Context: an optimization exercise on an open-source flow, tuned for a short achievable clock period and few clock cycles. The choices shown serve that exercise and are no tape-out recipe.
Function was checked by simulation only, so behaviour that the tests miss may differ from the original.
Some runs may be left out. An edit can pass the tests and still lose a function that they never use.
No activity file was given, so power comes from the tool's default toggle rates.

**design/flow/config.mk**
```make
export PLATFORM = sky130hd
export DESIGN_NAME = Microprocesador
export DESIGN_NICKNAME = Microprocesador
export VERILOG_FILES = /design/flow/design.v
export SDC_FILE = /design/flow/constraint.sdc
export NUM_CORES = 4
export LEC_CHECK = 0
export ABC_CLOCK_PERIOD_IN_PS = 6000
export CAP_MARGIN = 20
export CORE_MARGIN = 2
export CORE_UTILIZATION = 40
export PLACE_DENSITY = 0.6
export SETUP_SLACK_MARGIN = 3
export SLEW_MARGIN = 20
export TNS_END_PERCENT = 20
```
**design/flow/constraint.sdc**
```tcl
create_clock -name core_clock -period 11.0 [get_ports {CLK}]
set_input_delay 2.2000 -clock core_clock [delete_from_list [all_inputs] [get_ports {CLK}]]
set_output_delay 2.2000 -clock core_clock [all_outputs]
set_load 0.01 [all_outputs]
```
**design/flow/design.v**
```verilog
`timescale 1ns / 1ps
module Mux_2a1_32bits(           
    input  Control,              
    input [31:0] Entrada_0,      
    input [31:0] Entrada_1,      
    output reg [31:0] Salida     
    );
    always @(*)                              
		case(Control)                        
			1'b0: Salida <= Entrada_0;       
			1'b1: Salida <= Entrada_1;       
		endcase
endmodule
`timescale 1ns / 1ps
module Mux_2a1_5bits(            
    input  Control,              
    input [4:0] Entrada_0,       
    input [4:0] Entrada_1,       
    output reg [4:0] Salida      
    );
    always @(*)                            
		case(Control)                      
			1'b0: Salida <= Entrada_0;     
			1'b1: Salida <= Entrada_1;     
		endcase
endmodule
`timescale 1ns / 1ps
module Mux_4a1_32bits(           
    input [1:0] Control,         
    input [31:0] Entrada_0,      
    input [31:0] Entrada_1,      
    input [31:0] Entrada_10,     
    input [31:0] Entrada_11,     
    output reg [31:0] Salida     
    );
    always @(*)                              
		case(Control)                        
			2'b00: Salida <= Entrada_0;      
			2'b01: Salida <= Entrada_1;      
			2'b10: Salida <= Entrada_10;     
			2'b11: Salida <= Entrada_11;     
		endcase
endmodule
`timescale 1ns / 1ps
module SignExtend_8_32(          
    input [7:0] Entrada,         
    input Signo,                 
    output reg [31:0] Salida     
    );
    always @(*) begin
        if (Signo==1) begin
            if (Entrada[7]==1) begin                             
                Salida[31:8] <= 24'b111111111111111111111111;    
                Salida[7:0] <= Entrada[7:0];                     
            end
            else begin                                           
                Salida[31:8] <= 24'b000000000000000000000000;    
                Salida[7:0] <= Entrada[7:0];                     
            end
        end
        else begin
            Salida[31:6] <= 24'b000000000000000000000000;            
            Salida[7:0] <= Entrada[7:0];                             
        end
    end
endmodule
`timescale 1ns / 1ps
module SignExtend_12_32(         
    input [11:0] Entrada,        
    output reg [31:0] Salida     
    );
    always @(*) begin                                
        if (Entrada[11]==1) begin                        
            Salida[31:12] <= 20'b11111111111111111111;    
            Salida[11:0] <= Entrada[11:0];               
        end
        else begin                                       
            Salida[31:12] <= 20'b00000000000000000000;    
            Salida[11:0] <= Entrada[11:0];               
        end
    end
endmodule
`timescale 1ns / 1ps
module SignExtend_13_32(         
    input [12:0] Entrada,        
    output reg [31:0] Salida     
    );
    always @(*) begin                                    
        if (Entrada[12]==1) begin                        
            Salida[31:13] <= 19'b1111111111111111111;    
            Salida[12:0] <= Entrada[12:0];               
        end
        else begin                                       
            Salida[31:13] <= 19'b0000000000000000000;    
            Salida[12:0] <= Entrada[12:0];               
        end
    end
endmodule
`timescale 1ns / 1ps
module SignExtend_16_32(         
    input [15:0] Entrada,        
    input Signo,                
    output reg [31:0] Salida     
    );
    always @(*) begin                                    
        if (Signo==1) begin
            if (Entrada[15]==1) begin                    
                Salida[31:16] <= 16'b1111111111111111;   
                Salida[15:0] <= Entrada[15:0];           
            end
            else begin                                   
                Salida[31:16] <= 16'b000000000000000;    
                Salida[15:0] <= Entrada[15:0];           
            end
        end
    else begin
        Salida[31:16] <= 16'b000000000000000;    
        Salida[15:0] <= Entrada[15:0];           
        end
    end
endmodule
`timescale 1ns / 1ps
module SignExtend_20_32(         
    input [19:0] Entrada,        
    output reg [31:0] Salida     
    );
    always @(*) begin                                
        if (Entrada[19]==1) begin                    
            Salida[31:21] <= 11'b11111111111;        
            Salida[20:0] <= {Entrada[19:0], 1'b0};  
        end
        else begin                                   
            Salida[31:21] <= 11'b00000000000;        
            Salida[20:0] <= {Entrada[19:0], 1'b0};  
        end
    end
endmodule
`timescale 1ns / 1ps
module SignExtend_U(
    input [19:0] Entrada,        
    output reg [31:0] Salida     
    );
    always @(*) begin            
        Salida = {Entrada, 12'b0};    
    end
endmodule
`timescale 1ns / 1ps
module PC_ALU(
	input [31:0] A,     
	input [31:0] B,     
	output reg [31:0] ALU_out   
    );
    always @(*) begin    
        ALU_out=A+B;     
		end
endmodule
`timescale 1ns / 1ps
module RegPC(               
    output reg [31:0] Q,    
    input [31:0] D,         
    input Reset,            
    input CLK               
    );
always @(posedge CLK)       
begin
	if (Reset)
	    Q <= 32'd0;
	else
	    Q <= D;                 
end
endmodule
`timescale 1ns / 1ps
module Banco_Registros(          
    input CLK,                   
    input [4:0] rs2,             
    input [4:0] rs1,             
    input [4:0] rd,              
    input [31:0] di,             
    input wre,                   
    input Reset,
    output reg [31:0] do2,       
    output reg [31:0] do1        
    );
    integer i;
    reg [31:0] registers[31:0];  
	always @(posedge CLK)begin      
	   if(Reset)begin               
	       for(i=0; i<32; i=i+1)    
               registers[i] <= 0;   
	   end
	   else if(wre && rd != 5'd0) begin   
		  registers[rd]<=di;       
		  end
	   end
	always @(*) begin               
	   do2 = (rs2 == 5'd0) ? 32'd0 : registers[rs2];        
	   do1 = (rs1 == 5'd0) ? 32'd0 : registers[rs1];        
	   end
endmodule
`timescale 1ns / 1ps
module Main_ALU(
    input [4:0] Control,            
	input [31:0] A,                 
	input [31:0] B,                 
	output reg [31:0] ALU_out,      
	output reg Flag                 
    );
    always @(*) begin
        ALU_out=32'd0;                  
        Flag=1'b0;
		case (Control)   
			  5'b00000:  
			  begin
			     ALU_out=$signed(A)+$signed(B);
			  end
			  5'b00001:  
			  begin
			     ALU_out=$signed(A)-$signed(B);
			  end
			  5'b00010:  
			  begin
			     ALU_out=A<<B[4:0];
			  end
			  5'b00011:  
			  begin
                if ($signed(A)<$signed(B)) begin
                    ALU_out=32'd1;
                end
                else begin
                    ALU_out=32'd0;
                end
			  end
			  5'b00100:  
			  begin
			     if (A<B) begin
                    ALU_out=32'd1;
                 end
                 else begin
                    ALU_out=32'd0;
                 end
			  end
			  5'b00101:  
			  begin
			     ALU_out=A^B;
			  end
			  5'b00110:  
			  begin
			     ALU_out=A>>B[4:0];
			  end
			  5'b00111:  
			  begin
			     ALU_out=$signed(A)>>>B[4:0];
			  end
			  5'b01000:  
			  begin
			     ALU_out=A|B;
			  end
	          5'b01001:  
	          begin
	             ALU_out=A&B;
	          end
		      5'b01010:  
		      begin
		          ALU_out=B;
		      end
		      5'b01011:  
		      begin
		          if (A==B) begin
		              ALU_out=32'd1;
		              Flag=1;
		          end
		          else begin
		              ALU_out=32'd0;
		              Flag=0;
		          end
		      end
		      5'b01100:  
		      begin
		          if (A!=B) begin
		              ALU_out=32'd1;
		              Flag=1;
		          end
		          else begin
		              ALU_out=32'd0;
		              Flag=0;
		          end
		      end
		      5'b01101:  
		      begin
		          if ($signed(A)<$signed(B)) begin
		              ALU_out=32'd1;
		              Flag=1;
		          end
		          else begin
		              ALU_out=32'd0;
		              Flag=0;
		          end
		      end
		      5'b01110:  
		      begin
		          if ($signed(A)>=$signed(B)) begin
		              ALU_out=32'd1;
		              Flag=1;
		          end
		          else begin
		              ALU_out=32'd0;
		              Flag=0;
		          end
		      end
		      5'b01111:  
		      begin
		          if (A<B) begin
		              ALU_out=32'd1;
		              Flag=1;
		          end
		          else begin
		              ALU_out=32'd0;
		              Flag=0;
		          end
		      end
		      5'b10000:  
		      begin
			     if (A>=B) begin
			          ALU_out=32'd1;
		              Flag=1;
		          end
		          else begin
		              ALU_out=32'd0;
		              Flag=0;
		          end
		      end
		      default: ;
		      endcase
		end
endmodule
`timescale 1ns / 1ps
module Unidad_de_Control(
    input [6:0] opcode,  
	input [6:0] funct7,  
	input [2:0] funct3,  
	output reg wre,     
	output reg [1:0] muxsa,     
	output reg [1:0] muxsb,     
	output reg muximm,  
	output reg [4:0] aluop,     
	output reg [3:0] wme,   
	output reg su,  
	output reg [1:0] muxlm,   
	output reg jrj,     
	output reg [1:0] jrw,     
	output reg [1:0] pcsel  
    );
    always @(*) begin
    wre = 1'b0;
    muxsa = 2'b00;
    muxsb = 2'b00;
    muximm = 1'b0;
    aluop = 5'b00000;
    wme = 4'b0000;
    su = 1'b0;
    muxlm = 2'b10;
    jrj = 1'b0;
    jrw = 2'b00;
    pcsel = 2'b00;
    case (opcode)
        7'b0000011:  
        begin
        wre = 1'b1;
        jrw = 2'b01;
            case (funct3)    
                3'b000: begin  
                    su = 1'b1;
                    muxlm = 2'b01;
                end
                3'b001: begin  
                    su = 1'b1;
                    muxlm = 2'b00;
                end
                3'b010: begin  
                    su = 1'b1;
                    muxlm = 2'b10;
                end
                3'b100: begin  
                    su = 1'b0;
                    muxlm = 2'b01;
                end
                3'b101: begin  
                    su = 1'b0;
                    muxlm = 2'b00;
                end
                default: begin
                    su = 1'b0;
                    muxlm = 2'b10;
                end
            endcase 
        end
        7'b0010011:  
        begin
        wre = 1'b1;
            case (funct3)    
                3'b000: aluop = 5'b00000;  
                3'b001: aluop = 5'b00010;  
                3'b010: aluop = 5'b00011;  
                3'b011: aluop = 5'b00100;  
                3'b100: aluop = 5'b00101;  
                3'b101: aluop = funct7[5] ? 5'b00111 : 5'b00110;  
                3'b110: aluop = 5'b01000;  
                default: aluop = 5'b01001;  
            endcase 
        end
        7'b0100011:  
        begin
        muximm = 1'b1;
            case (funct3)    
                3'b000: wme = 4'b0001;    
                3'b001: wme = 4'b0011;    
                3'b010: wme = 4'b1111;    
                default: wme = 4'b0000;
            endcase
        end
        7'b0110011:  
        begin
        wre = 1'b1;
        muxsb = 2'b01;
            case (funct3)       
                3'b000: aluop = funct7[5] ? 5'b00001 : 5'b00000;  
                3'b001: aluop = 5'b00010;  
                3'b010: aluop = 5'b00011;  
                3'b011: aluop = 5'b00100;  
                3'b100: aluop = 5'b00101;  
                3'b101: aluop = funct7[5] ? 5'b00111 : 5'b00110;  
                3'b110: aluop = 5'b01000;  
                default: aluop = 5'b01001;  
            endcase
        end
        7'b1100011:  
        begin
        muxsb = 2'b01;
        pcsel = 2'b01;
            case (funct3)        
                3'b000: aluop = 5'b01011;  
                3'b001: aluop = 5'b01100;  
                3'b100: aluop = 5'b01101;  
                3'b101: aluop = 5'b01110;  
                3'b110: aluop = 5'b01111;  
                3'b111: aluop = 5'b10000;  
                default: aluop = 5'b00000;
            endcase
        end
        7'b0010111:  
        begin
        wre = 1'b1;
        muxsa = 2'b10;
        muxsb = 2'b10;
        end
        7'b0110111:  
        begin
        wre = 1'b1;
        muxsa = 2'b11;
        muxsb = 2'b10;
        aluop = 5'b01010;
        end
        7'b1100111:  
        begin
        wre = 1'b1;
        jrj = 1'b1;
        jrw = 2'b10;
        end
        7'b1101111:  
        begin
        wre = 1'b1;
        jrw = 2'b10;
        pcsel = 2'b10;
        end
        default: ;
    endcase
    end
endmodule
`timescale 1ns / 1ps
module Microprocesador(
    input CLK,
    input Reset,
    output [31:0] imem_addr,
    input  [31:0] imem_rdata,
    output [31:0] dmem_addr,
    output [31:0] dmem_wdata,
    output [3:0]  dmem_wstrb,
    input  [31:0] dmem_rdata
    );
    wire Flag, wre, SU, muximm, jrj;
    wire [31:0] INST, MemHalfWord, MemByte, RegPCIn, RegPCOut, BranchPC, JalPC, PCAluIn, Condtomuxalu, PCAluOut, PCPlus4, Uout, do1, AluA, AluB, di, Imm32, do2, MainOut, MemWord, MemData, DataOut, ImmOrU;
    wire [1:0] pcsel, muxlm, muxsa, muxsb, jrw;
    wire [19:0] JalIn, UIn;
    wire [12:0] BranchIn;
    wire [11:0] Cin12;
    wire [4:0] Imm5, aluop;
    wire [7:0] dout0;
    wire [15:0] HalfWord;
    wire [3:0] wme;
    assign imem_addr = RegPCOut;
    assign INST = imem_rdata;
    Unidad_de_Control UC (
        .opcode(INST[6:0]),
	    .funct7(INST[31:25]),
	    .funct3(INST[14:12]),
	    .wre(wre),
	    .muxsa(muxsa),
	    .muxsb(muxsb),
	    .muximm(muximm),
	    .aluop(aluop),
	    .wme(wme),
	    .su(SU),
	    .muxlm(muxlm),
	    .jrj(jrj),
	    .jrw(jrw),
	    .pcsel(pcsel)
    );
    Mux_2a1_32bits MuxJRJ (
        .Control(jrj),
        .Entrada_0(PCAluOut),
        .Entrada_1({MainOut[31:1], 1'b0}),
        .Salida(RegPCIn)
    );
    RegPC RegPC (
        .Q(RegPCOut),
        .D(RegPCIn),
        .Reset(Reset),
        .CLK(CLK)
    );
    Mux_2a1_32bits Condicion (
        .Control(Flag),
        .Entrada_0(32'd4),
        .Entrada_1(BranchPC),
        .Salida(Condtomuxalu)
    );
    Mux_4a1_32bits MuxPCALU (
        .Control(pcsel),
        .Entrada_0(32'd4),
        .Entrada_1(Condtomuxalu),
        .Entrada_10(JalPC),
        .Entrada_11(32'd4),
        .Salida(PCAluIn)
    );
    assign JalIn = {INST[31],INST[19:12],INST[20],INST[30:21]};
    SignExtend_20_32 SignJal (
        .Entrada(JalIn),
        .Salida(JalPC)
    );
    assign BranchIn = {INST[31],INST[7],INST[30:25],INST[11:8], 1'b0};
    SignExtend_13_32 Branch (
        .Entrada(BranchIn),
        .Salida(BranchPC)
    );
    PC_ALU PCAlu (
        .A(RegPCOut),
	    .B(PCAluIn),
	    .ALU_out(PCAluOut)
    );
    PC_ALU PCAlu4 (
        .A(RegPCOut),
	    .B(32'd4),
	    .ALU_out(PCPlus4)
    );
    Banco_Registros BancoRegistros (  
        .CLK(CLK),
        .rs2(INST[24:20]),
        .rs1(INST[19:15]),
        .rd(INST[11:7]),
        .di(di),
        .wre(wre),
        .Reset(Reset),
        .do2(do2),
        .do1(do1)
    );
    assign UIn = INST[31:12];
    SignExtend_U ExtensorU (
        .Entrada(UIn),
        .Salida(Uout)
    );
    Mux_2a1_5bits MuxInmediato (  
        .Control(muximm),
        .Entrada_0(INST[24:20]),
        .Entrada_1(INST[11:7]),
        .Salida(Imm5)
    );
    assign Cin12 = {INST[31:25], Imm5};
    SignExtend_12_32 ExtensorImm (
        .Entrada(Cin12),  
        .Salida(Imm32)   
    );
    Mux_4a1_32bits MainAluA (
        .Control(muxsa),
        .Entrada_0(do1),
        .Entrada_1(do1),
        .Entrada_10(RegPCOut),
        .Entrada_11(32'd0),
        .Salida(AluA)
    );
    Mux_4a1_32bits MainAluB (
        .Control(muxsb),
        .Entrada_0(Imm32),
        .Entrada_1(do2),
        .Entrada_10(Uout),
        .Entrada_11(32'd0),
        .Salida(AluB)
    );
    Main_ALU MainAlu (
        .Control(aluop),
	    .A(AluA),
	    .B(AluB),
	    .ALU_out(MainOut),
	    .Flag(Flag)
    );
    assign dmem_addr = MainOut;
    assign dmem_wstrb = Reset ? 4'b0000 :
                        (wme == 4'b0001) ? (4'b0001 << MainOut[1:0]) :
                        (wme == 4'b0011) ? (MainOut[1] ? 4'b1100 : 4'b0011) :
                        wme;
    assign dmem_wdata = (wme == 4'b0001) ? {4{do2[7:0]}} :
                        (wme == 4'b0011) ? {2{do2[15:0]}} :
                        do2;
    assign MemWord = dmem_rdata >> {MainOut[1:0], 3'b000};
    assign dout0 = MemWord[7:0];
    SignExtend_8_32 ExtensorByte (
        .Entrada(dout0), 
        .Salida(MemByte),    
        .Signo(SU)
    );
    assign HalfWord = MemWord[15:0];
    SignExtend_16_32 ExtensorHalfWord (
        .Entrada(HalfWord), 
        .Salida(MemHalfWord),    
        .Signo(SU)
    );
    Mux_4a1_32bits MuxMemOutput (
        .Control(muxlm),
        .Entrada_0(MemHalfWord),
        .Entrada_1(MemByte),
        .Entrada_10(MemWord),
        .Entrada_11(32'd0),
        .Salida(MemData)
    );
    Mux_4a1_32bits MuxWR (
        .Control(jrw),
        .Entrada_0(MainOut),
        .Entrada_1(MemData),
        .Entrada_10(PCPlus4),
        .Entrada_11(32'd0),
        .Salida(di)
    );
endmodule
```
**design/flow/run.sh**
```bash
#!/bin/bash
# synth_recipe.tcl (not shown) runs the flow's synth.tcl, then flattens the netlist and writes it again
# the make line also repeats each setting of config.mk as NAME=value (left out here)
make -C /OpenROAD-flow-scripts/flow DESIGN_CONFIG=/design/flow/config.mk WORK_HOME=/design/flow/orfs CLKGATE_MAP_FILE= SYNTH_SCRIPT=/design/flow/synth_recipe.tcl finish
```
**Run 1: PDN straps and rails**

Drawn at 1 px/micron. Pins as bars on the die edge.
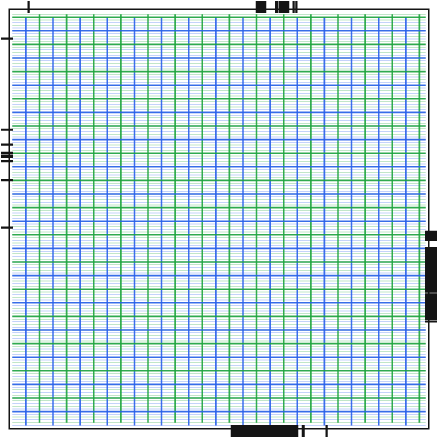
legend:
  blue:
    net: VSS
  green:
    net: VDD
met4 straps: 30
rows: 151
met1 rails: 152
met5 straps: 30
signal pins: 166
Peak VDD IR: 127 uV
Core ar.: 170000 sq um
die height: 418 microns
Chip Width: 418 microns

**Run 1: cell classes on the final placement**

Drawn at 1.5 px/micron. Fill, decap, tap and diode cells in grey.
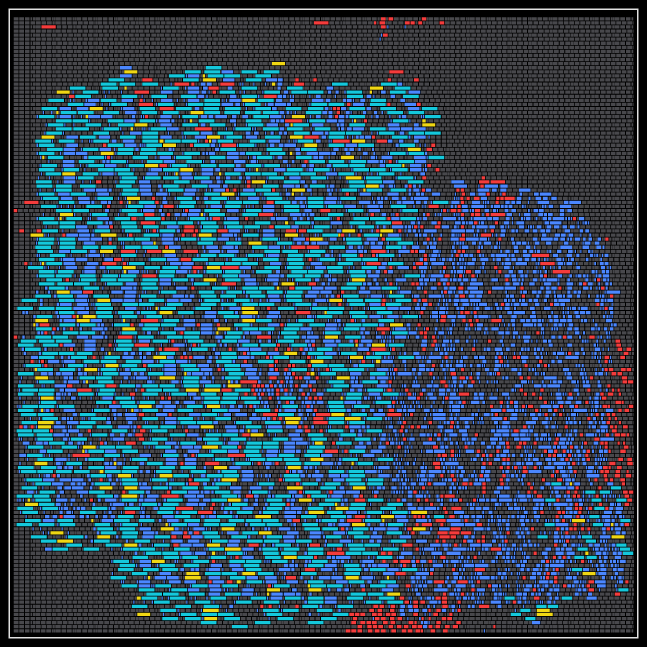
legend:
  blue:
    class: all other logic
    cells: 4363
    share_of_their_area: 46%
  cyan:
    class: flip-flops
    cells: 1055
    share_of_their_area: 38%
  red:
    class: other buffers and delay cells
    cells: 866
    share_of_their_area: 11%
  yellow:
    class: clock drivers and dummy loads
    cells: 203
    share_of_their_area: 4.6%

==> PnR_summary.wiki, run 1 <==
{| class="wikitable"
! Metric !! Value
|-
| Status || complete, no violations
|-
| Layout cells sized above 1 || 0.332
|-
| Count of cells along the worst register-to-register path || 34
|-
| Sequential share of the synthesized area || 0.458
|-
| Syn-to-layout area delta || 23.4%
|-
| Final Hold Vio Count || 0
|-
| Number of buffers added on ports || 164
|-
| Number of ports placed on the die boundary || 166
|-
| HPWL reported at the end of detailed placement || 216 mm
|-
| Syn Std Cell Area || 68500 sq um
|-
| Worst relative slew slack || 0.209
|-
| Register-to-register path setup slack || 3.11 ns
|-
| Peak fanout along the critical path || 7
|-
| Number of buffers inserted for hold repair after clock tree synthesis || 0
|-
| Worst skew pair latency || 0.78 ns
|-
| Final hold slack || 0.832 ns
|-
| Critical-path top delay cell || sky130_fd_sc_hd__or4_4
|-
| Cell taking the most area after synthesis || sky130_fd_sc_hd__edfxtp_1
|-
| Total die area || 175000 sq um
|-
| Combined global-route utilization of all metal layers || 0.371
|-
| Post-detailed-route via-to-cell ratio || 6.84
|-
| Fin Setup TNS || 0 ns
|-
| Delay of the slowest critical-path stage || 0.53 ns
|-
| Flip-flop and latch count after synthesis || 1055
|-
| Count of cells along the worst hold path || 4
|}
Testbench counts for the RTL of run 1, summed over its fixed seeds: cycles 31,218.
**Run 1: clock distribution**

Drawn at 1.5 px/micron.
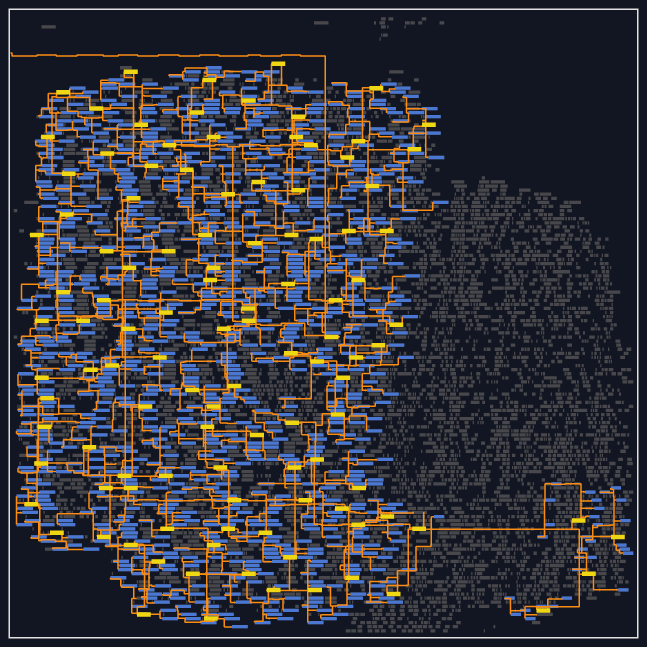
legend:
  orange:
    item: clock wires
    length: 14000 microns
  yellow:
    item: cells driving clock nets
    count: 112
  blue:
    item: flip-flops
    count: 1055
routed clock nets: 113

run 1: cell families after synthesis:
logic type / synth area share
flops: 0.458
compound gates: 0.108
mux: 0.217
xor+xnor: 0.00933
buf+inv: 0.0480
other cells: 0.0000547
simple gates: 0.135
fa+ha+maj: 0.0253
run 1: worst min-delay path, cell delays in order, from the launching register on:
cell and delay [ns]:
sky130_fd_sc_hd__dfxtp_1 0.36, sky130_fd_sc_hd__ha_1 0.23, sky130_fd_sc_hd__xnor2_1 0.09, sky130_fd_sc_hd__nand2_1 0.07, sky130_fd_sc_hd__a21oi_2 0.04
run 1: worst max path at each step:
stage	startpoint	endpoint	slack, ns	depth (start not counted)
after global placement	imem_rdata[20]	dmem_wstrb[2]	0.05	23
final	imem_rdata[20]	dmem_wstrb[0]	0.97	26
after floorplan	imem_rdata[20]	dmem_wstrb[2]	0.61	31
after CTS	imem_rdata[20]	dmem_wstrb[0]	1.12	24
after detailed placement	imem_rdata[20]	RegPC.Q[31]	0.04	37
after global routing	imem_rdata[20]	dmem_wstrb[3]	0.87	26
run 1: metal layers:
metal | vias up | global-route usage | part of all wire
met3 | 1477 | 0.128 | 0.14
met1 | 29474 | 0.447 | 0.33
li1 | 23457 | - | -
met2 | 5192 | 0.550 | 0.43
met5 | - | 0.0108 | 0.0013
met4 | 28 | 0.274 | 0.097
run 1: sequential cells by signal, indices dropped and copies added (netlist names):
name and cells:
BancoRegistros.registers 1024, RegPC.Q 31
run 1: power by group:
part / internal, mW / switching, mW
logic: 1.55 / 2.74
clock network: 2.28 / 1.71
registers: 4.54 / 0.0859
total: 8.38 / 4.54
run 1: cell usage in the layout, fill, tap and decap left out, types with 130 or more instances in the layout:
| master | n |
|---|---|
| sky130_fd_sc_hd__mux2i_1 | 312 |
| sky130_fd_sc_hd__nand2_1 | 348 |
| sky130_fd_sc_hd__nor2_1 | 986 |
| sky130_fd_sc_hd__edfxtp_1 | 1024 |
| sky130_fd_sc_hd__o21ai_0 | 135 |
| sky130_fd_sc_hd__a22oi_1 | 130 |
| sky130_fd_sc_hd__nor2_2 | 136 |
| sky130_fd_sc_hd__buf_4 | 533 |
| sky130_fd_sc_hd__mux4_2 | 489 |
| sky130_fd_sc_hd__a21oi_1 | 189 |
run 1: timing repair:
item	4_1_cts	5_1_grt
endpoints found under the setup margin	1066	1057
cloned	30	4
setup buffers	140	73
pin swaps	158	130
gates resized for setup	613	238
run 1: area by class of cell:
type                       instances  area [sq um]
sequential                      1055         31400
clock inverter                    72           882
timing repair buffer             866          8920
tap                             2218          2780
clock buffer                     131          2900
fill                           14902         85300
inverter                         136           529
multi-input combinational       4227         37200
antenna                            9          22.5
run 1: through the flow:
stage	util	worst slack, ns	instances	cell area (sq um)
after floorplan	-	0.614	5971	69200
after global placement	0.442	0.0479	8254	75000
after detailed placement	0.442	0.0405	8254	75000
after CTS	0.488	1.12	8627	83000
after global routing	0.498	0.867	8706	84600
final	0.498	0.974	8714	84600
**Run 1: track usage over the die**

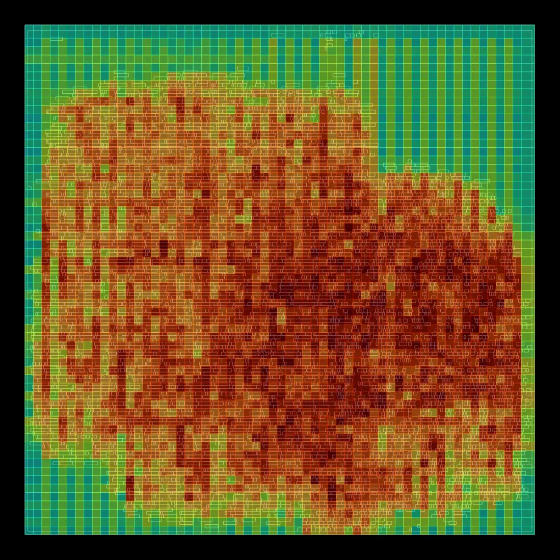

==> run 2: a larger rewrite; changed files in full <==
==> design/flow/design.v <==
`timescale 1ns / 1ps
module Mux_2a1_32bits(           
    input  Control,              
    input [31:0] Entrada_0,      
    input [31:0] Entrada_1,      
    output reg [31:0] Salida     
    );
    always @(*)                              
		case(Control)                        
			1'b0: Salida <= Entrada_0;       
			1'b1: Salida <= Entrada_1;       
		endcase
endmodule
`timescale 1ns / 1ps
module Mux_2a1_5bits(            
    input  Control,              
    input [4:0] Entrada_0,       
    input [4:0] Entrada_1,       
    output reg [4:0] Salida      
    );
    always @(*)                            
		case(Control)                      
			1'b0: Salida <= Entrada_0;     
			1'b1: Salida <= Entrada_1;     
		endcase
endmodule
`timescale 1ns / 1ps
module Mux_4a1_32bits(           
    input [1:0] Control,         
    input [31:0] Entrada_0,      
    input [31:0] Entrada_1,      
    input [31:0] Entrada_10,     
    input [31:0] Entrada_11,     
    output reg [31:0] Salida     
    );
    always @(*)                              
		case(Control)                        
			2'b00: Salida <= Entrada_0;      
			2'b01: Salida <= Entrada_1;      
			2'b10: Salida <= Entrada_10;     
			2'b11: Salida <= Entrada_11;     
		endcase
endmodule
`timescale 1ns / 1ps
module SignExtend_8_32(          
    input [7:0] Entrada,         
    input Signo,                 
    output reg [31:0] Salida     
    );
    always @(*) begin
        if (Signo==1) begin
            if (Entrada[7]==1) begin                             
                Salida[31:8] <= 24'b111111111111111111111111;    
                Salida[7:0] <= Entrada[7:0];                     
            end
            else begin                                           
                Salida[31:8] <= 24'b000000000000000000000000;    
                Salida[7:0] <= Entrada[7:0];                     
            end
        end
        else begin
            Salida[31:6] <= 24'b000000000000000000000000;            
            Salida[7:0] <= Entrada[7:0];                             
        end
    end
endmodule
`timescale 1ns / 1ps
module SignExtend_12_32(         
    input [11:0] Entrada,        
    output reg [31:0] Salida     
    );
    always @(*) begin                                
        if (Entrada[11]==1) begin                        
            Salida[31:12] <= 20'b11111111111111111111;    
            Salida[11:0] <= Entrada[11:0];               
        end
        else begin                                       
            Salida[31:12] <= 20'b00000000000000000000;    
            Salida[11:0] <= Entrada[11:0];               
        end
    end
endmodule
`timescale 1ns / 1ps
module SignExtend_13_32(         
    input [12:0] Entrada,        
    output reg [31:0] Salida     
    );
    always @(*) begin                                    
        if (Entrada[12]==1) begin                        
            Salida[31:13] <= 19'b1111111111111111111;    
            Salida[12:0] <= Entrada[12:0];               
        end
        else begin                                       
            Salida[31:13] <= 19'b0000000000000000000;    
            Salida[12:0] <= Entrada[12:0];               
        end
    end
endmodule
`timescale 1ns / 1ps
module SignExtend_16_32(         
    input [15:0] Entrada,        
    input Signo,                
    output reg [31:0] Salida     
    );
    always @(*) begin                                    
        if (Signo==1) begin
            if (Entrada[15]==1) begin                    
                Salida[31:16] <= 16'b1111111111111111;   
                Salida[15:0] <= Entrada[15:0];           
            end
            else begin                                   
                Salida[31:16] <= 16'b000000000000000;    
                Salida[15:0] <= Entrada[15:0];           
            end
        end
    else begin
        Salida[31:16] <= 16'b000000000000000;    
        Salida[15:0] <= Entrada[15:0];           
        end
    end
endmodule
`timescale 1ns / 1ps
module SignExtend_20_32(         
    input [19:0] Entrada,        
    output reg [31:0] Salida     
    );
    always @(*) begin                                
        if (Entrada[19]==1) begin                    
            Salida[31:21] <= 11'b11111111111;        
            Salida[20:0] <= {Entrada[19:0], 1'b0};  
        end
        else begin                                   
            Salida[31:21] <= 11'b00000000000;        
            Salida[20:0] <= {Entrada[19:0], 1'b0};  
        end
    end
endmodule
`timescale 1ns / 1ps
module SignExtend_U(
    input [19:0] Entrada,        
    output reg [31:0] Salida     
    );
    always @(*) begin            
        Salida = {Entrada, 12'b0};    
    end
endmodule
`timescale 1ns / 1ps
module PC_ALU(
	input [31:0] A,     
	input [31:0] B,     
	output reg [31:0] ALU_out   
    );
    always @(*) begin    
        ALU_out=A+B;     
		end
endmodule
`timescale 1ns / 1ps
module RegPC(               
    output reg [31:0] Q,    
    input [31:0] D,         
    input Reset,            
    input CLK               
    );
always @(posedge CLK)       
begin
	if (Reset)
	    Q <= 32'd0;
	else
	    Q <= D;                 
end
endmodule
`timescale 1ns / 1ps
module Banco_Registros(          
    input CLK,                   
    input [4:0] rs2,             
    input [4:0] rs1,             
    input [4:0] rd,              
    input [31:0] di,             
    input wre,                   
    input Reset,
    output reg [31:0] do2,       
    output reg [31:0] do1        
    );
    integer i;
    reg [31:0] registers[31:0];  
	always @(posedge CLK)begin      
	   if(Reset)begin               
	       for(i=0; i<32; i=i+1)    
               registers[i] <= 0;   
	   end
	   else if(wre && rd != 5'd0) begin   
		  registers[rd]<=di;       
		  end
	   end
	always @(*) begin               
	   do2 = (rs2 == 5'd0) ? 32'd0 : registers[rs2];        
	   do1 = (rs1 == 5'd0) ? 32'd0 : registers[rs1];        
	   end
endmodule
`timescale 1ns / 1ps
module Main_ALU(
    input [4:0] Control,            
	input [31:0] A,                 
	input [31:0] B,                 
	output reg [31:0] ALU_out,      
	output reg Flag                 
    );
    always @(*) begin
        ALU_out=32'd0;                  
        Flag=1'b0;
		case (Control)   
			  5'b00000:  
			  begin
			     ALU_out=$signed(A)+$signed(B);
			  end
			  5'b00001:  
			  begin
			     ALU_out=$signed(A)-$signed(B);
			  end
			  5'b00010:  
			  begin
			     ALU_out=A<<B[4:0];
			  end
			  5'b00011:  
			  begin
                if ($signed(A)<$signed(B)) begin
                    ALU_out=32'd1;
                end
                else begin
                    ALU_out=32'd0;
                end
			  end
			  5'b00100:  
			  begin
			     if (A<B) begin
                    ALU_out=32'd1;
                 end
                 else begin
                    ALU_out=32'd0;
                 end
			  end
			  5'b00101:  
			  begin
			     ALU_out=A^B;
			  end
			  5'b00110:  
			  begin
			     ALU_out=A>>B[4:0];
			  end
			  5'b00111:  
			  begin
			     ALU_out=$signed(A)>>>B[4:0];
			  end
			  5'b01000:  
			  begin
			     ALU_out=A|B;
			  end
	          5'b01001:  
	          begin
	             ALU_out=A&B;
	          end
		      5'b01010:  
		      begin
		          ALU_out=B;
		      end
		      5'b01011:  
		      begin
		          if (A==B) begin
		              ALU_out=32'd1;
		              Flag=1;
		          end
		          else begin
		              ALU_out=32'd0;
		              Flag=0;
		          end
		      end
		      5'b01100:  
		      begin
		          if (A!=B) begin
		              ALU_out=32'd1;
		              Flag=1;
		          end
		          else begin
		              ALU_out=32'd0;
		              Flag=0;
		          end
		      end
		      5'b01101:  
		      begin
		          if ($signed(A)<$signed(B)) begin
		              ALU_out=32'd1;
		              Flag=1;
		          end
		          else begin
		              ALU_out=32'd0;
		              Flag=0;
		          end
		      end
		      5'b01110:  
		      begin
		          if ($signed(A)>=$signed(B)) begin
		              ALU_out=32'd1;
		              Flag=1;
		          end
		          else begin
		              ALU_out=32'd0;
		              Flag=0;
		          end
		      end
		      5'b01111:  
		      begin
		          if (A<B) begin
		              ALU_out=32'd1;
		              Flag=1;
		          end
		          else begin
		              ALU_out=32'd0;
		              Flag=0;
		          end
		      end
		      5'b10000:  
		      begin
			     if (A>=B) begin
			          ALU_out=32'd1;
		              Flag=1;
		          end
		          else begin
		              ALU_out=32'd0;
		              Flag=0;
		          end
		      end
		      default: ;
		      endcase
		end
endmodule
`timescale 1ns / 1ps
module Unidad_de_Control(
    input [6:0] opcode,  
	input [6:0] funct7,  
	input [2:0] funct3,  
	output reg wre,     
	output reg [1:0] muxsa,     
	output reg [1:0] muxsb,     
	output reg muximm,  
	output reg [4:0] aluop,     
	output reg [3:0] wme,   
	output reg su,  
	output reg [1:0] muxlm,   
	output reg jrj,     
	output reg [1:0] jrw,     
	output reg [1:0] pcsel  
    );
    always @(*) begin
    wre = 1'b0;
    muxsa = 2'b00;
    muxsb = 2'b00;
    muximm = 1'b0;
    aluop = 5'b00000;
    wme = 4'b0000;
    su = 1'b0;
    muxlm = 2'b10;
    jrj = 1'b0;
    jrw = 2'b00;
    pcsel = 2'b00;
    case (opcode)
        7'b0000011:  
        begin
        wre = 1'b1;
        jrw = 2'b01;
            case (funct3)    
                3'b000: begin  
                    su = 1'b1;
                    muxlm = 2'b01;
                end
                3'b001: begin  
                    su = 1'b1;
                    muxlm = 2'b00;
                end
                3'b010: begin  
                    su = 1'b1;
                    muxlm = 2'b10;
                end
                3'b100: begin  
                    su = 1'b0;
                    muxlm = 2'b01;
                end
                3'b101: begin  
                    su = 1'b0;
                    muxlm = 2'b00;
                end
                default: begin
                    su = 1'b0;
                    muxlm = 2'b10;
                end
            endcase 
        end
        7'b0010011:  
        begin
        wre = 1'b1;
            case (funct3)    
                3'b000: aluop = 5'b00000;  
                3'b001: aluop = 5'b00010;  
                3'b010: aluop = 5'b00011;  
                3'b011: aluop = 5'b00100;  
                3'b100: aluop = 5'b00101;  
                3'b101: aluop = funct7[5] ? 5'b00111 : 5'b00110;  
                3'b110: aluop = 5'b01000;  
                default: aluop = 5'b01001;  
            endcase 
        end
        7'b0100011:  
        begin
        muximm = 1'b1;
            case (funct3)    
                3'b000: wme = 4'b0001;    
                3'b001: wme = 4'b0011;    
                3'b010: wme = 4'b1111;    
                default: wme = 4'b0000;
            endcase
        end
        7'b0110011:  
        begin
        wre = 1'b1;
        muxsb = 2'b01;
            case (funct3)       
                3'b000: aluop = funct7[5] ? 5'b00001 : 5'b00000;  
                3'b001: aluop = 5'b00010;  
                3'b010: aluop = 5'b00011;  
                3'b011: aluop = 5'b00100;  
                3'b100: aluop = 5'b00101;  
                3'b101: aluop = funct7[5] ? 5'b00111 : 5'b00110;  
                3'b110: aluop = 5'b01000;  
                default: aluop = 5'b01001;  
            endcase
        end
        7'b1100011:  
        begin
        muxsb = 2'b01;
        pcsel = 2'b01;
            case (funct3)        
                3'b000: aluop = 5'b01011;  
                3'b001: aluop = 5'b01100;  
                3'b100: aluop = 5'b01101;  
                3'b101: aluop = 5'b01110;  
                3'b110: aluop = 5'b01111;  
                3'b111: aluop = 5'b10000;  
                default: aluop = 5'b00000;
            endcase
        end
        7'b0010111:  
        begin
        wre = 1'b1;
        muxsa = 2'b10;
        muxsb = 2'b10;
        end
        7'b0110111:  
        begin
        wre = 1'b1;
        muxsa = 2'b11;
        muxsb = 2'b10;
        aluop = 5'b01010;
        end
        7'b1100111:  
        begin
        wre = 1'b1;
        jrj = 1'b1;
        jrw = 2'b10;
        end
        7'b1101111:  
        begin
        wre = 1'b1;
        jrw = 2'b10;
        pcsel = 2'b10;
        end
        default: ;
    endcase
    end
endmodule
`timescale 1ns / 1ps
module Microprocesador(
    input CLK,
    input Reset,
    output [31:0] imem_addr,
    input  [31:0] imem_rdata,
    output [31:0] dmem_addr,
    output [31:0] dmem_wdata,
    output [3:0]  dmem_wstrb,
    input  [31:0] dmem_rdata
    );
    reg [31:0] pc;
    reg        d_v;
    reg [31:0] d_ir, d_pc;
    reg        e_v;
    reg [31:0] e_a, e_b, e_sd, e_alt;
    reg        e_fa, e_fb, e_fs;
    reg [4:0]  e_rd;
    reg        e_wr, e_ld, e_st, e_br, e_jalr, e_sub, e_pt;
    reg [2:0]  e_f3;
    reg        e_s_add, e_s_sll, e_s_sr, e_s_sra, e_s_slt, e_s_sltu, e_s_xor, e_s_or, e_s_and, e_s_pass;
    reg        e_c_eq, e_c_lt, e_c_ltu, e_c_inv;
    reg [31:0] m_res, m_wdata;
    reg [3:0]  m_wstrb;
    reg [4:0]  m_rd;
    reg        m_wr, m_ld;
    reg [2:0]  m_f3;
    reg [31:0] w_res;
    reg [4:0]  w_rd;
    reg        w_wr;
    reg [31:0] rf [1:31];
    assign imem_addr  = pc;
    assign dmem_addr  = m_res;
    assign dmem_wdata = m_wdata;
    assign dmem_wstrb = m_wstrb;
    wire [6:0] op  = d_ir[6:0];
    wire [2:0] f3  = d_ir[14:12];
    wire [4:0] rd  = d_ir[11:7];
    wire [4:0] rs1 = d_ir[19:15];
    wire [4:0] rs2 = d_ir[24:20];
    wire op_lui   = (op == 7'b0110111);
    wire op_auipc = (op == 7'b0010111);
    wire op_jal   = (op == 7'b1101111);
    wire op_jalr  = (op == 7'b1100111);
    wire op_br    = (op == 7'b1100011);
    wire op_ld    = (op == 7'b0000011);
    wire op_st    = (op == 7'b0100011);
    wire op_imm   = (op == 7'b0010011);
    wire op_reg   = (op == 7'b0110011);
    wire use1 = ~(op_lui | op_auipc | op_jal);
    wire use2 = op_reg | op_st | op_br;
    wire wr_d = (op_lui | op_auipc | op_jal | op_jalr | op_ld | op_imm | op_reg) && (rd != 5'd0);
    wire [31:0] immI = {{20{d_ir[31]}}, d_ir[31:20]};
    wire [31:0] immS = {{20{d_ir[31]}}, d_ir[31:25], d_ir[11:7]};
    wire [31:0] immB = {{19{d_ir[31]}}, d_ir[31], d_ir[7], d_ir[30:25], d_ir[11:8], 1'b0};
    wire [31:0] immU = {d_ir[31:12], 12'b0};
    wire [31:0] immJ = {{11{d_ir[31]}}, d_ir[31], d_ir[19:12], d_ir[20], d_ir[30:21], 1'b0};
    wire [31:0] d_tgt  = d_pc + (op_jal ? immJ : op_auipc ? immU : immB);
    wire [31:0] d_pc4  = d_pc + 32'd4;
    wire        d_pt   = op_jal | (op_br & d_ir[31]);
    wire hz_e = e_ld && e_wr && ((use1 && rs1 == e_rd) || (use2 && rs2 == e_rd));
    wire hz_m = m_ld && m_wr && ((use1 && rs1 == m_rd) || (use2 && rs2 == m_rd));
    wire stall = d_v && (hz_e || hz_m);
    wire [31:0] rf1 = (rs1 == 5'd0) ? 32'd0 : rf[rs1];
    wire [31:0] rf2 = (rs2 == 5'd0) ? 32'd0 : rf[rs2];
    wire fe1 = e_wr && rs1 == e_rd;
    wire fe2 = e_wr && rs2 == e_rd;
    wire [31:0] r1 = (m_wr && rs1 == m_rd) ? m_res : (w_wr && rs1 == w_rd) ? w_res : rf1;
    wire [31:0] r2 = (m_wr && rs2 == m_rd) ? m_res : (w_wr && rs2 == w_rd) ? w_res : rf2;
    wire [31:0] A  = e_fa ? m_res : e_a;
    wire [31:0] B  = e_fb ? m_res : e_b;
    wire [31:0] SD = e_fs ? m_res : e_sd;
    wire [32:0] sum33 = {1'b0, A} + {1'b0, B ^ {32{e_sub}}} + {32'd0, e_sub};
    wire [31:0] sum   = sum33[31:0];
    wire        ltu   = ~sum33[32];
    wire        lt    = (A[31] ^ B[31]) ? A[31] : sum[31];
    wire        eq    = (A == B);
    wire [31:0] shl = A << B[4:0];
    wire [31:0] shr = {{32{e_s_sra & A[31]}}, A} >> B[4:0];
    wire [31:0] ex_res = ({32{e_s_add}}  & sum)
                       | ({32{e_s_sll}}  & shl)
                       | ({32{e_s_sr}}   & shr)
                       | ({32{e_s_slt}}  & {31'd0, lt})
                       | ({32{e_s_sltu}} & {31'd0, ltu})
                       | ({32{e_s_xor}}  & (A ^ B))
                       | ({32{e_s_or}}   & (A | B))
                       | ({32{e_s_and}}  & (A & B))
                       | ({32{e_s_pass}} & e_alt);
    wire taken   = (e_c_eq & eq) | (e_c_lt & lt) | (e_c_ltu & ltu);
    wire redir   = (e_br & (taken ^ e_c_inv)) | e_jalr;
    wire [31:0] redir_pc = e_jalr ? {sum[31:1], 1'b0} : e_alt;
    wire [3:0] strb = (e_f3[1:0] == 2'b00) ? (4'b0001 << sum[1:0]) :
                      (e_f3[1:0] == 2'b01) ? (sum[1] ? 4'b1100 : 4'b0011) : 4'b1111;
    wire [31:0] lw = dmem_rdata >> {m_res[1:0], 3'b000};
    wire [31:0] ld_val = (m_f3[1:0] == 2'b00) ? {{24{lw[7]  & ~m_f3[2]}}, lw[7:0]} :
                         (m_f3[1:0] == 2'b01) ? {{16{lw[15] & ~m_f3[2]}}, lw[15:0]} : lw;
    integer i;
    always @(posedge CLK) begin
        if (Reset) begin
            pc   <= 32'd0;
            d_v  <= 1'b0;
            e_v  <= 1'b0;
            e_wr <= 1'b0; e_ld <= 1'b0; e_st <= 1'b0; e_br <= 1'b0; e_jalr <= 1'b0;
            m_wr <= 1'b0; m_ld <= 1'b0; m_wstrb <= 4'b0000;
            w_wr <= 1'b0;
        end else begin
            if (redir)
                pc <= redir_pc;
            else if (!stall)
                pc <= (d_v && d_pt) ? d_tgt : pc + 32'd4;
            if (redir)
                d_v <= 1'b0;
            else if (!stall)
                d_v <= !(d_v && d_pt);
            if (!stall) begin
                d_ir <= imem_rdata;
                d_pc <= pc;
            end
            begin : idex
                reg v;
                v = d_v && !stall && !redir;
                e_v    <= v;
                e_wr   <= v && wr_d;
                e_ld   <= v && op_ld;
                e_st   <= v && op_st;
                e_br   <= v && op_br;
                e_jalr <= v && op_jalr;
            end
            e_rd  <= rd;
            e_f3  <= f3;
            e_fa  <= use1 && fe1;
            e_fb  <= (op_reg || op_br) && fe2;
            e_fs  <= fe2;
            e_a   <= r1;
            e_b   <= (op_reg || op_br) ? r2 : op_st ? immS : immI;
            e_sd  <= r2;
            e_alt <= (op_lui) ? immU : (op_auipc) ? d_tgt :
                     (op_br && d_ir[31]) ? d_pc4 : op_br ? d_tgt : d_pc4;
            e_pt  <= d_pt;
            e_sub <= op_br || (op_reg && f3 == 3'b000 && d_ir[30]) ||
                     ((op_reg || op_imm) && f3[2:1] == 2'b01);
            e_s_add  <= op_ld || op_st || ((op_reg || op_imm) && f3 == 3'b000);
            e_s_sll  <= (op_reg || op_imm) && f3 == 3'b001;
            e_s_sr   <= (op_reg || op_imm) && f3 == 3'b101;
            e_s_sra  <= d_ir[30];
            e_s_slt  <= (op_reg || op_imm) && f3 == 3'b010;
            e_s_sltu <= (op_reg || op_imm) && f3 == 3'b011;
            e_s_xor  <= (op_reg || op_imm) && f3 == 3'b100;
            e_s_or   <= (op_reg || op_imm) && f3 == 3'b110;
            e_s_and  <= (op_reg || op_imm) && f3 == 3'b111;
            e_s_pass <= op_lui || op_auipc || op_jal || op_jalr;
            e_c_eq   <= f3[2:1] == 2'b00;
            e_c_lt   <= f3[2:1] == 2'b10;
            e_c_ltu  <= f3[2:1] == 2'b11;
            e_c_inv  <= f3[0] ^ (op_br & d_ir[31]);
            m_wr    <= e_wr;
            m_ld    <= e_ld;
            m_rd    <= e_rd;
            m_f3    <= e_f3;
            m_res   <= ex_res;
            m_wstrb <= e_st ? strb : 4'b0000;
            m_wdata <= (e_f3[1:0] == 2'b00) ? {4{SD[7:0]}} :
                       (e_f3[1:0] == 2'b01) ? {2{SD[15:0]}} : SD;
            w_wr  <= m_wr;
            w_rd  <= m_rd;
            w_res <= m_ld ? ld_val : m_res;
        end
    end
    always @(posedge CLK) begin
        if (Reset) begin
            for (i = 1; i < 32; i = i + 1)
                rf[i] <= 32'd0;
        end else if (w_wr) begin
            rf[w_rd] <= w_res;
        end
    end
endmodule
==> design/flow/config.mk <==
export PLATFORM = sky130hd
export DESIGN_NAME = Microprocesador
export DESIGN_NICKNAME = Microprocesador
export VERILOG_FILES = /design/flow/design.v
export SDC_FILE = /design/flow/constraint.sdc
export NUM_CORES = 4
export LEC_CHECK = 0
export ABC_CLOCK_PERIOD_IN_PS = 3000
export CAP_MARGIN = 20
export CORE_MARGIN = 2
export CORE_UTILIZATION = 40
export PLACE_DENSITY = 0.6
export SETUP_SLACK_MARGIN = 5
export SLEW_MARGIN = 20
export TNS_END_PERCENT = 100
**Run 2: track usage over the die**

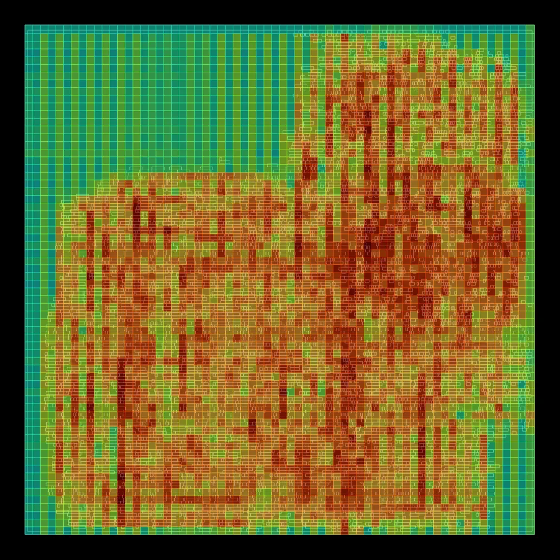
global routing usage on met1: 0.392
Global Route met2 Usage: 0.455
most used routing layer in global routing: met2
GRT met3 Usage: 0.0595

**Run 2: clock distribution**

Drawn at 1 px/micron.
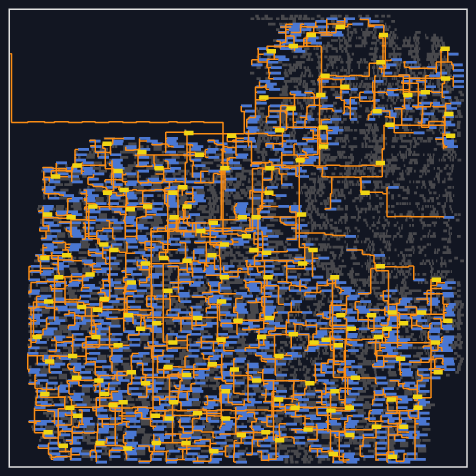
legend:
  orange:
    item: clock wires
    length: 19500 microns
  blue:
    item: flip-flops
    count: 1406
  yellow:
    item: cells driving clock nets
    count: 159
flops lie: widely spread

==> run 2 against run 1 <==
Sequential share of layout area is 8.3 points higher. Register-to-register slack better by 2.1 ns. Combinational power fell by 23%. Global-route usage fell by 7.9 points. Wire length is 6.6% lower. Sequential power rose by about 40%. Core utilization shrank 4.4 points. Non-clock buffer count fell by 512. Highest routed layer unchanged.
==> PnR_summary.wiki, run 2 <==
{| class="wikitable"
! Metric !! Value
|-
| Worst Max-Slew Pin Slew || 1.16 ns
|-
| Core ar. || 203000 sq um (+19%)
|-
| Worst relative slew slack || 0.224 (+0.0155)
|-
| Placed instance area || 86600 sq um (+15%)
|-
| HPWL reported at the end of detailed placement || 204 mm (-5.6%)
|-
| Routed length on met1 || 118 mm (+7.7%)
|-
| Peak VDD IR || 179 uV (+41%)
|-
| Status || complete, no violations
|-
| Shortest period the worst path allows || 5.79 ns
|-
| Reported max-cap violation count || 0
|-
| Final count of pins violating max slew || 0
|-
| Finished Layout Cells || 9030 (+3.6%)
|-
| Uppermost signal routing layer after detailed routing || met5
|-
| Flip-flop and latch count after synthesis || 1406 (+33%)
|-
| Critical path origin || e_fa
|-
| Post-route standard cell area excluding fillers || 91900 sq um (+8.7%)
|-
| Clock tree root driver cell || sky130_fd_sc_hd__clkbuf_16
|-
| Routed met2 length || 143 mm (+0.80%)
|-
| Number of flip-flops under the largest register name || 1024 (unchanged)
|-
| Peak fanout along the critical path || 71 (+64)
|-
| Cell taking the most area after synthesis || sky130_fd_sc_hd__edfxtp_1
|-
| Most frequent standard cell in the layout excluding fill and tap cells || sky130_fd_sc_hd__edfxtp_1
|-
| DP Cell Count || 8727 (+5.7%)
|-
| Fin Setup TNS || 0 ns (unchanged)
|-
| Placement Setup Slack || 5.39 ns (+5.35 ns)
|-
| Die height || 456 microns (+9.1%)
|-
| Met3 wire length || 32.6 mm (-31%)
|-
| Critical Path RT || 11.70 ns
|-
| Buffer levels on the longest clock path || 3
|-
| Number of buffers inserted for hold repair after clock tree synthesis || 0 (unchanged)
|-
| Final Worst Setup Slack || 5.21 ns (+4.23 ns)
|-
| Register with the highest flop count || rf
|-
| Layout cells sized above 1 || 0.200 (-0.132)
|-
| Wire length of the first global-routing pass || 432 mm
|-
| Yosys warning count || 1
|-
| Number of library cell types mapped by synthesis || 88
|-
| Final Hold Vio Count || 0 (unchanged)
|-
| Clock sinks || 1406
|-
| Maximum clock rate || 173 MHz
|-
| Number of buffers added on ports || 165 (+0.61%)
|-
| TritonCTS clock tree || built
|-
| Total die area || 208000 sq um (+19%)
|-
| Final Wtd Congestion || 1.01
|-
| Pin count of the biggest net entering global routing || 158
|-
| Syn-to-layout area delta || 12.4%
|-
| Main synth FF type || sky130_fd_sc_hd__edfxtp_1
|-
| Count of fill cells added during filler insertion || 17994 (+21%)
|-
| Syn Std Cell Area || 81800 sq um (+19%)
|-
| Worst endpoint data arrival time || 6.49 ns
|-
| Sequential share of the synthesized area || 0.510 (+0.0518)
|-
| Number of ports placed on the die boundary || 166 (unchanged)
|-
| Combined global-route utilization of all metal layers || 0.292 (-0.0795)
|-
| Initial antenna violation count || 28
|-
| Worst skew pair latency || 0.87 ns (+0.09 ns)
|-
| Count of flip-flops with a built-in enable after synthesis || 1351
|-
| Chip Width || 456 microns (+9.1%)
|-
| Commonest cells after routing, fill and taps aside || 1351 x sky130_fd_sc_hd__edfxtp_1, 1009 x sky130_fd_sc_hd__and2_1, 640 x sky130_fd_sc_hd__mux4_2
|-
| Floorplan row count || 165
|-
| Post-detailed-route via-to-cell ratio || 6.34 (-7.3%)
|}
Testbench counts for the RTL of run 2, summed over its fixed seeds: cycles 35,747.
[run 2: cell families (layout without fill, tap and decap cells)]
group           Yosys count  count (layout)  share of synthesized area
simple gates           2042            2042                      0.134
other cells               0               3                          0
buf+inv                 666             737                     0.0311
xor+xnor                171             171                     0.0183
compound gates          929             929                     0.0727
fa+ha+maj               129             129                     0.0198
mux                     941             941                      0.215
flops                  1406            1406                      0.510
[run 2: layout make-up]
| type | instances | area, sq um | area share |
|---|---|---|---|
| Antenna cell | 3 | 7.51 | 0.0000817 |
| Clock buffer | 202 | 4230 | 0.0461 |
| Clock inverter | 87 | 886 | 0.00964 |
| Inverter | 94 | 360 | 0.00392 |
| Multi-Input combinational cell | 4212 | 38100 | 0.415 |
| Sequential cell | 1406 | 41700 | 0.454 |
| Tap cell | 2672 | 3340 | 0.0364 |
| Timing Repair Buffer | 354 | 3270 | 0.0356 |
[run 2: power breakdown]
group          switching (mW)  leakage [nW]  internal, mW
Combinational            2.08          16.2          1.21
Clock                    2.34          2.48          2.98
Sequential              0.317          14.3          6.16
Total                    4.74          33.0          10.3
[run 2: critical path, cell delays in order (launching register included)]
cell	delay, ns
sky130_fd_sc_hd__edfxtp_1	0.32
sky130_fd_sc_hd__buf_4	0.56
sky130_fd_sc_hd__mux2i_1	0.68
sky130_fd_sc_hd__ha_1	0.39
sky130_fd_sc_hd__nor4_1	0.90
sky130_fd_sc_hd__nand4_1	0.36
sky130_fd_sc_hd__nor3_1	0.36
sky130_fd_sc_hd__a211oi_1	0.08
sky130_fd_sc_hd__o221ai_1	0.09
sky130_fd_sc_hd__a311o_1	0.19
sky130_fd_sc_hd__nor4_2	0.04
sky130_fd_sc_hd__and3b_2	0.26
sky130_fd_sc_hd__buf_4	0.64
sky130_fd_sc_hd__mux2_2	0.42
sky130_fd_sc_hd__o31ai_1	0.22
[run 2: repair_timing]
item                       in CTS  in global routing
resized for setup               0                  1
setup buffers                   0                  0
setup endpoints to repair       0                  1
[run 2: path summary, 6_finish.rpt]
path	cells after the start	to	slack (ns)
setup reg to reg	14	pc[8]	5.21
setup / recovery	14	pc[8]	5.21
hold / removal	0	m_f3[2]	0.42
hold reg to reg	0	m_f3[2]	0.42
[run 2: metrics by stage]
step,util,hold slack [ns]
after floorplan,-,0.400
after global placement,0.427,0.407
after detailed placement,0.427,0.411
after CTS,0.452,0.426
after global routing,0.453,0.454
final,0.453,0.425
[run 2: layer usage]
metal | track usage | up-vias
li1 | - | 23721
met1 | 0.392 | 29452
met2 | 0.455 | 3480
met3 | 0.0595 | 630
met4 | 0.134 | 12
met5 | 0 | -
**Run 2: PDN straps and rails**

Drawn at 1 px/micron. Pins as bars on the die edge.
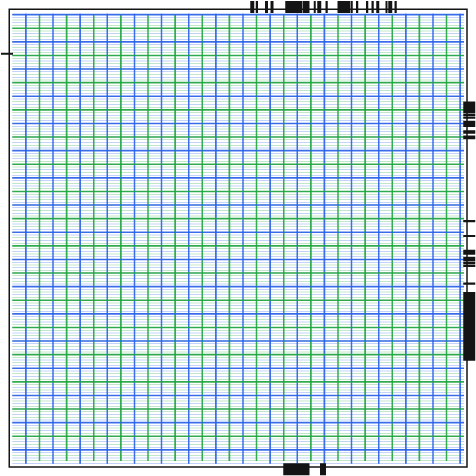

==> run 3, diff against run 2 <==
--- a/design/flow/design.v
+++ b/design/flow/design.v
@@ -489,10 +489,11 @@
     );
-    reg [31:0] pc;
-    reg        d_v;
+    reg [11:2] fpc;      
+    reg [31:0] pc;       
+    reg        d_v, d_pt;
     reg [31:0] d_ir, d_pc;
     reg        e_v;
-    reg [31:0] e_a, e_b, e_sd, e_alt;
+    reg [31:0] e_a, e_b, e_bx, e_sd, e_alt;
     reg        e_fa, e_fb, e_fs;
     reg [4:0]  e_rd;
-    reg        e_wr, e_ld, e_st, e_br, e_jalr, e_sub, e_pt;
+    reg        e_wr, e_ld, e_st, e_br, e_jalr, e_sub;
     reg [2:0]  e_f3;
@@ -500,3 +501,3 @@
     reg        e_c_eq, e_c_lt, e_c_ltu, e_c_inv;
-    reg [31:0] m_res, m_wdata;
+    reg [31:0] m_res, m_addr, m_wdata;
     reg [3:0]  m_wstrb;
@@ -509,6 +510,12 @@
     reg [31:0] rf [1:31];
-    assign imem_addr  = pc;
-    assign dmem_addr  = m_res;
+    assign imem_addr  = {20'd0, fpc, 2'b00};
+    assign dmem_addr  = m_addr;
     assign dmem_wdata = m_wdata;
     assign dmem_wstrb = m_wstrb;
+    wire [6:0]  f_op   = imem_rdata[6:0];
+    wire        f_jal  = (f_op == 7'b1101111);
+    wire        f_bbk  = (f_op == 7'b1100011) && imem_rdata[31];
+    wire [11:2] f_tJ   = fpc + {imem_rdata[20], imem_rdata[30:22]};
+    wire [11:2] f_tB   = fpc + {imem_rdata[7], imem_rdata[30:25], imem_rdata[11:9]};
+    wire [11:2] f_next = f_jal ? f_tJ : f_bbk ? f_tB : fpc + 10'd1;
     wire [6:0] op  = d_ir[6:0];
@@ -527,5 +534,8 @@
     wire op_reg   = (op == 7'b0110011);
+    wire op_alu   = op_reg | op_imm;
     wire use1 = ~(op_lui | op_auipc | op_jal);
-    wire use2 = op_reg | op_st | op_br;
-    wire wr_d = (op_lui | op_auipc | op_jal | op_jalr | op_ld | op_imm | op_reg) && (rd != 5'd0);
+    wire useb = op_reg | op_br;             
+    wire use2 = useb | op_st;
+    wire wr_d = (op_lui | op_auipc | op_jal | op_jalr | op_ld | op_alu) && (rd != 5'd0);
+    wire sub_d = op_br || (op_reg && f3 == 3'b000 && d_ir[30]) || (op_alu && f3[2:1] == 2'b01);
     wire [31:0] immI = {{20{d_ir[31]}}, d_ir[31:20]};
@@ -535,14 +545,26 @@
     wire [31:0] immJ = {{11{d_ir[31]}}, d_ir[31], d_ir[19:12], d_ir[20], d_ir[30:21], 1'b0};
-    wire [31:0] d_tgt  = d_pc + (op_jal ? immJ : op_auipc ? immU : immB);
+    wire [31:0] d_tgt  = d_pc + (op_auipc ? immU : immB);
     wire [31:0] d_pc4  = d_pc + 32'd4;
-    wire        d_pt   = op_jal | (op_br & d_ir[31]);
-    wire hz_e = e_ld && e_wr && ((use1 && rs1 == e_rd) || (use2 && rs2 == e_rd));
+    wire [31:0] d_tgtp = d_pc + (op_jal ? immJ : immB);    
+    wire [31:0] pc_f   = (d_v && d_pt) ? d_tgtp : pc;                
+    wire fe1 = e_wr && rs1 == e_rd;
+    wire fe2 = e_wr && rs2 == e_rd;
+    wire hz_e = e_ld && ((use1 && fe1) || (use2 && fe2));
     wire hz_m = m_ld && m_wr && ((use1 && rs1 == m_rd) || (use2 && rs2 == m_rd));
-    wire stall = d_v && (hz_e || hz_m);
+    wire hz_2 = use1 && fe1 && useb && fe2;
+    wire stall = d_v && (hz_e || hz_m || hz_2);
     wire [31:0] rf1 = (rs1 == 5'd0) ? 32'd0 : rf[rs1];
     wire [31:0] rf2 = (rs2 == 5'd0) ? 32'd0 : rf[rs2];
-    wire fe1 = e_wr && rs1 == e_rd;
-    wire fe2 = e_wr && rs2 == e_rd;
     wire [31:0] r1 = (m_wr && rs1 == m_rd) ? m_res : (w_wr && rs1 == w_rd) ? w_res : rf1;
     wire [31:0] r2 = (m_wr && rs2 == m_rd) ? m_res : (w_wr && rs2 == w_rd) ? w_res : rf2;
+    wire [31:0] bsel = useb ? r2 : op_st ? immS : immI;
+    wire [32:0] s0 = {1'b0, e_a}   + {1'b0, e_bx} + {32'd0, e_sub};
+    wire [32:0] s1 = {1'b0, m_res} + {1'b0, e_bx} + {32'd0, e_sub};
+    wire [32:0] s2 = {1'b0, e_a}   + {1'b0, m_res ^ {32{e_sub}}} + {32'd0, e_sub};
+    wire [32:0] s  = e_fa ? s1 : e_fb ? s2 : s0;
+    wire [31:0] sum = s[31:0];
+    wire eq0 = &(e_a ^ e_bx);        
+    wire eq1 = &(m_res ^ e_bx);
+    wire eq2 = (e_a == m_res);
+    wire eq  = e_fa ? eq1 : e_fb ? eq2 : eq0;
     wire [31:0] A  = e_fa ? m_res : e_a;
@@ -550,7 +572,4 @@
     wire [31:0] SD = e_fs ? m_res : e_sd;
-    wire [32:0] sum33 = {1'b0, A} + {1'b0, B ^ {32{e_sub}}} + {32'd0, e_sub};
-    wire [31:0] sum   = sum33[31:0];
-    wire        ltu   = ~sum33[32];
-    wire        lt    = (A[31] ^ B[31]) ? A[31] : sum[31];
-    wire        eq    = (A == B);
+    wire        ltu = ~s[32];
+    wire        lt  = (A[31] ^ B[31]) ? A[31] : sum[31];
     wire [31:0] shl = A << B[4:0];
@@ -571,9 +590,10 @@
                       (e_f3[1:0] == 2'b01) ? (sum[1] ? 4'b1100 : 4'b0011) : 4'b1111;
-    wire [31:0] lw = dmem_rdata >> {m_res[1:0], 3'b000};
+    wire [31:0] lw = dmem_rdata >> {m_addr[1:0], 3'b000};
     wire [31:0] ld_val = (m_f3[1:0] == 2'b00) ? {{24{lw[7]  & ~m_f3[2]}}, lw[7:0]} :
                          (m_f3[1:0] == 2'b01) ? {{16{lw[15] & ~m_f3[2]}}, lw[15:0]} : lw;
-    integer i;
     always @(posedge CLK) begin
         if (Reset) begin
+            fpc  <= 10'd0;
             pc   <= 32'd0;
+            d_pt <= 1'b0;
             d_v  <= 1'b0;
@@ -584,6 +604,11 @@
         end else begin
-            if (redir)
-                pc <= redir_pc;
-            else if (!stall)
-                pc <= (d_v && d_pt) ? d_tgt : pc + 32'd4;
+            if (redir) begin
+                fpc <= redir_pc[11:2];
+                pc  <= redir_pc;
+            end else if (!stall) begin
+                fpc <= f_next;
+                pc  <= pc_f + 32'd4;
+            end
+            if (!stall)
+                d_pt <= f_jal | f_bbk;
             if (redir)
@@ -591,7 +616,3 @@
             else if (!stall)
-                d_v <= !(d_v && d_pt);
-            if (!stall) begin
-                d_ir <= imem_rdata;
-                d_pc <= pc;
-            end
+                d_v <= 1'b1;
             begin : idex
@@ -606,40 +627,6 @@
             end
-            e_rd  <= rd;
-            e_f3  <= f3;
-            e_fa  <= use1 && fe1;
-            e_fb  <= (op_reg || op_br) && fe2;
-            e_fs  <= fe2;
-            e_a   <= r1;
-            e_b   <= (op_reg || op_br) ? r2 : op_st ? immS : immI;
-            e_sd  <= r2;
-            e_alt <= (op_lui) ? immU : (op_auipc) ? d_tgt :
-                     (op_br && d_ir[31]) ? d_pc4 : op_br ? d_tgt : d_pc4;
-            e_pt  <= d_pt;
-            e_sub <= op_br || (op_reg && f3 == 3'b000 && d_ir[30]) ||
-                     ((op_reg || op_imm) && f3[2:1] == 2'b01);
-            e_s_add  <= op_ld || op_st || ((op_reg || op_imm) && f3 == 3'b000);
-            e_s_sll  <= (op_reg || op_imm) && f3 == 3'b001;
-            e_s_sr   <= (op_reg || op_imm) && f3 == 3'b101;
-            e_s_sra  <= d_ir[30];
-            e_s_slt  <= (op_reg || op_imm) && f3 == 3'b010;
-            e_s_sltu <= (op_reg || op_imm) && f3 == 3'b011;
-            e_s_xor  <= (op_reg || op_imm) && f3 == 3'b100;
-            e_s_or   <= (op_reg || op_imm) && f3 == 3'b110;
-            e_s_and  <= (op_reg || op_imm) && f3 == 3'b111;
-            e_s_pass <= op_lui || op_auipc || op_jal || op_jalr;
-            e_c_eq   <= f3[2:1] == 2'b00;
-            e_c_lt   <= f3[2:1] == 2'b10;
-            e_c_ltu  <= f3[2:1] == 2'b11;
-            e_c_inv  <= f3[0] ^ (op_br & d_ir[31]);
             m_wr    <= e_wr;
             m_ld    <= e_ld;
-            m_rd    <= e_rd;
-            m_f3    <= e_f3;
-            m_res   <= ex_res;
             m_wstrb <= e_st ? strb : 4'b0000;
-            m_wdata <= (e_f3[1:0] == 2'b00) ? {4{SD[7:0]}} :
-                       (e_f3[1:0] == 2'b01) ? {2{SD[15:0]}} : SD;
-            w_wr  <= m_wr;
-            w_rd  <= m_rd;
-            w_res <= m_ld ? ld_val : m_res;
+            w_wr    <= m_wr;
         end
@@ -647,3 +634,46 @@
     always @(posedge CLK) begin
-        if (Reset) begin
+        if (!stall) begin
+            d_ir <= imem_rdata;
+            d_pc <= pc_f;
+        end
+        e_rd  <= rd;
+        e_f3  <= f3;
+        e_fa  <= use1 && fe1;
+        e_fb  <= useb && fe2;
+        e_fs  <= fe2;
+        e_a   <= r1;
+        e_b   <= bsel;
+        e_bx  <= bsel ^ {32{sub_d}};
+        e_sd  <= r2;
+        e_alt <= op_lui ? immU : op_auipc ? d_tgt :
+                 (op_br && !d_pt) ? d_tgt : d_pc4;
+        e_sub <= sub_d;
+        e_s_add  <= op_ld || op_st || (op_alu && f3 == 3'b000);
+        e_s_sll  <= op_alu && f3 == 3'b001;
+        e_s_sr   <= op_alu && f3 == 3'b101;
+        e_s_sra  <= d_ir[30];
+        e_s_slt  <= op_alu && f3 == 3'b010;
+        e_s_sltu <= op_alu && f3 == 3'b011;
+        e_s_xor  <= op_alu && f3 == 3'b100;
+        e_s_or   <= op_alu && f3 == 3'b110;
+        e_s_and  <= op_alu && f3 == 3'b111;
+        e_s_pass <= op_lui || op_auipc || op_jal || op_jalr;
+        e_c_eq   <= f3[2:1] == 2'b00;
+        e_c_lt   <= f3[2:1] == 2'b10;
+        e_c_ltu  <= f3[2:1] == 2'b11;
+        e_c_inv  <= f3[0] ^ d_pt;
+        m_rd    <= e_rd;
+        m_f3    <= e_f3;
+        m_res   <= ex_res;
+        m_addr  <= sum;
+        m_wdata <= (e_f3[1:0] == 2'b00) ? {4{SD[7:0]}} :
+                   (e_f3[1:0] == 2'b01) ? {2{SD[15:0]}} : SD;
+        w_rd  <= m_rd;
+        w_res <= m_ld ? ld_val : m_res;
+    end
+    reg rst_q;
+    always @(posedge CLK) rst_q <= Reset;
+    integer i;
+    always @(posedge CLK) begin
+        if (rst_q) begin
             for (i = 1; i < 32; i = i + 1)
==> design/flow/flow/run.sh (new file) <==
#!/bin/bash
set -euo pipefail
bash standard.sh SETUP_SLACK_MARGIN=7.7 TNS_END_PERCENT=100 ABC_CLOCK_PERIOD_IN_PS=3000 finish > standard_flow.log 2>&1
==> design/flow/standard.sh (new file) <==
#!/bin/bash
# synth_recipe.tcl (not shown) runs the flow's synth.tcl, then flattens the netlist and writes it again
# the make line also repeats each setting of config.mk as NAME=value (left out here)
make -C /OpenROAD-flow-scripts/flow DESIGN_CONFIG=/design/flow/config.mk WORK_HOME=/design/flow/orfs CLKGATE_MAP_FILE= SYNTH_SCRIPT=/design/flow/synth_recipe.tcl "${@:-finish}"
removed: design/flow/run.sh
**Run 3: PDN straps and rails**

Drawn at 1 px/micron. Pins as bars on the die edge.
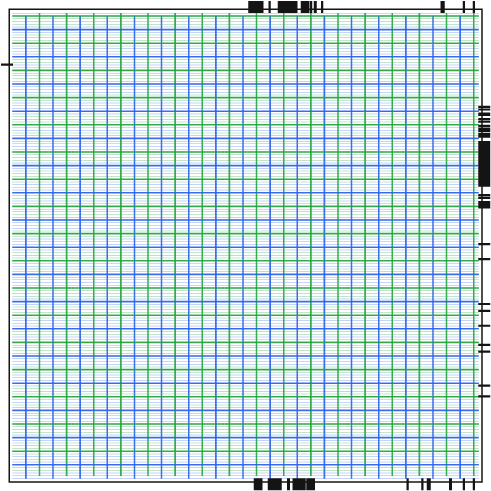
legend:
  green:
    net: VDD
  blue:
    net: VSS
met1 rails: 172
met4 straps: 34
die height: 471 microns
Core ar.: 217000 sq um
Peak VDD IR: 137 uV
Chip Width: 471 microns

**Run 3: signal wires by layer**

Drawn at 1 px/micron. Two of the layers only.
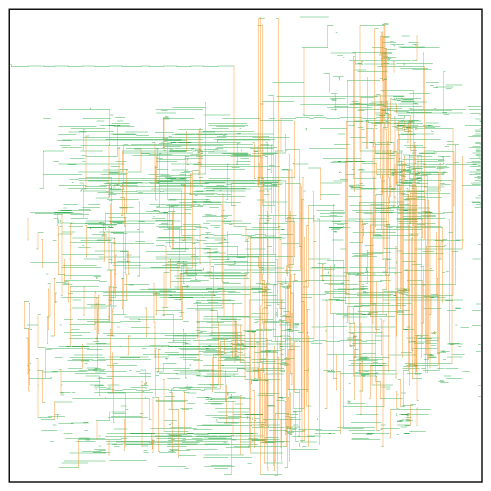
legend:
  green:
    layer: met3
    wire_length: 31.3 mm
  orange:
    layer: met4
    wire_length: 26.2 mm
total detailed-routing wirelength: 353 mm
total number of vias: 66309
detail-routed net length per standard cell: 33.2 microns
combined global-route utilization of all metal layers: 0.309

==> run 3 against run 2 <==
Still clean on timing, DRC and antenna. Hold slack got worse by 0.090 ns. First-iteration DRC count increased by 1.4%. Global-route usage increased by 1.7 points. Via count increased by 16%. Combinational power decreased by 2%. Design area increased by 15%. Critical path depth increased by 8. Clock power increased by 6.2%. Setup slack improved by 1.1 ns. Clock skew decreased by 0.041 ns. Sequential power increased by 0.9%. Synthesized cell count increased by 17%. Critical endpoint is now pc[20]. Largest cell class is now multi-input combinational cells.
==> PnR_summary.wiki, run 3 <==
{| class="wikitable"
! Metric !! Value
|-
| Status || complete, no violations
|-
| Buffer levels on the longest clock path || 3 (unchanged)
|-
| Number of buffers added on ports || 143 (-13%)
|-
| Critical-path top delay cell || sky130_fd_sc_hd__edfxtp_1
|-
| Number of flip-flops under the largest register name || 1024 (unchanged)
|-
| Layout cells sized above 1 || 0.296 (+0.0955)
|-
| Flip-flop and latch count after synthesis || 1482 (+5.4%)
|-
| Total die area || 222000 sq um (+6.7%)
|-
| Critical Path RT || 11.76 ns (+0.06 ns)
|-
| Worst Max-Slew Pin Slew || 1.10 ns (-0.0679 ns)
|-
| Count of flip-flops with a built-in enable after synthesis || 1088 (-19%)
|-
| Count of fill cells added during filler insertion || 18984 (+5.5%)
|-
| Final Hold Vio Count || 0 (unchanged)
|-
| Count of cells along the worst register-to-register path || 22 (+8)
|-
| Floorplan row count || 171 (+3.6%)
|-
| Worst relative slew slack || 0.269 (+0.0453)
|-
| Post-detailed-route via-to-cell ratio || 6.23 (-1.8%)
|-
| Finished Layout Cells || 10637 (+18%)
|-
| Worst endpoint data arrival time || 5.43 ns (-1.06 ns)
|-
| Syn-to-layout area delta || 21.5%
|-
| Register-to-register path setup slack || 6.32 ns (+1.11 ns)
|-
| Number of ports placed on the die boundary || 166 (unchanged)
|-
| Clock tree root driver cell || sky130_fd_sc_hd__clkbuf_16
|-
| Syn Std Cell Area || 87300 sq um (+6.7%)
|-
| Final Wtd Congestion || 1.00 (-0.51%)
|-
| Number of buffers inserted for hold repair after clock tree synthesis || 0 (unchanged)
|-
| Reported max-cap violation count || 0 (unchanged)
|-
| Main synth FF type || sky130_fd_sc_hd__edfxtp_1
|-
| Worst skew pair latency || 0.85 ns (-0.02 ns)
|-
| Peak fanout along the critical path || 7 (-90%)
|-
| Sequential share of the synthesized area || 0.465 (-0.0448)
|-
| Count of cells along the worst hold path || 0 (unchanged)
|-
| CP cell instances || nand2b_4 > nor2_4 > nand3_2 > nor2_4 > buf_6 > mux2_4 > ha_4 > o211ai_1 > buf_4 > a211oi_4 > o211ai_4 > buf_6 > a211o_1 > nand3_4 > nand4_4 > or3_4 > buf_4 > nor4b_4 > xnor2_1 > a21oi_1 > mux2i_1 > o2bb2ai_1
|-
| Fin Setup TNS || 0 ns (unchanged)
|}
Testbench counts for the RTL of run 3, summed over its fixed seeds: cycles 34,309.
## run 3: cell types whose count changed after synthesis, sizes merged, moves of 68 or more
cell	previous run	this run
a21oi	249	429
dfxtp	55	394
edfxtp	1351	1088
ha	128	232
inv	92	160
nand2	332	404
## run 3: layout make-up
class                           instances  area (sq um)  area share
Sequential cell                      1482         40800       0.384
Timing Repair inverter                  1          8.76   0.0000826
Inverter                              163           636     0.00599
Clock inverter                         72           802     0.00756
Tap cell                             2854          3570      0.0337
Timing Repair Buffer                  710          8170      0.0770
Antenna cell                           21          52.6    0.000495
Clock buffer                          237          4640      0.0437
Multi-Input combinational cell       5097         47400       0.447
## run 3: routing by layer
metal / up-vias / track usage / part of all wire
met5: - / 0 / 0.00019
met4: 6 / 0.195 / 0.074
met3: 965 / 0.0604 / 0.089
met2: 3655 / 0.495 / 0.47
met1: 33728 / 0.383 / 0.37
li1: 27955 / - / -
## run 3: final timing paths
path | from | endpoint
worst max-delay path | d_ir[4] | pc[20]
worst min-delay path | e_f3[2] | m_f3[2]
worst max register to register | d_ir[4] | pc[20]
worst min register to register | e_f3[2] | m_f3[2]
## run 3: cells by family after synthesis
kind of cell,count (synthesis),share of synthesized area
AOI/OAI and AO/OA,1341,0.0984
buffers and inverters,813,0.0366
other,1,0.0000430
DFF,1482,0.465
xor gates and xnor gates,300,0.0301
and+or+nand+nor,2301,0.140
muxes,887,0.195
adders and majority gates,241,0.0352
## run 3: what timing repair did
action                                   CTS  global route
gates cloned                              36            10
pin swaps                                179           147
endpoints found under the setup margin   984           558
buffers inserted                         245           122
resized for setup                       1026           319
## run 3: report_power, final
group          internal (mW)  leakage (nW)  total (mW)  switching, mW
combinational           1.37          23.3        3.21           1.83
clock                   3.19          2.63        5.65           2.46
sequential              6.26          14.6        6.53          0.266
total                   10.8          40.5        15.4           4.56
## run 3: per-stage QoR
step | area (sq um) | setup slack, ns | hold slack (ns) | utilization | power, mW
final | 106000 | 6.32 | 0.335 | 0.489 | 15.4
after detailed placement | 92100 | 5.56 | 0.324 | 0.425 | 9.15
after global routing | 106000 | 6.19 | 0.348 | 0.489 | 15.7
after floorplan | 88200 | 6.61 | 0.310 | - | 7.96
after global placement | 92100 | 5.47 | 0.318 | 0.425 | 9.13
after CTS | 103000 | 6.48 | 0.338 | 0.477 | 15.2
**Run 3: clock distribution**

Drawn at 1 px/micron.
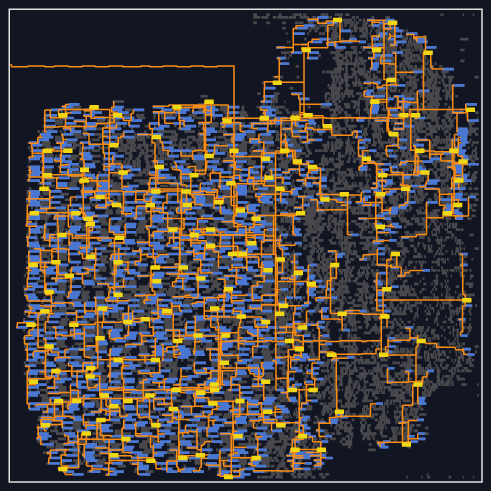

==> run 4, diff against run 3 <==
--- a/design/flow/design.v
+++ b/design/flow/design.v
@@ -490,3 +490,6 @@
     reg [11:2] fpc;      
-    reg [31:0] pc;       
+    reg [31:0] pcb;      
+    reg [31:0] rpc;      
+    reg        r_redir;  
+    reg        r_kill;   
     reg        d_v, d_pt;
@@ -514,8 +517,8 @@
     assign dmem_wstrb = m_wstrb;
-    wire [6:0]  f_op   = imem_rdata[6:0];
-    wire        f_jal  = (f_op == 7'b1101111);
-    wire        f_bbk  = (f_op == 7'b1100011) && imem_rdata[31];
-    wire [11:2] f_tJ   = fpc + {imem_rdata[20], imem_rdata[30:22]};
-    wire [11:2] f_tB   = fpc + {imem_rdata[7], imem_rdata[30:25], imem_rdata[11:9]};
-    wire [11:2] f_next = f_jal ? f_tJ : f_bbk ? f_tB : fpc + 10'd1;
+    reg [15:0] bt_v;
+    reg [11:6] bt_tag [0:15];
+    reg [11:2] bt_tgt [0:15];
+    wire [3:0]  f_idx  = fpc[5:2];
+    wire        f_hit  = bt_v[f_idx] && (bt_tag[f_idx] == fpc[11:6]);
+    wire [11:2] f_next = f_hit ? bt_tgt[f_idx] : fpc + 10'd1;
     wire [6:0] op  = d_ir[6:0];
@@ -539,3 +542,3 @@
     wire wr_d = (op_lui | op_auipc | op_jal | op_jalr | op_ld | op_alu) && (rd != 5'd0);
-    wire sub_d = op_br || (op_reg && f3 == 3'b000 && d_ir[30]) || (op_alu && f3[2:1] == 2'b01);
+    wire sub_d = op_reg && f3 == 3'b000 && d_ir[30];
     wire [31:0] immI = {{20{d_ir[31]}}, d_ir[31:20]};
@@ -545,6 +548,11 @@
     wire [31:0] immJ = {{11{d_ir[31]}}, d_ir[31], d_ir[19:12], d_ir[20], d_ir[30:21], 1'b0};
-    wire [31:0] d_tgt  = d_pc + (op_auipc ? immU : immB);
+    wire [31:0] d_tB   = d_pc + immB;
+    wire [31:0] d_tJ   = d_pc + immJ;
+    wire [31:0] d_tU   = d_pc + immU;
     wire [31:0] d_pc4  = d_pc + 32'd4;
-    wire [31:0] d_tgtp = d_pc + (op_jal ? immJ : immB);    
-    wire [31:0] pc_f   = (d_v && d_pt) ? d_tgtp : pc;                
+    wire [31:0] pcb4   = pcb + 32'd4;
+    wire [31:0] d_tP   = op_jal ? d_tJ : d_tB;
+    wire        d_bbk  = op_br && d_ir[31];
+    wire        d_sp   = op_jal || d_bbk;                
+    wire [31:0] pc_f   = r_redir ? rpc : (d_v && d_pt) ? d_tP : pcb4;
     wire fe1 = e_wr && rs1 == e_rd;
@@ -555,2 +563,4 @@
     wire stall = d_v && (hz_e || hz_m || hz_2);
+    wire id_redir = d_v && !stall && (d_sp != d_pt);
+    wire [31:0] id_tgt = d_sp ? d_tP : d_pc4;
     wire [31:0] rf1 = (rs1 == 5'd0) ? 32'd0 : rf[rs1];
@@ -560,11 +570,22 @@
     wire [31:0] bsel = useb ? r2 : op_st ? immS : immI;
-    wire [32:0] s0 = {1'b0, e_a}   + {1'b0, e_bx} + {32'd0, e_sub};
-    wire [32:0] s1 = {1'b0, m_res} + {1'b0, e_bx} + {32'd0, e_sub};
-    wire [32:0] s2 = {1'b0, e_a}   + {1'b0, m_res ^ {32{e_sub}}} + {32'd0, e_sub};
-    wire [32:0] s  = e_fa ? s1 : e_fb ? s2 : s0;
-    wire [31:0] sum = s[31:0];
-    wire eq0 = &(e_a ^ e_bx);        
-    wire eq1 = &(m_res ^ e_bx);
-    wire eq2 = (e_a == m_res);
-    wire eq  = e_fa ? eq1 : e_fb ? eq2 : eq0;
+    wire e_ok = ~r_kill;
+    wire [31:0] s0 = e_a   + e_bx + {31'd0, e_sub};
+    wire [31:0] s1 = m_res + e_bx + {31'd0, e_sub};
+    wire [31:0] s2 = e_a   + (m_res ^ {32{e_sub}}) + {31'd0, e_sub};
+    wire [31:0] sum = e_fa ? s1 : e_fb ? s2 : s0;
+    wire [31:0] j0 = e_a   + e_b;
+    wire [31:0] j1 = m_res + e_b;
+    wire [31:0] jt = e_fa ? j1 : j0;
+    wire eq0  = (e_a == e_b);
+    wire eq1  = (m_res == e_b);
+    wire eq2  = (e_a == m_res);
+    wire lu0  = (e_a < e_b);
+    wire lu1  = (m_res < e_b);
+    wire lu2  = (e_a < m_res);
+    wire ls0  = ($signed(e_a) < $signed(e_b));
+    wire ls1  = ($signed(m_res) < $signed(e_b));
+    wire ls2  = ($signed(e_a) < $signed(m_res));
+    wire eq   = e_fa ? eq1 : e_fb ? eq2 : eq0;
+    wire ltu  = e_fa ? lu1 : e_fb ? lu2 : lu0;
+    wire lt   = e_fa ? ls1 : e_fb ? ls2 : ls0;
     wire [31:0] A  = e_fa ? m_res : e_a;
@@ -572,4 +593,2 @@
     wire [31:0] SD = e_fs ? m_res : e_sd;
-    wire        ltu = ~s[32];
-    wire        lt  = (A[31] ^ B[31]) ? A[31] : sum[31];
     wire [31:0] shl = A << B[4:0];
@@ -586,6 +605,6 @@
     wire taken   = (e_c_eq & eq) | (e_c_lt & lt) | (e_c_ltu & ltu);
-    wire redir   = (e_br & (taken ^ e_c_inv)) | e_jalr;
-    wire [31:0] redir_pc = e_jalr ? {sum[31:1], 1'b0} : e_alt;
-    wire [3:0] strb = (e_f3[1:0] == 2'b00) ? (4'b0001 << sum[1:0]) :
-                      (e_f3[1:0] == 2'b01) ? (sum[1] ? 4'b1100 : 4'b0011) : 4'b1111;
+    wire redir   = e_ok & ((e_br & (taken ^ e_c_inv)) | e_jalr);
+    wire [31:0] redir_pc = e_jalr ? {jt[31:1], 1'b0} : e_alt;
+    wire [3:0] strb = (e_f3[1:0] == 2'b00) ? (4'b0001 << jt[1:0]) :
+                      (e_f3[1:0] == 2'b01) ? (jt[1] ? 4'b1100 : 4'b0011) : 4'b1111;
     wire [31:0] lw = dmem_rdata >> {m_addr[1:0], 3'b000};
@@ -596,3 +615,6 @@
             fpc  <= 10'd0;
-            pc   <= 32'd0;
+            rpc  <= 32'd0;
+            r_redir <= 1'b1;
+            r_kill  <= 1'b0;
+            bt_v <= 16'd0;
             d_pt <= 1'b0;
@@ -604,12 +626,16 @@
         end else begin
-            if (redir) begin
+            if (redir)
                 fpc <= redir_pc[11:2];
-                pc  <= redir_pc;
-            end else if (!stall) begin
+            else if (id_redir)
+                fpc <= id_tgt[11:2];
+            else if (!stall)
                 fpc <= f_next;
-                pc  <= pc_f + 32'd4;
-            end
+            rpc     <= redir ? redir_pc : id_tgt;
+            r_redir <= redir || id_redir;
+            r_kill  <= redir;
             if (!stall)
-                d_pt <= f_jal | f_bbk;
-            if (redir)
+                d_pt <= f_hit;
+            if (d_v && d_sp && !d_pt)
+                bt_v[d_pc[5:2]] <= 1'b1;
+            if (redir || id_redir)
                 d_v <= 1'b0;
@@ -619,3 +645,3 @@
                 reg v;
-                v = d_v && !stall && !redir;
+                v = d_v && !stall;
                 e_v    <= v;
@@ -627,5 +653,5 @@
             end
-            m_wr    <= e_wr;
-            m_ld    <= e_ld;
-            m_wstrb <= e_st ? strb : 4'b0000;
+            m_wr    <= e_wr && e_ok;
+            m_ld    <= e_ld && e_ok;
+            m_wstrb <= (e_st && e_ok) ? strb : 4'b0000;
             w_wr    <= m_wr;
@@ -637,2 +663,3 @@
             d_pc <= pc_f;
+            pcb  <= pc_f;
         end
@@ -647,4 +674,4 @@
         e_sd  <= r2;
-        e_alt <= op_lui ? immU : op_auipc ? d_tgt :
-                 (op_br && !d_pt) ? d_tgt : d_pc4;
+        e_alt <= op_lui ? immU : op_auipc ? d_tU :
+                 (op_br && !d_bbk) ? d_tB : d_pc4;
         e_sub <= sub_d;
@@ -663,3 +690,3 @@
         e_c_ltu  <= f3[2:1] == 2'b11;
-        e_c_inv  <= f3[0] ^ d_pt;
+        e_c_inv  <= f3[0] ^ d_bbk;
         m_rd    <= e_rd;
@@ -667,3 +694,3 @@
         m_res   <= ex_res;
-        m_addr  <= sum;
+        m_addr  <= jt;
         m_wdata <= (e_f3[1:0] == 2'b00) ? {4{SD[7:0]}} :
@@ -673,2 +700,8 @@
     end
+    always @(posedge CLK) begin
+        if (d_v && d_sp && !d_pt) begin
+            bt_tag[d_pc[5:2]] <= d_pc[11:6];
+            bt_tgt[d_pc[5:2]] <= d_tP[11:2];
+        end
+    end
     reg rst_q;
**Run 4: clock distribution**

Drawn at 1 px/micron.
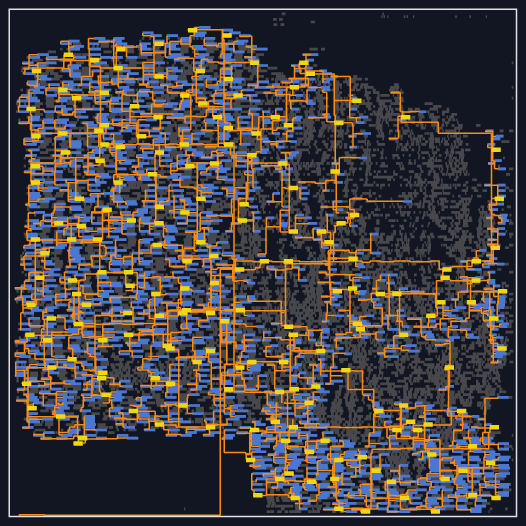
legend:
  yellow:
    item: cells driving clock nets
    count: 195
  orange:
    item: clock wires
    length: 23.9 mm
  blue:
    item: flip-flops
    count: 1760
routed clock nets: 196

**Run 4: PDN straps and rails**

Drawn at 1 px/micron. Pins as bars on the die edge.
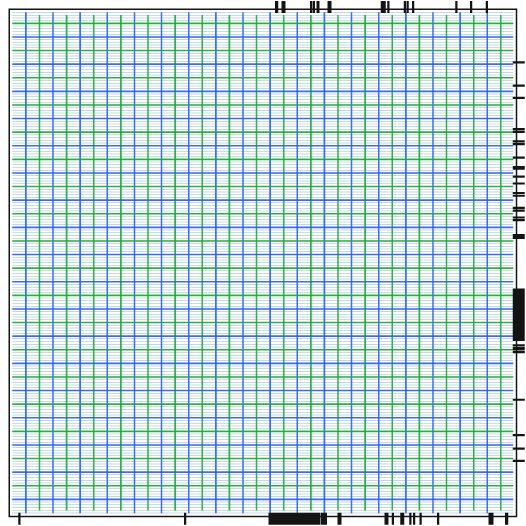
legend:
  green:
    net: VDD
  blue:
    net: VSS
met4 straps: 36
rows: 184
met1 rails: 185

==> run 4 against run 3 <==
Hold slack gained 0.0065 ns. Synthesized cell count is 11% higher. Design area grew 16%. Critical path type unchanged. Largest cell class unchanged.
==> PnR_summary.wiki, run 4 <==
{| class="wikitable"
! Metric !! Value
|-
| Status || complete, no violations
|-
| Layout cells sized above 1 || 0.325 (+0.0287)
|-
| Number of flip-flops under the largest register name || 1024 (unchanged)
|-
| Number of buffers inserted for hold repair after clock tree synthesis || 0 (unchanged)
|-
| Proportion of power drawn by combinational gates || 0.214 (+0.006)
|-
| Die height || 506 microns (+7.3%)
|-
| Sequential share of the synthesized area || 0.484 (+0.0190)
|-
| Peak VDD IR || 154 uV (+12%)
|-
| Count of flip-flops with a built-in enable after synthesis || 1344 (+24%)
|-
| Number of buffers added on ports || 143 (unchanged)
|-
| Dominant combinational cell family by area after synthesis || multiplexers
|-
| Post-detailed-route via-to-cell ratio || 6.27 (+0.61%)
|-
| Fin Setup TNS || 0 ns (unchanged)
|-
| Capturing point of the worst reg2reg path || m_res[30]
|-
| Core ar. || 251000 sq um (+16%)
|-
| Detail-routed net length per standard cell || 33.5 microns (+0.92%)
|-
| Main synth FF type || sky130_fd_sc_hd__edfxtp_1
|-
| Total number of vias || 75967 (+15%)
|-
| Reported max-cap violation count || 0 (unchanged)
|-
| Clock share of power || 0.363 (-0.004)
|-
| Syn-to-layout area delta || 22.6%
|-
| Worst skew pair latency || 0.89 ns (+0.04 ns)
|-
| Combined global-route utilization of all metal layers || 0.304 (-0.00469)
|-
| Floorplan row count || 184 (+7.6%)
|-
| Seq pwr share || 0.423 (about the same)
|-
| Count of cells along the worst hold path || 0 (unchanged)
|-
| Synth Area in Adders || 0.0444 (+0.00921)
|-
| Chip Width || 506 microns (+7.3%)
|-
| Area share of and/or/nand/nor cells after synthesis || 0.124 (-0.0158)
|-
| Placed instance area || 106000 sq um (+15%)
|-
| Compound-gate portion of the synthesized area || 0.0950 (-0.00337)
|-
| Power Internal || 13.0 mW (+20%)
|-
| Start of the worst register-to-register path || e_sub
|-
| Final Wtd Congestion || 0.974 (-2.6%)
|-
| Core occupancy in the finished layout || 0.492 (+0.00326)
|-
| Sw Pwr || 5.56 mW (+22%)
|}
Testbench counts for the RTL of run 4, summed over its fixed seeds: cycles 34,799.
run 4: changes by cell type after synthesis, moves of 53 or more:
cell / before / now
sky130_fd_sc_hd__mux4_2: 640 / 727
sky130_fd_sc_hd__o21ai_0: 285 / 338
sky130_fd_sc_hd__edfxtp_1: 1088 / 1344
sky130_fd_sc_hd__nand2_1: 404 / 503
sky130_fd_sc_hd__inv_1: 158 / 212
sky130_fd_sc_hd__ha_1: 232 / 343
sky130_fd_sc_hd__a21oi_1: 428 / 481
run 4: power by group through the flow:
stage,sequential (mW),combinational [mW],clock [mW]
after floorplan,7.79,1.93,0
after global routing,7.85,4.12,7.02
after CTS,7.82,3.56,6.77
after detailed placement,7.99,3.08,0
after global placement,7.98,3.06,0
final,7.83,3.96,6.73
run 4: metrics by stage:
stage	cells	setup slack [ns]	power (mW)
floorplan	8228	7.29	9.72
detailed placement	11225	5.61	11.1
CTS	11897	7.01	18.1
finish	12112	6.97	18.5
global placement	11224	5.48	11.0
global route	12103	6.87	19.0
run 4: worst max-delay path: cells and delay by family (launching register included):
kind | cells | cell delay (ns)
and+or+nand+nor | 1 | 0.35
buffers and inverters | 1 | 0.15
adders and majority gates | 1 | 0.39
AOI/OAI and AO/OA | 9 | 2.13
muxes | 1 | 0.30
DFF | 1 | 0.35
xor gates and xnor gates | 1 | 0.21
run 4: layout make-up:
type | instances | area, sq um
antenna | 10 | 25.0
timing repair buffer | 839 | 9100
sequential | 1760 | 49100
timing repair inverter | 1 | 8.76
clock buffer | 245 | 5240
multi-input combinational | 5577 | 53600
clock inverter | 117 | 1280
fill | 21720 | 127000
tap | 3348 | 4190
inverter | 215 | 856
run 4: routing by layer:
| layer | routed length, microns | vias up | global-route usage |
|---|---|---|---|
| met5 | 50 | - | 0 |
| met4 | 24700 | 8 | 0.149 |
| met3 | 39300 | 1022 | 0.0615 |
| met2 | 188000 | 4361 | 0.484 |
| met1 | 153000 | 38932 | 0.396 |
| li1 | - | 31644 | - |
run 4: repair_timing:
action | CTS | global route
gates resized for setup | 1205 | 597
setup buffers | 277 | 182
endpoints found under the setup margin | 1288 | 612
pin swaps | 132 | 308
gates cloned | 33 | 23
run 4: worst max-delay path by stage:
stage	from	endpoint	slack (ns)	depth (start not counted)
after global placement	m_res[31]	flip-flop	5.48	13
after detailed placement	m_res[17]	flip-flop	5.61	14
after CTS	e_sub	m_res[30]	7.01	14
after floorplan	d_pc[6]	d_pc[31]	7.29	13
after global routing	e_sub	m_res[30]	6.87	14
final	e_sub	m_res[30]	6.97	14
run 4: cell families (layout without fill, tap and decap cells):
| kind of cell | after synthesis | count (layout) |
|---|---|---|
| buf+inv | 895 | 1417 |
| fa+ha+maj | 352 | 352 |
| simple gates | 2389 | 2392 |
| compound gates | 1506 | 1507 |
| mux | 985 | 985 |
| flops | 1760 | 1760 |
| other cells | 1 | 32 |
| xor+xnor | 319 | 319 |
**Run 4: track usage over the die**

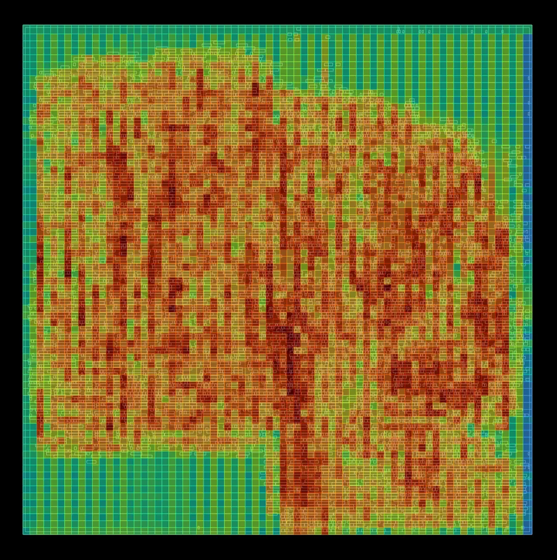

==> run 5, diff against run 4 <==
--- a/design/flow/design.v
+++ b/design/flow/design.v
@@ -498,3 +498,3 @@
     reg [31:0] e_a, e_b, e_bx, e_sd, e_alt;
-    reg        e_fa, e_fb, e_fs;
+    reg        e_fa, e_fb, e_fn, e_fs;
     reg [4:0]  e_rd;
@@ -517,7 +517,7 @@
     assign dmem_wstrb = m_wstrb;
-    reg [15:0] bt_v;
-    reg [11:6] bt_tag [0:15];
-    reg [11:2] bt_tgt [0:15];
-    wire [3:0]  f_idx  = fpc[5:2];
-    wire        f_hit  = bt_v[f_idx] && (bt_tag[f_idx] == fpc[11:6]);
+    reg [3:0] bt_v;
+    reg [11:4] bt_tag [0:3];
+    reg [11:2] bt_tgt [0:3];
+    wire [1:0]  f_idx  = fpc[3:2];
+    wire        f_hit  = bt_v[f_idx] && (bt_tag[f_idx] == fpc[11:4]);
     wire [11:2] f_next = f_hit ? bt_tgt[f_idx] : fpc + 10'd1;
@@ -553,6 +553,7 @@
     wire [31:0] pcb4   = pcb + 32'd4;
-    wire [31:0] d_tP   = op_jal ? d_tJ : d_tB;
+    wire [31:0] d_tP   = ({32{op_jal}} & d_tJ) | ({32{~op_jal}} & d_tB);
     wire        d_bbk  = op_br && d_ir[31];
     wire        d_sp   = op_jal || d_bbk;                
-    wire [31:0] pc_f   = r_redir ? rpc : (d_v && d_pt) ? d_tP : pcb4;
+    wire        pf_t   = !r_redir && d_v && d_pt;
+    wire [31:0] pc_f   = ({32{r_redir}} & rpc) | ({32{pf_t}} & d_tP) | ({32{!r_redir && !pf_t}} & pcb4);
     wire fe1 = e_wr && rs1 == e_rd;
@@ -563,4 +564,11 @@
     wire stall = d_v && (hz_e || hz_m || hz_2);
-    wire id_redir = d_v && !stall && (d_sp != d_pt);
-    wire [31:0] id_tgt = d_sp ? d_tP : d_pc4;
+    wire        jb_e   = fe1 && e_s_pass;
+    wire        jb_m   = !fe1 && m_wr && !m_ld && rs1 == m_rd;
+    wire        jalr_id = op_jalr && (jb_e || jb_m);
+    wire [31:0] jt_e   = e_alt + immI;
+    wire [31:0] jt_m   = m_res + immI;
+    wire [31:0] jt_id  = ({32{jb_e}} & jt_e) | ({32{~jb_e}} & jt_m);
+    wire id_redir = d_v && !stall && (jalr_id || (!op_jalr && d_sp != d_pt));
+    wire [31:0] id_tgt = ({32{op_jalr}} & {jt_id[31:1], 1'b0}) | ({32{!op_jalr && d_sp}} & d_tP) |
+                         ({32{!op_jalr && !d_sp}} & d_pc4);
     wire [31:0] rf1 = (rs1 == 5'd0) ? 32'd0 : rf[rs1];
@@ -574,6 +582,6 @@
     wire [31:0] s2 = e_a   + (m_res ^ {32{e_sub}}) + {31'd0, e_sub};
-    wire [31:0] sum = e_fa ? s1 : e_fb ? s2 : s0;
+    wire [31:0] sum = ({32{e_fa}} & s1) | ({32{e_fb}} & s2) | ({32{e_fn}} & s0);
     wire [31:0] j0 = e_a   + e_b;
     wire [31:0] j1 = m_res + e_b;
-    wire [31:0] jt = e_fa ? j1 : j0;
+    wire [31:0] jt = ({32{e_fa}} & j1) | ({32{~e_fa}} & j0);
     wire eq0  = (e_a == e_b);
@@ -587,5 +595,5 @@
     wire ls2  = ($signed(e_a) < $signed(m_res));
-    wire eq   = e_fa ? eq1 : e_fb ? eq2 : eq0;
-    wire ltu  = e_fa ? lu1 : e_fb ? lu2 : lu0;
-    wire lt   = e_fa ? ls1 : e_fb ? ls2 : ls0;
+    wire eq   = (e_fa & eq1) | (e_fb & eq2) | (e_fn & eq0);
+    wire ltu  = (e_fa & lu1) | (e_fb & lu2) | (e_fn & lu0);
+    wire lt   = (e_fa & ls1) | (e_fb & ls2) | (e_fn & ls0);
     wire [31:0] A  = e_fa ? m_res : e_a;
@@ -618,3 +626,3 @@
             r_kill  <= 1'b0;
-            bt_v <= 16'd0;
+            bt_v <= 4'd0;
             d_pt <= 1'b0;
@@ -638,3 +646,3 @@
             if (d_v && d_sp && !d_pt)
-                bt_v[d_pc[5:2]] <= 1'b1;
+                bt_v[d_pc[3:2]] <= 1'b1;
             if (redir || id_redir)
@@ -651,3 +659,3 @@
                 e_br   <= v && op_br;
-                e_jalr <= v && op_jalr;
+                e_jalr <= v && op_jalr && !jalr_id;
             end
@@ -669,2 +677,3 @@
         e_fb  <= useb && fe2;
+        e_fn  <= !(use1 && fe1) && !(useb && fe2);
         e_fs  <= fe2;
@@ -674,4 +683,5 @@
         e_sd  <= r2;
-        e_alt <= op_lui ? immU : op_auipc ? d_tU :
-                 (op_br && !d_bbk) ? d_tB : d_pc4;
+        e_alt <= ({32{op_lui}} & immU) | ({32{op_auipc}} & d_tU) |
+                 ({32{op_br && !d_bbk}} & d_tB) |
+                 ({32{!(op_lui || op_auipc || (op_br && !d_bbk))}} & d_pc4);
         e_sub <= sub_d;
@@ -702,4 +712,4 @@
         if (d_v && d_sp && !d_pt) begin
-            bt_tag[d_pc[5:2]] <= d_pc[11:6];
-            bt_tgt[d_pc[5:2]] <= d_tP[11:2];
+            bt_tag[d_pc[3:2]] <= d_pc[11:4];
+            bt_tgt[d_pc[3:2]] <= d_tP[11:2];
         end
**Run 5: track usage over the die**

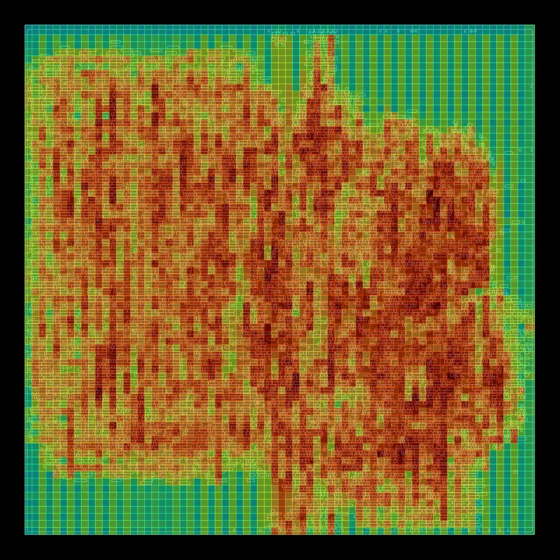
combined global-route utilization of all metal layers: 0.329
core occupancy in the finished layout: 0.497
GRT met3 Usage: 0.0682
Global Route met2 Usage: 0.536

==> run 5 against run 4 <==
Design area fell by 1.9%. Maximum frequency rose by 1.4%. Die area is 2.5% lower. Clock skew increased by 0.030 ns. Flip-flop and latch count is 197 lower. Wire length rose by 4.4%. Critical endpoint is now rpc[30].
==> PnR_summary.wiki, run 5 <==
{| class="wikitable"
! Metric !! Value
|-
| Status || complete, no violations
|-
| Register-to-register path setup slack || 7.02 ns
|-
| Routed met2 length || 198 mm (+5.3%)
|-
| Fin Setup TNS || 0 ns (unchanged)
|-
| Number of buffers inserted for hold repair after clock tree synthesis || 0 (unchanged)
|-
| FF/Latch Area || 43300 sq um (-12%)
|-
| Post-detailed-route via-to-cell ratio || 6.38 (+1.7%)
|-
| Capturing point of the worst reg2reg path || rpc[30]
|-
| Pin count of the biggest net entering global routing || 65
|-
| Syn-to-layout area delta || 23.3%
|-
| Main synth FF type || sky130_fd_sc_hd__edfxtp_1
|-
| Die height || 499 microns (-1.2%)
|-
| Uppermost signal routing layer after detailed routing || met5
|-
| Peak VDD IR || 172 uV (+12%)
|-
| Chip Width || 499 microns (-1.2%)
|-
| Combined area of the multi-input logic cells || 56900 sq um (+6.1%)
|-
| Start of the worst register-to-register path || d_ir[20]
|-
| Total number of vias || 78637 (+3.5%)
|-
| Crit path max-delay family || compound AO/OA/AOI/OAI gates
|-
| Core ar. || 244000 sq um (-2.8%)
|-
| Reported max-cap violation count || 0 (unchanged)
|-
| Power Internal || 11.7 mW (-9.3%)
|-
| Clock share of power || 0.353 (-0.010)
|-
| Proportion of power drawn by combinational gates || 0.245 (+0.031)
|-
| Number of flip-flops under the largest register name || 1024 (unchanged)
|-
| Detail-routed net length per standard cell || 34.3 microns (+2.6%)
|-
| Number of buffers added on ports || 143 (unchanged)
|-
| Count of fill cells added during filler insertion || 21343 (-1.7%)
|-
| Number of remaining DRC errors || 0
|-
| Routed length on met1 || 152 mm (-0.91%)
|-
| Sequential share of the synthesized area || 0.437 (-0.0465)
|-
| Count of flip-flops with a built-in enable after synthesis || 1160 (-14%)
|-
| Total power of the final layout || 17.3 mW (-6.3%)
|-
| Worst skew pair latency || 0.90 ns (about the same)
|-
| Final Wtd Congestion || 1.04 (+6.7%)
|-
| Buf/Inv on CP || 1 (unchanged)
|}
Testbench counts for the RTL of run 5, summed over its fixed seeds: cycles 34,680.
**Run 5: PDN straps and rails**

Drawn at 1 px/micron. Pins as bars on the die edge.
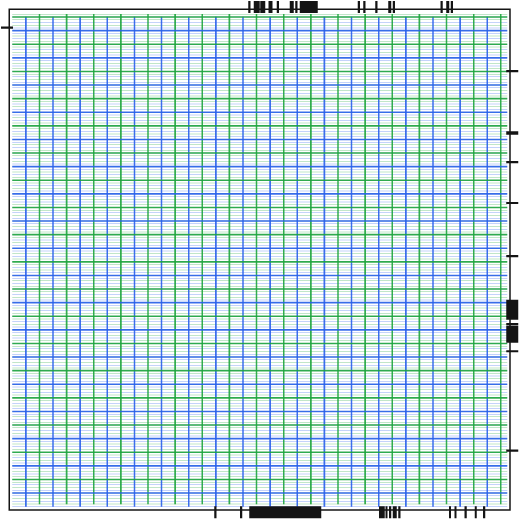
legend:
  green:
    net: VDD
  blue:
    net: VSS
met4 straps: 36
met5 straps: 36
met1 rails: 182
rows: 181
signal pins: 166

run 5: changes by cell type in the layout (fill, tap and decap cells not counted), moves of 22 or more:
cell / previous run / this run
sky130_fd_sc_hd__a21o_1: 74 / 140
sky130_fd_sc_hd__a21oi_1: 362 / 414
sky130_fd_sc_hd__buf_4: 456 / 434
sky130_fd_sc_hd__clkbuf_16: 217 / 193
sky130_fd_sc_hd__edfxtp_1: 1344 / 1160
sky130_fd_sc_hd__ha_1: 282 / 375
sky130_fd_sc_hd__inv_1: 182 / 255
sky130_fd_sc_hd__mux4_2: 727 / 660
sky130_fd_sc_hd__nand2b_1: 29 / 54
sky130_fd_sc_hd__nor2_1: 382 / 426
sky130_fd_sc_hd__xnor2_1: 155 / 216
run 5: power groups by stage:
stage	combinational, mW	sequential, mW	clock [mW]
after floorplan	2.01	6.93	0
after global placement	3.34	7.08	0
after detailed placement	3.34	7.09	0
after CTS	3.89	6.94	6.17
after global routing	4.39	6.98	6.39
final	4.25	6.96	6.13
run 5: stage by stage:
step	instances	worst slack (ns)	instance area, sq um
CTS	12149	6.93	117000
global route	12321	6.94	121000
finish	12332	7.02	121000
detailed placement	11480	4.90	103000
global placement	11477	4.93	103000
floorplan	8611	7.02	98600
run 5: cell families (layout without fill, tap and decap cells):
logic type	after synthesis	in the layout	share of synthesized area
AND/OR/NAND/NOR	2507	2509	0.134
adder cells (fa/ha/maj)	445	445	0.0576
AO/OA/AOI/OAI	1799	1799	0.118
XOR/XNOR	386	386	0.0344
flip-flops	1563	1563	0.437
buffers and inverters	957	1455	0.0377
other	1	41	0.0000382
multiplexers	932	932	0.181
run 5: timing repair:
action | in CTS | in global routing
endpoints found under the setup margin | 885 | 474
gates cloned | 50 | 16
buffers inserted | 292 | 148
resized for setup | 1358 | 463
pin swaps | 233 | 264
run 5: worst max path at each step:
| stage | start | end | slack (ns) | cells past startpoint |
|---|---|---|---|---|
| after floorplan | d_ir[31] | rpc[30] | 7.02 | 12 |
| after global placement | m_res[31] | rpc[30] | 4.93 | 13 |
| after detailed placement | m_res[31] | rpc[30] | 4.90 | 13 |
| after CTS | d_ir[20] | rpc[30] | 6.93 | 14 |
| after global routing | d_ir[20] | rpc[30] | 6.94 | 14 |
| final | d_ir[20] | rpc[30] | 7.02 | 14 |
run 5: metal layers:
metal / track usage / vias up
met5: 0 / -
met4: 0.214 / 6
met3: 0.0682 / 1259
met2: 0.536 / 4793
met1: 0.396 / 39704
li1: - / 32875
run 5: area by class of cell:
cell class | instances | share of cell area
Timing Repair inverter | 1 | 0.0000724
Sequential cell | 1563 | 0.358
Multi-Input combinational cell | 6093 | 0.470
Antenna cell | 19 | 0.000393
Inverter | 275 | 0.00886
Clock inverter | 119 | 0.0113
Clock buffer | 208 | 0.0379
Tap cell | 3202 | 0.0331
Timing Repair Buffer | 852 | 0.0805
run 5: worst register-to-register path, cell delays in order, from the launching register on:
cell and delay (ns):
sky130_fd_sc_hd__edfxtp_1 0.42, sky130_fd_sc_hd__buf_12 0.17, sky130_fd_sc_hd__and2_4 0.14, sky130_fd_sc_hd__fa_2 0.35
sky130_fd_sc_hd__a21o_1 0.19, sky130_fd_sc_hd__a311o_1 0.39, sky130_fd_sc_hd__a2111oi_4 0.37, sky130_fd_sc_hd__o21bai_2 0.14
sky130_fd_sc_hd__a211o_1 0.35, sky130_fd_sc_hd__a311o_1 0.38, sky130_fd_sc_hd__a311o_1 0.41, sky130_fd_sc_hd__a31oi_4 0.22
sky130_fd_sc_hd__xnor2_2 0.18, sky130_fd_sc_hd__a21oi_1 0.11, sky130_fd_sc_hd__o32ai_1 0.12
**Run 5: cell classes on the final placement**

Drawn at 1 px/micron. Fill, decap, tap and diode cells in grey.
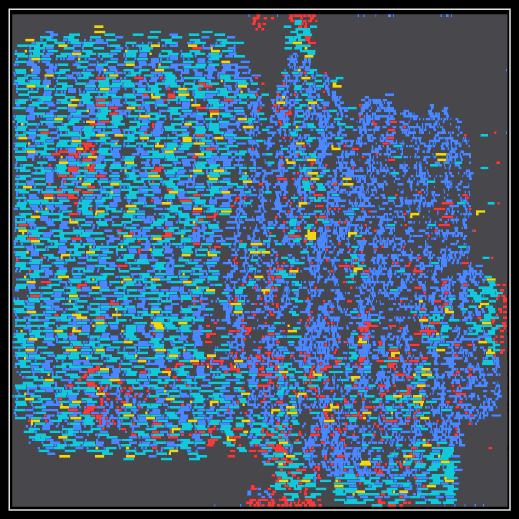

==> run 6, diff against run 5 <==
--- a/design/flow/design.v
+++ b/design/flow/design.v
@@ -497,6 +497,7 @@
     reg        e_v;
-    reg [31:0] e_a, e_b, e_bx, e_sd, e_alt;
+    reg [31:0] e_a, e_b, e_bn, e_sd, e_alt;
+    reg [5:0]  e_k;      
     reg        e_fa, e_fb, e_fn, e_fs;
     reg [4:0]  e_rd;
-    reg        e_wr, e_ld, e_st, e_br, e_jalr, e_sub;
+    reg        e_wr, e_ld, e_st, e_br, e_jalr;
     reg [2:0]  e_f3;
@@ -548,7 +549,8 @@
     wire [31:0] immJ = {{11{d_ir[31]}}, d_ir[31], d_ir[19:12], d_ir[20], d_ir[30:21], 1'b0};
-    wire [31:0] d_tB   = d_pc + immB;
-    wire [31:0] d_tJ   = d_pc + immJ;
-    wire [31:0] d_tU   = d_pc + immU;
-    wire [31:0] d_pc4  = d_pc + 32'd4;
-    wire [31:0] pcb4   = pcb + 32'd4;
+    wire [31:0] d_tB, d_tJ, d_tU, d_pc4, pcb4;
+    rv_add32 u_tB (.a(d_pc), .b(immB), .ci(1'b0), .s(d_tB));
+    rv_add32 u_tJ (.a(d_pc), .b(immJ), .ci(1'b0), .s(d_tJ));
+    rv_add32 u_tU (.a(d_pc), .b(immU), .ci(1'b0), .s(d_tU));
+    rv_inc32 u_d4 (.a(d_pc), .s(d_pc4));
+    rv_inc32 u_p4 (.a(pcb),  .s(pcb4));
     wire [31:0] d_tP   = ({32{op_jal}} & d_tJ) | ({32{~op_jal}} & d_tB);
@@ -567,4 +569,5 @@
     wire        jalr_id = op_jalr && (jb_e || jb_m);
-    wire [31:0] jt_e   = e_alt + immI;
-    wire [31:0] jt_m   = m_res + immI;
+    wire [31:0] jt_e, jt_m;
+    rv_add32 u_je (.a(e_alt), .b(immI), .ci(1'b0), .s(jt_e));
+    rv_add32 u_jm (.a(m_res), .b(immI), .ci(1'b0), .s(jt_m));
     wire [31:0] jt_id  = ({32{jb_e}} & jt_e) | ({32{~jb_e}} & jt_m);
@@ -579,18 +582,16 @@
     wire e_ok = ~r_kill;
-    wire [31:0] s0 = e_a   + e_bx + {31'd0, e_sub};
-    wire [31:0] s1 = m_res + e_bx + {31'd0, e_sub};
-    wire [31:0] s2 = e_a   + (m_res ^ {32{e_sub}}) + {31'd0, e_sub};
-    wire [31:0] sum = ({32{e_fa}} & s1) | ({32{e_fb}} & s2) | ({32{e_fn}} & s0);
-    wire [31:0] j0 = e_a   + e_b;
-    wire [31:0] j1 = m_res + e_b;
+    wire [31:0] j0, j1, a2, u0, u1, u2;
+    rv_add32 u_j0 (.a(e_a),   .b(e_b),    .ci(1'b0), .s(j0));
+    rv_add32 u_j1 (.a(m_res), .b(e_b),    .ci(1'b0), .s(j1));
+    rv_add32 u_a2 (.a(e_a),   .b(m_res),  .ci(1'b0), .s(a2));
+    rv_add32 u_u0 (.a(e_a),   .b(e_bn),   .ci(1'b1), .s(u0));
+    rv_add32 u_u1 (.a(m_res), .b(e_bn),   .ci(1'b1), .s(u1));
+    rv_add32 u_u2 (.a(e_a),   .b(~m_res), .ci(1'b1), .s(u2));
+    wire [31:0] sum = ({32{e_k[0]}} & j0) | ({32{e_k[1]}} & j1) | ({32{e_k[2]}} & a2) |
+                      ({32{e_k[3]}} & u0) | ({32{e_k[4]}} & u1) | ({32{e_k[5]}} & u2);
     wire [31:0] jt = ({32{e_fa}} & j1) | ({32{~e_fa}} & j0);
-    wire eq0  = (e_a == e_b);
-    wire eq1  = (m_res == e_b);
-    wire eq2  = (e_a == m_res);
-    wire lu0  = (e_a < e_b);
-    wire lu1  = (m_res < e_b);
-    wire lu2  = (e_a < m_res);
-    wire ls0  = ($signed(e_a) < $signed(e_b));
-    wire ls1  = ($signed(m_res) < $signed(e_b));
-    wire ls2  = ($signed(e_a) < $signed(m_res));
+    wire eq0, eq1, eq2, lu0, lu1, lu2, ls0, ls1, ls2;
+    rv_cmp32 u_c0 (.a(e_a),   .b(e_b),   .eq(eq0), .ltu(lu0), .lts(ls0));
+    rv_cmp32 u_c1 (.a(m_res), .b(e_b),   .eq(eq1), .ltu(lu1), .lts(ls1));
+    rv_cmp32 u_c2 (.a(e_a),   .b(m_res), .eq(eq2), .ltu(lu2), .lts(ls2));
     wire eq   = (e_fa & eq1) | (e_fb & eq2) | (e_fn & eq0);
@@ -681,3 +682,3 @@
         e_b   <= bsel;
-        e_bx  <= bsel ^ {32{sub_d}};
+        e_bn  <= ~bsel;
         e_sd  <= r2;
@@ -686,3 +687,4 @@
                  ({32{!(op_lui || op_auipc || (op_br && !d_bbk))}} & d_pc4);
-        e_sub <= sub_d;
+        e_k   <= {sub_d && (useb && fe2), sub_d && (use1 && fe1), sub_d && !(use1 && fe1) && !(useb && fe2),
+                  !sub_d && (useb && fe2), !sub_d && (use1 && fe1), !sub_d && !(use1 && fe1) && !(useb && fe2)};
         e_s_add  <= op_ld || op_st || (op_alu && f3 == 3'b000);
@@ -728 +730,26 @@
 endmodule
+module rv_add32 (
+    input  [31:0] a,
+    input  [31:0] b,
+    input         ci,
+    output [31:0] s
+    );
+    assign s = a + b + {31'd0, ci};
+endmodule
+module rv_inc32 (
+    input  [31:0] a,
+    output [31:0] s
+    );
+    assign s = a + 32'd4;
+endmodule
+module rv_cmp32 (
+    input  [31:0] a,
+    input  [31:0] b,
+    output        eq,
+    output        ltu,
+    output        lts
+    );
+    assign eq  = (a == b);
+    assign ltu = (a < b);
+    assign lts = ($signed(a) < $signed(b));
+endmodule
--- a/design/flow/config.mk
+++ b/design/flow/config.mk
@@ -14,2 +14,3 @@
 export SLEW_MARGIN = 20
+export SYNTH_HIERARCHICAL = 1
 export TNS_END_PERCENT = 100
**Run 6: cell classes on the final placement**

Drawn at 1 px/micron. Fill, decap, tap and diode cells in grey.
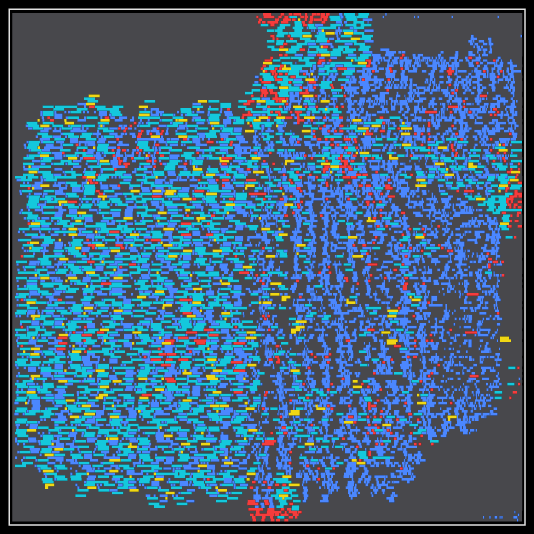
legend:
  cyan:
    class: flip-flops
    cells: 1568
    share_of_their_area: 36%
  red:
    class: other buffers and delay cells
    cells: 700
    share_of_their_area: 6.1%
  yellow:
    class: clock drivers and dummy loads
    cells: 326
    share_of_their_area: 5.0%
  blue:
    class: all other logic
    cells: 7049
    share_of_their_area: 53%

==> run 6 against run 5 <==
Clock-buffer cell count up 9. Via count increased by 4.5%. Core utilization fell by 1.9 points. Largest power group unchanged. Highest routed layer unchanged. Wire length down 0.82%. Synthesized area increased by 6.1%. Global-route usage fell by 2.2 points. Sequential share of layout area down 0.75 points. Die area increased by 6.1%. Sequential power hardly changed. Still clean.
==> PnR_summary.wiki, run 6 <==
{| class="wikitable"
! Metric !! Value
|-
| Status || complete, no violations
|-
| Power density cells || 143 nW/um^2
|-
| Top post-synthesis cells by area || sky130_fd_sc_hd__edfxtp_1 33%, sky130_fd_sc_hd__mux4_2 14%, sky130_fd_sc_hd__dfxtp_1 7.8%
|-
| Proportion of power drawn by combinational gates || 0.261 (+0.016)
|-
| Register-to-register path setup slack || 6.81 ns (-0.22 ns)
|-
| Power Internal || 11.9 mW (+1.1%)
|-
| Chip Width || 514 microns (+3.0%)
|-
| Detail-routed net length per standard cell || 32.1 microns (-6.4%)
|-
| Final Wtd Congestion || 1.01 (-3.3%)
|-
| Fin Setup TNS || 0 ns (unchanged)
|-
| Worst skew pair latency || 0.89 ns (about the same)
|-
| Peak VDD IR || 174 uV (+1.3%)
|-
| Flip-flop and latch count after synthesis || 1568
|-
| Syn-to-layout area delta || 18.9%
|-
| Start of the worst register-to-register path || e_b[7]
|-
| Leakage || 47.4 nW
|-
| Clock share of power || 0.346 (-0.007)
|-
| Pin count of the biggest net entering global routing || 66 (+1.5%)
|-
| Worst setup path endpoint || fpc[8]
|-
| FF/Latch Area || 43400 sq um (+0.16%)
|-
| Sequential share of the synthesized area || 0.413 (-0.0242)
|-
| Count of fill cells added during filler insertion || 23169 (+8.6%)
|-
| Number of buffers added on ports || 143 (unchanged)
|-
| Post-detailed-route via-to-cell ratio || 6.29 (-1.3%)
|-
| Core ar. || 259000 sq um (+6.4%)
|-
| Main synth FF type || sky130_fd_sc_hd__edfxtp_1
|-
| Die height || 514 microns (+3.0%)
|-
| Combined area of the multi-input logic cells || 61700 sq um (+8.5%)
|-
| Unrepaired setup endpoints after global routing || true
|-
| Count of flip-flops with a built-in enable after synthesis || 1160 (unchanged)
|-
| Number of remaining DRC errors || 0 (unchanged)
|-
| Critical path start-end classification || reg -> reg
|-
| Critical path origin || e_b[7]
|-
| Initial antenna violation count || 26
|-
| Number of buffers inserted for hold repair after clock tree synthesis || 0 (unchanged)
|}
Testbench counts for the RTL of run 6, summed over its fixed seeds: cycles 34,680.
**Run 6: signal wires by layer**

Drawn at 1 px/micron. Two of the layers only.
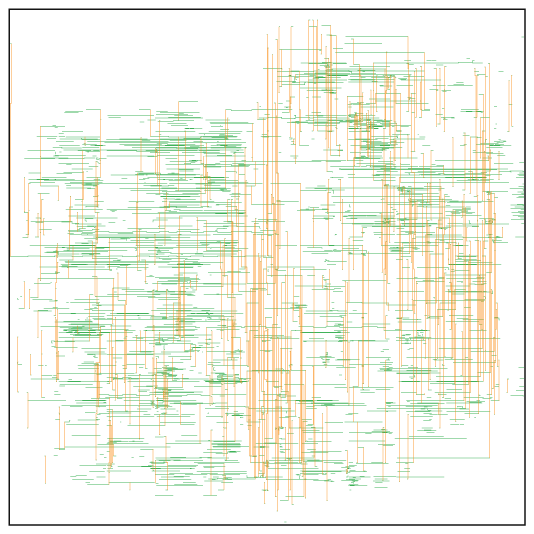
legend:
  green:
    layer: met3
    wire_length: 35.0 mm
  orange:
    layer: met4
    wire_length: 29.1 mm
total number of vias: 82203
total detailed-routing wirelength: 420 mm
combined global-route utilization of all metal layers: 0.307

==> run 6: how the worst min path moves through the flow <==
stage / startpoint / endpoint / slack (ns) / depth (start not counted)
after detailed placement: e_rd[1] / m_rd[1] / 0.38 / 0
final: e_rd[0] / m_rd[0] / 0.37 / 0
after global routing: e_rd[0] / m_rd[0] / 0.37 / 0
after CTS: e_rd[0] / m_rd[0] / 0.37 / 0
after global placement: m_rd[2] / w_rd[2] / 0.38 / 0
after floorplan: e_f3[2] / m_f3[2] / 0.31 / 0
==> run 6: modules after synthesis, one instance, submodules excluded <==
| module | flip-flops and latches | cells |
|---|---|---|
| Microprocesador | 1568 | 6193 |
| rv_add32 | 0 | 229 |
| rv_cmp32 | 0 | 115 |
| rv_inc32 | 0 | 79 |
==> run 6: per-stage QoR <==
stage                     setup WS [ns]  instance area [sq um]   util  power (mW)  std cells
after global routing               6.72                 124000  0.477        18.1      13051
after global placement             4.78                 110000  0.423        10.9      12334
after detailed placement           4.67                 110000  0.423        10.9      12334
after floorplan                    6.67                 105000      -        9.31       9261
after CTS                          6.81                 121000  0.468        17.4      12931
final                              6.81                 124000  0.477        17.7      13062
==> run 6: final cells by class <==
class,instances,area share
multi-input cells,6742,0.499
flip-flops and latches,1568,0.350
repair buffers,700,0.0592
clock buffers,217,0.0382
well taps,3402,0.0344
clock inverters,109,0.00959
inverters,307,0.00942
diodes,17,0.000344
==> run 6: power groups by stage <==
stage	Clock (mW)	Sequential, mW	Combinational (mW)
floorplan	0	6.95	2.36
global placement	0	7.05	3.84
detailed placement	0	7.08	3.85
CTS	6.15	6.92	4.30
global route	6.38	6.97	4.78
finish	6.10	6.94	4.61
==> run 6: per-layer routing <==
metal	wire, microns	up-vias	GRT usage
li1	-	35276	-
met5	21	-	0
met4	29100	4	0.184
met1	154000	41521	0.372
met3	35000	1088	0.0551
met2	201000	4314	0.511
==> run 6: kinds of logic after synthesis <==
kind of cell / Yosys count / share of synthesized area
and+or+nand+nor: 2862 / 0.146
AOI/OAI and AO/OA: 1788 / 0.118
DFF: 1568 / 0.413
muxes: 1129 / 0.190
buffers and inverters: 958 / 0.0372
adders and majority gates: 516 / 0.0636
xor gates and xnor gates: 392 / 0.0330
other: 2 / 0.0000721
==> run 6: what timing repair did <==
| action | 4_1_cts | 5_1_grt |
|---|---|---|
| endpoints found under the setup margin | 887 | 528 |
| gates resized for setup | 1066 | 333 |
| cloned | 28 | 14 |
| setup buffers | 243 | 96 |
| pin swaps | 187 | 185 |
==> run 6: critical path, cell delays in order (launching register included) <==
cell                       delay [ns]
sky130_fd_sc_hd__dfxtp_2         0.39
sky130_fd_sc_hd__inv_1           0.06
sky130_fd_sc_hd__ha_1            0.32
sky130_fd_sc_hd__a21oi_1         0.17
sky130_fd_sc_hd__nand3_1         0.16
sky130_fd_sc_hd__a221o_1         0.37
sky130_fd_sc_hd__o31a_1          0.36
sky130_fd_sc_hd__buf_4           0.17
sky130_fd_sc_hd__nor4_2          0.25
sky130_fd_sc_hd__a222oi_1        0.11
sky130_fd_sc_hd__buf_4           0.21
sky130_fd_sc_hd__nor2b_4         0.15
sky130_fd_sc_hd__or4_4           0.15
sky130_fd_sc_hd__a31oi_4         0.12
sky130_fd_sc_hd__or2_4           0.28
sky130_fd_sc_hd__buf_12          0.15
sky130_fd_sc_hd__or3_4           0.33
sky130_fd_sc_hd__o221a_1         0.14
sky130_fd_sc_hd__a211oi_2        0.21

==> layout pictures side by side <==
Cell classes on the final placement.
Drawn at 1 px/micron. Fill, decap, tap and diode cells in grey.
panel A
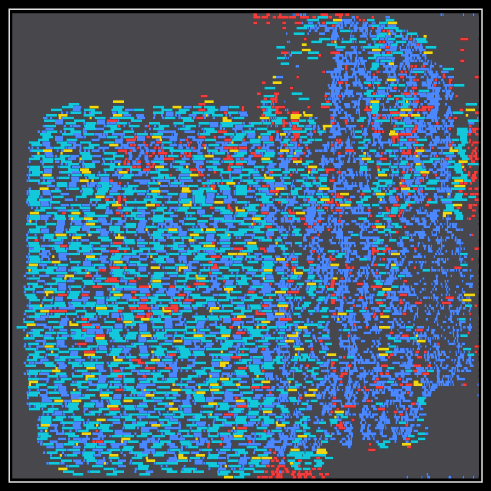
panel B
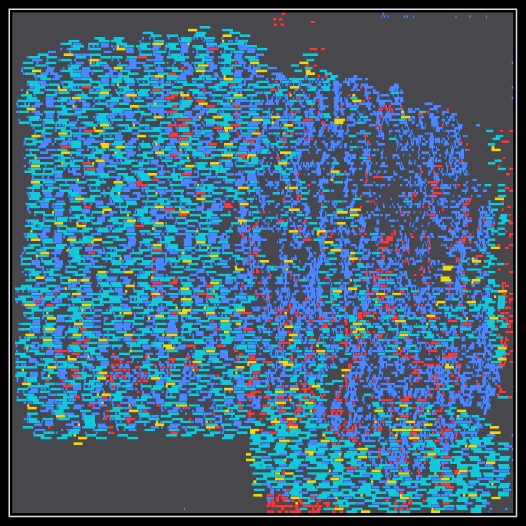
| picture | from |
|---|---|
| panel A | run 3 |
| panel B | run 4 |
The one with the most sequential cells is panel B.
The one with the largest die is panel B.

Key to panel A:
legend:
  blue:
    class: all other logic
    cells: 5261
    share_of_their_area: 47%
  yellow:
    class: clock drivers and dummy loads
    cells: 309
    share_of_their_area: 5.3%
  red:
    class: other buffers and delay cells
    cells: 710
    share_of_their_area: 8.0%
  cyan:
    class: flip-flops
    cells: 1482
    share_of_their_area: 40%


## Gallery

Signal wires by layer.
Drawn at 1 px/micron. Two of the layers only.
image #1
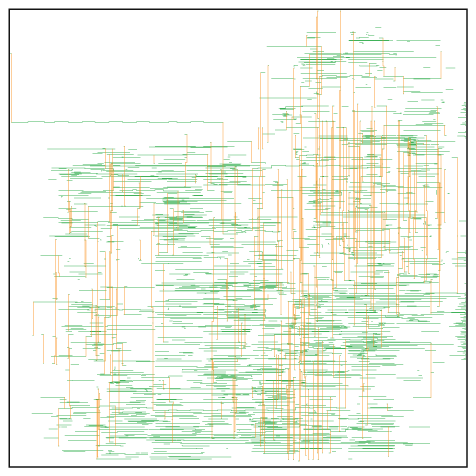
image #2
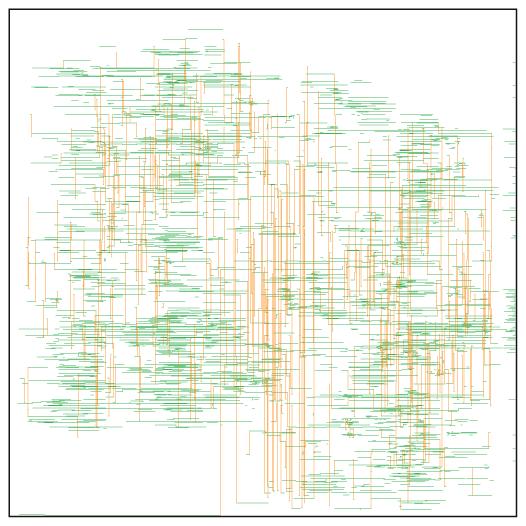
image #3
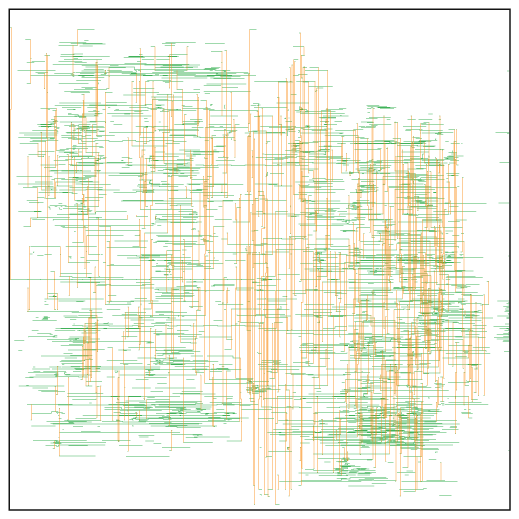
image #4
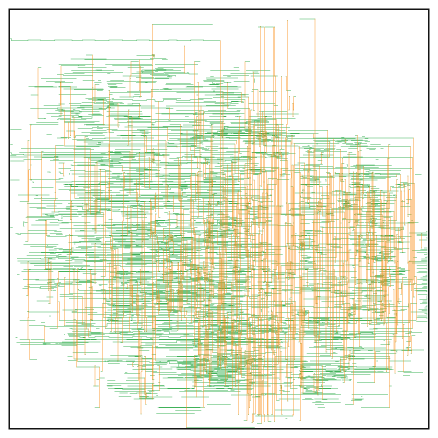
image #3 -> run 5
image #2 -> run 4
image #1 -> run 2
image #4 -> run 1
Of these, smallest die: image #4

Key to image #2:
legend:
  orange:
    layer: met4
    wire_length: 24.7 mm
  green:
    layer: met3
    wire_length: 39.3 mm

## separate check: timing with driven ports
The flow's constraints put no driver on any port. The routed layouts listed below were extracted and timed again, unchanged, in two steps.
Step 1, drivers: a clkbuf_16 drives CLK and a buf_2 each remaining input, both assumed.
Step 2 moves the port delays by t, midway between the first and last clock arrival at a register: inputs arrive t later, outputs are due t later. That takes back most of the time a late clock gives input paths.
Three values: ideal, step 1, step 2; two values: the first two.
run | t (ns) | setup WS [ns] | worst register clock-pin slew, ns
run 1 | 0.845 | 0.974 / 0.726 / 0.636 | 0.07 / 0.07
run 2 | 0.900 | 5.209 / 5.209 / 5.209 | 0.08 / 0.08
run 3 | 0.903 | 6.323 / 6.323 / 5.823 | 0.07 / 0.07
run 4 | 0.940 | 6.967 / 6.967 / 6.733 | 0.07 / 0.07
run 5 | 0.929 | 7.023 / 7.023 / 6.533 | 0.08 / 0.08
run 6 | 0.927 | 6.807 / 6.807 / 6.784 | 0.07 / 0.07
After both steps setup and hold are still met in every run listed. The setup slack of run 3, which loses most, moves by 0.000 ns with the drivers and by -0.500 ns with both steps.
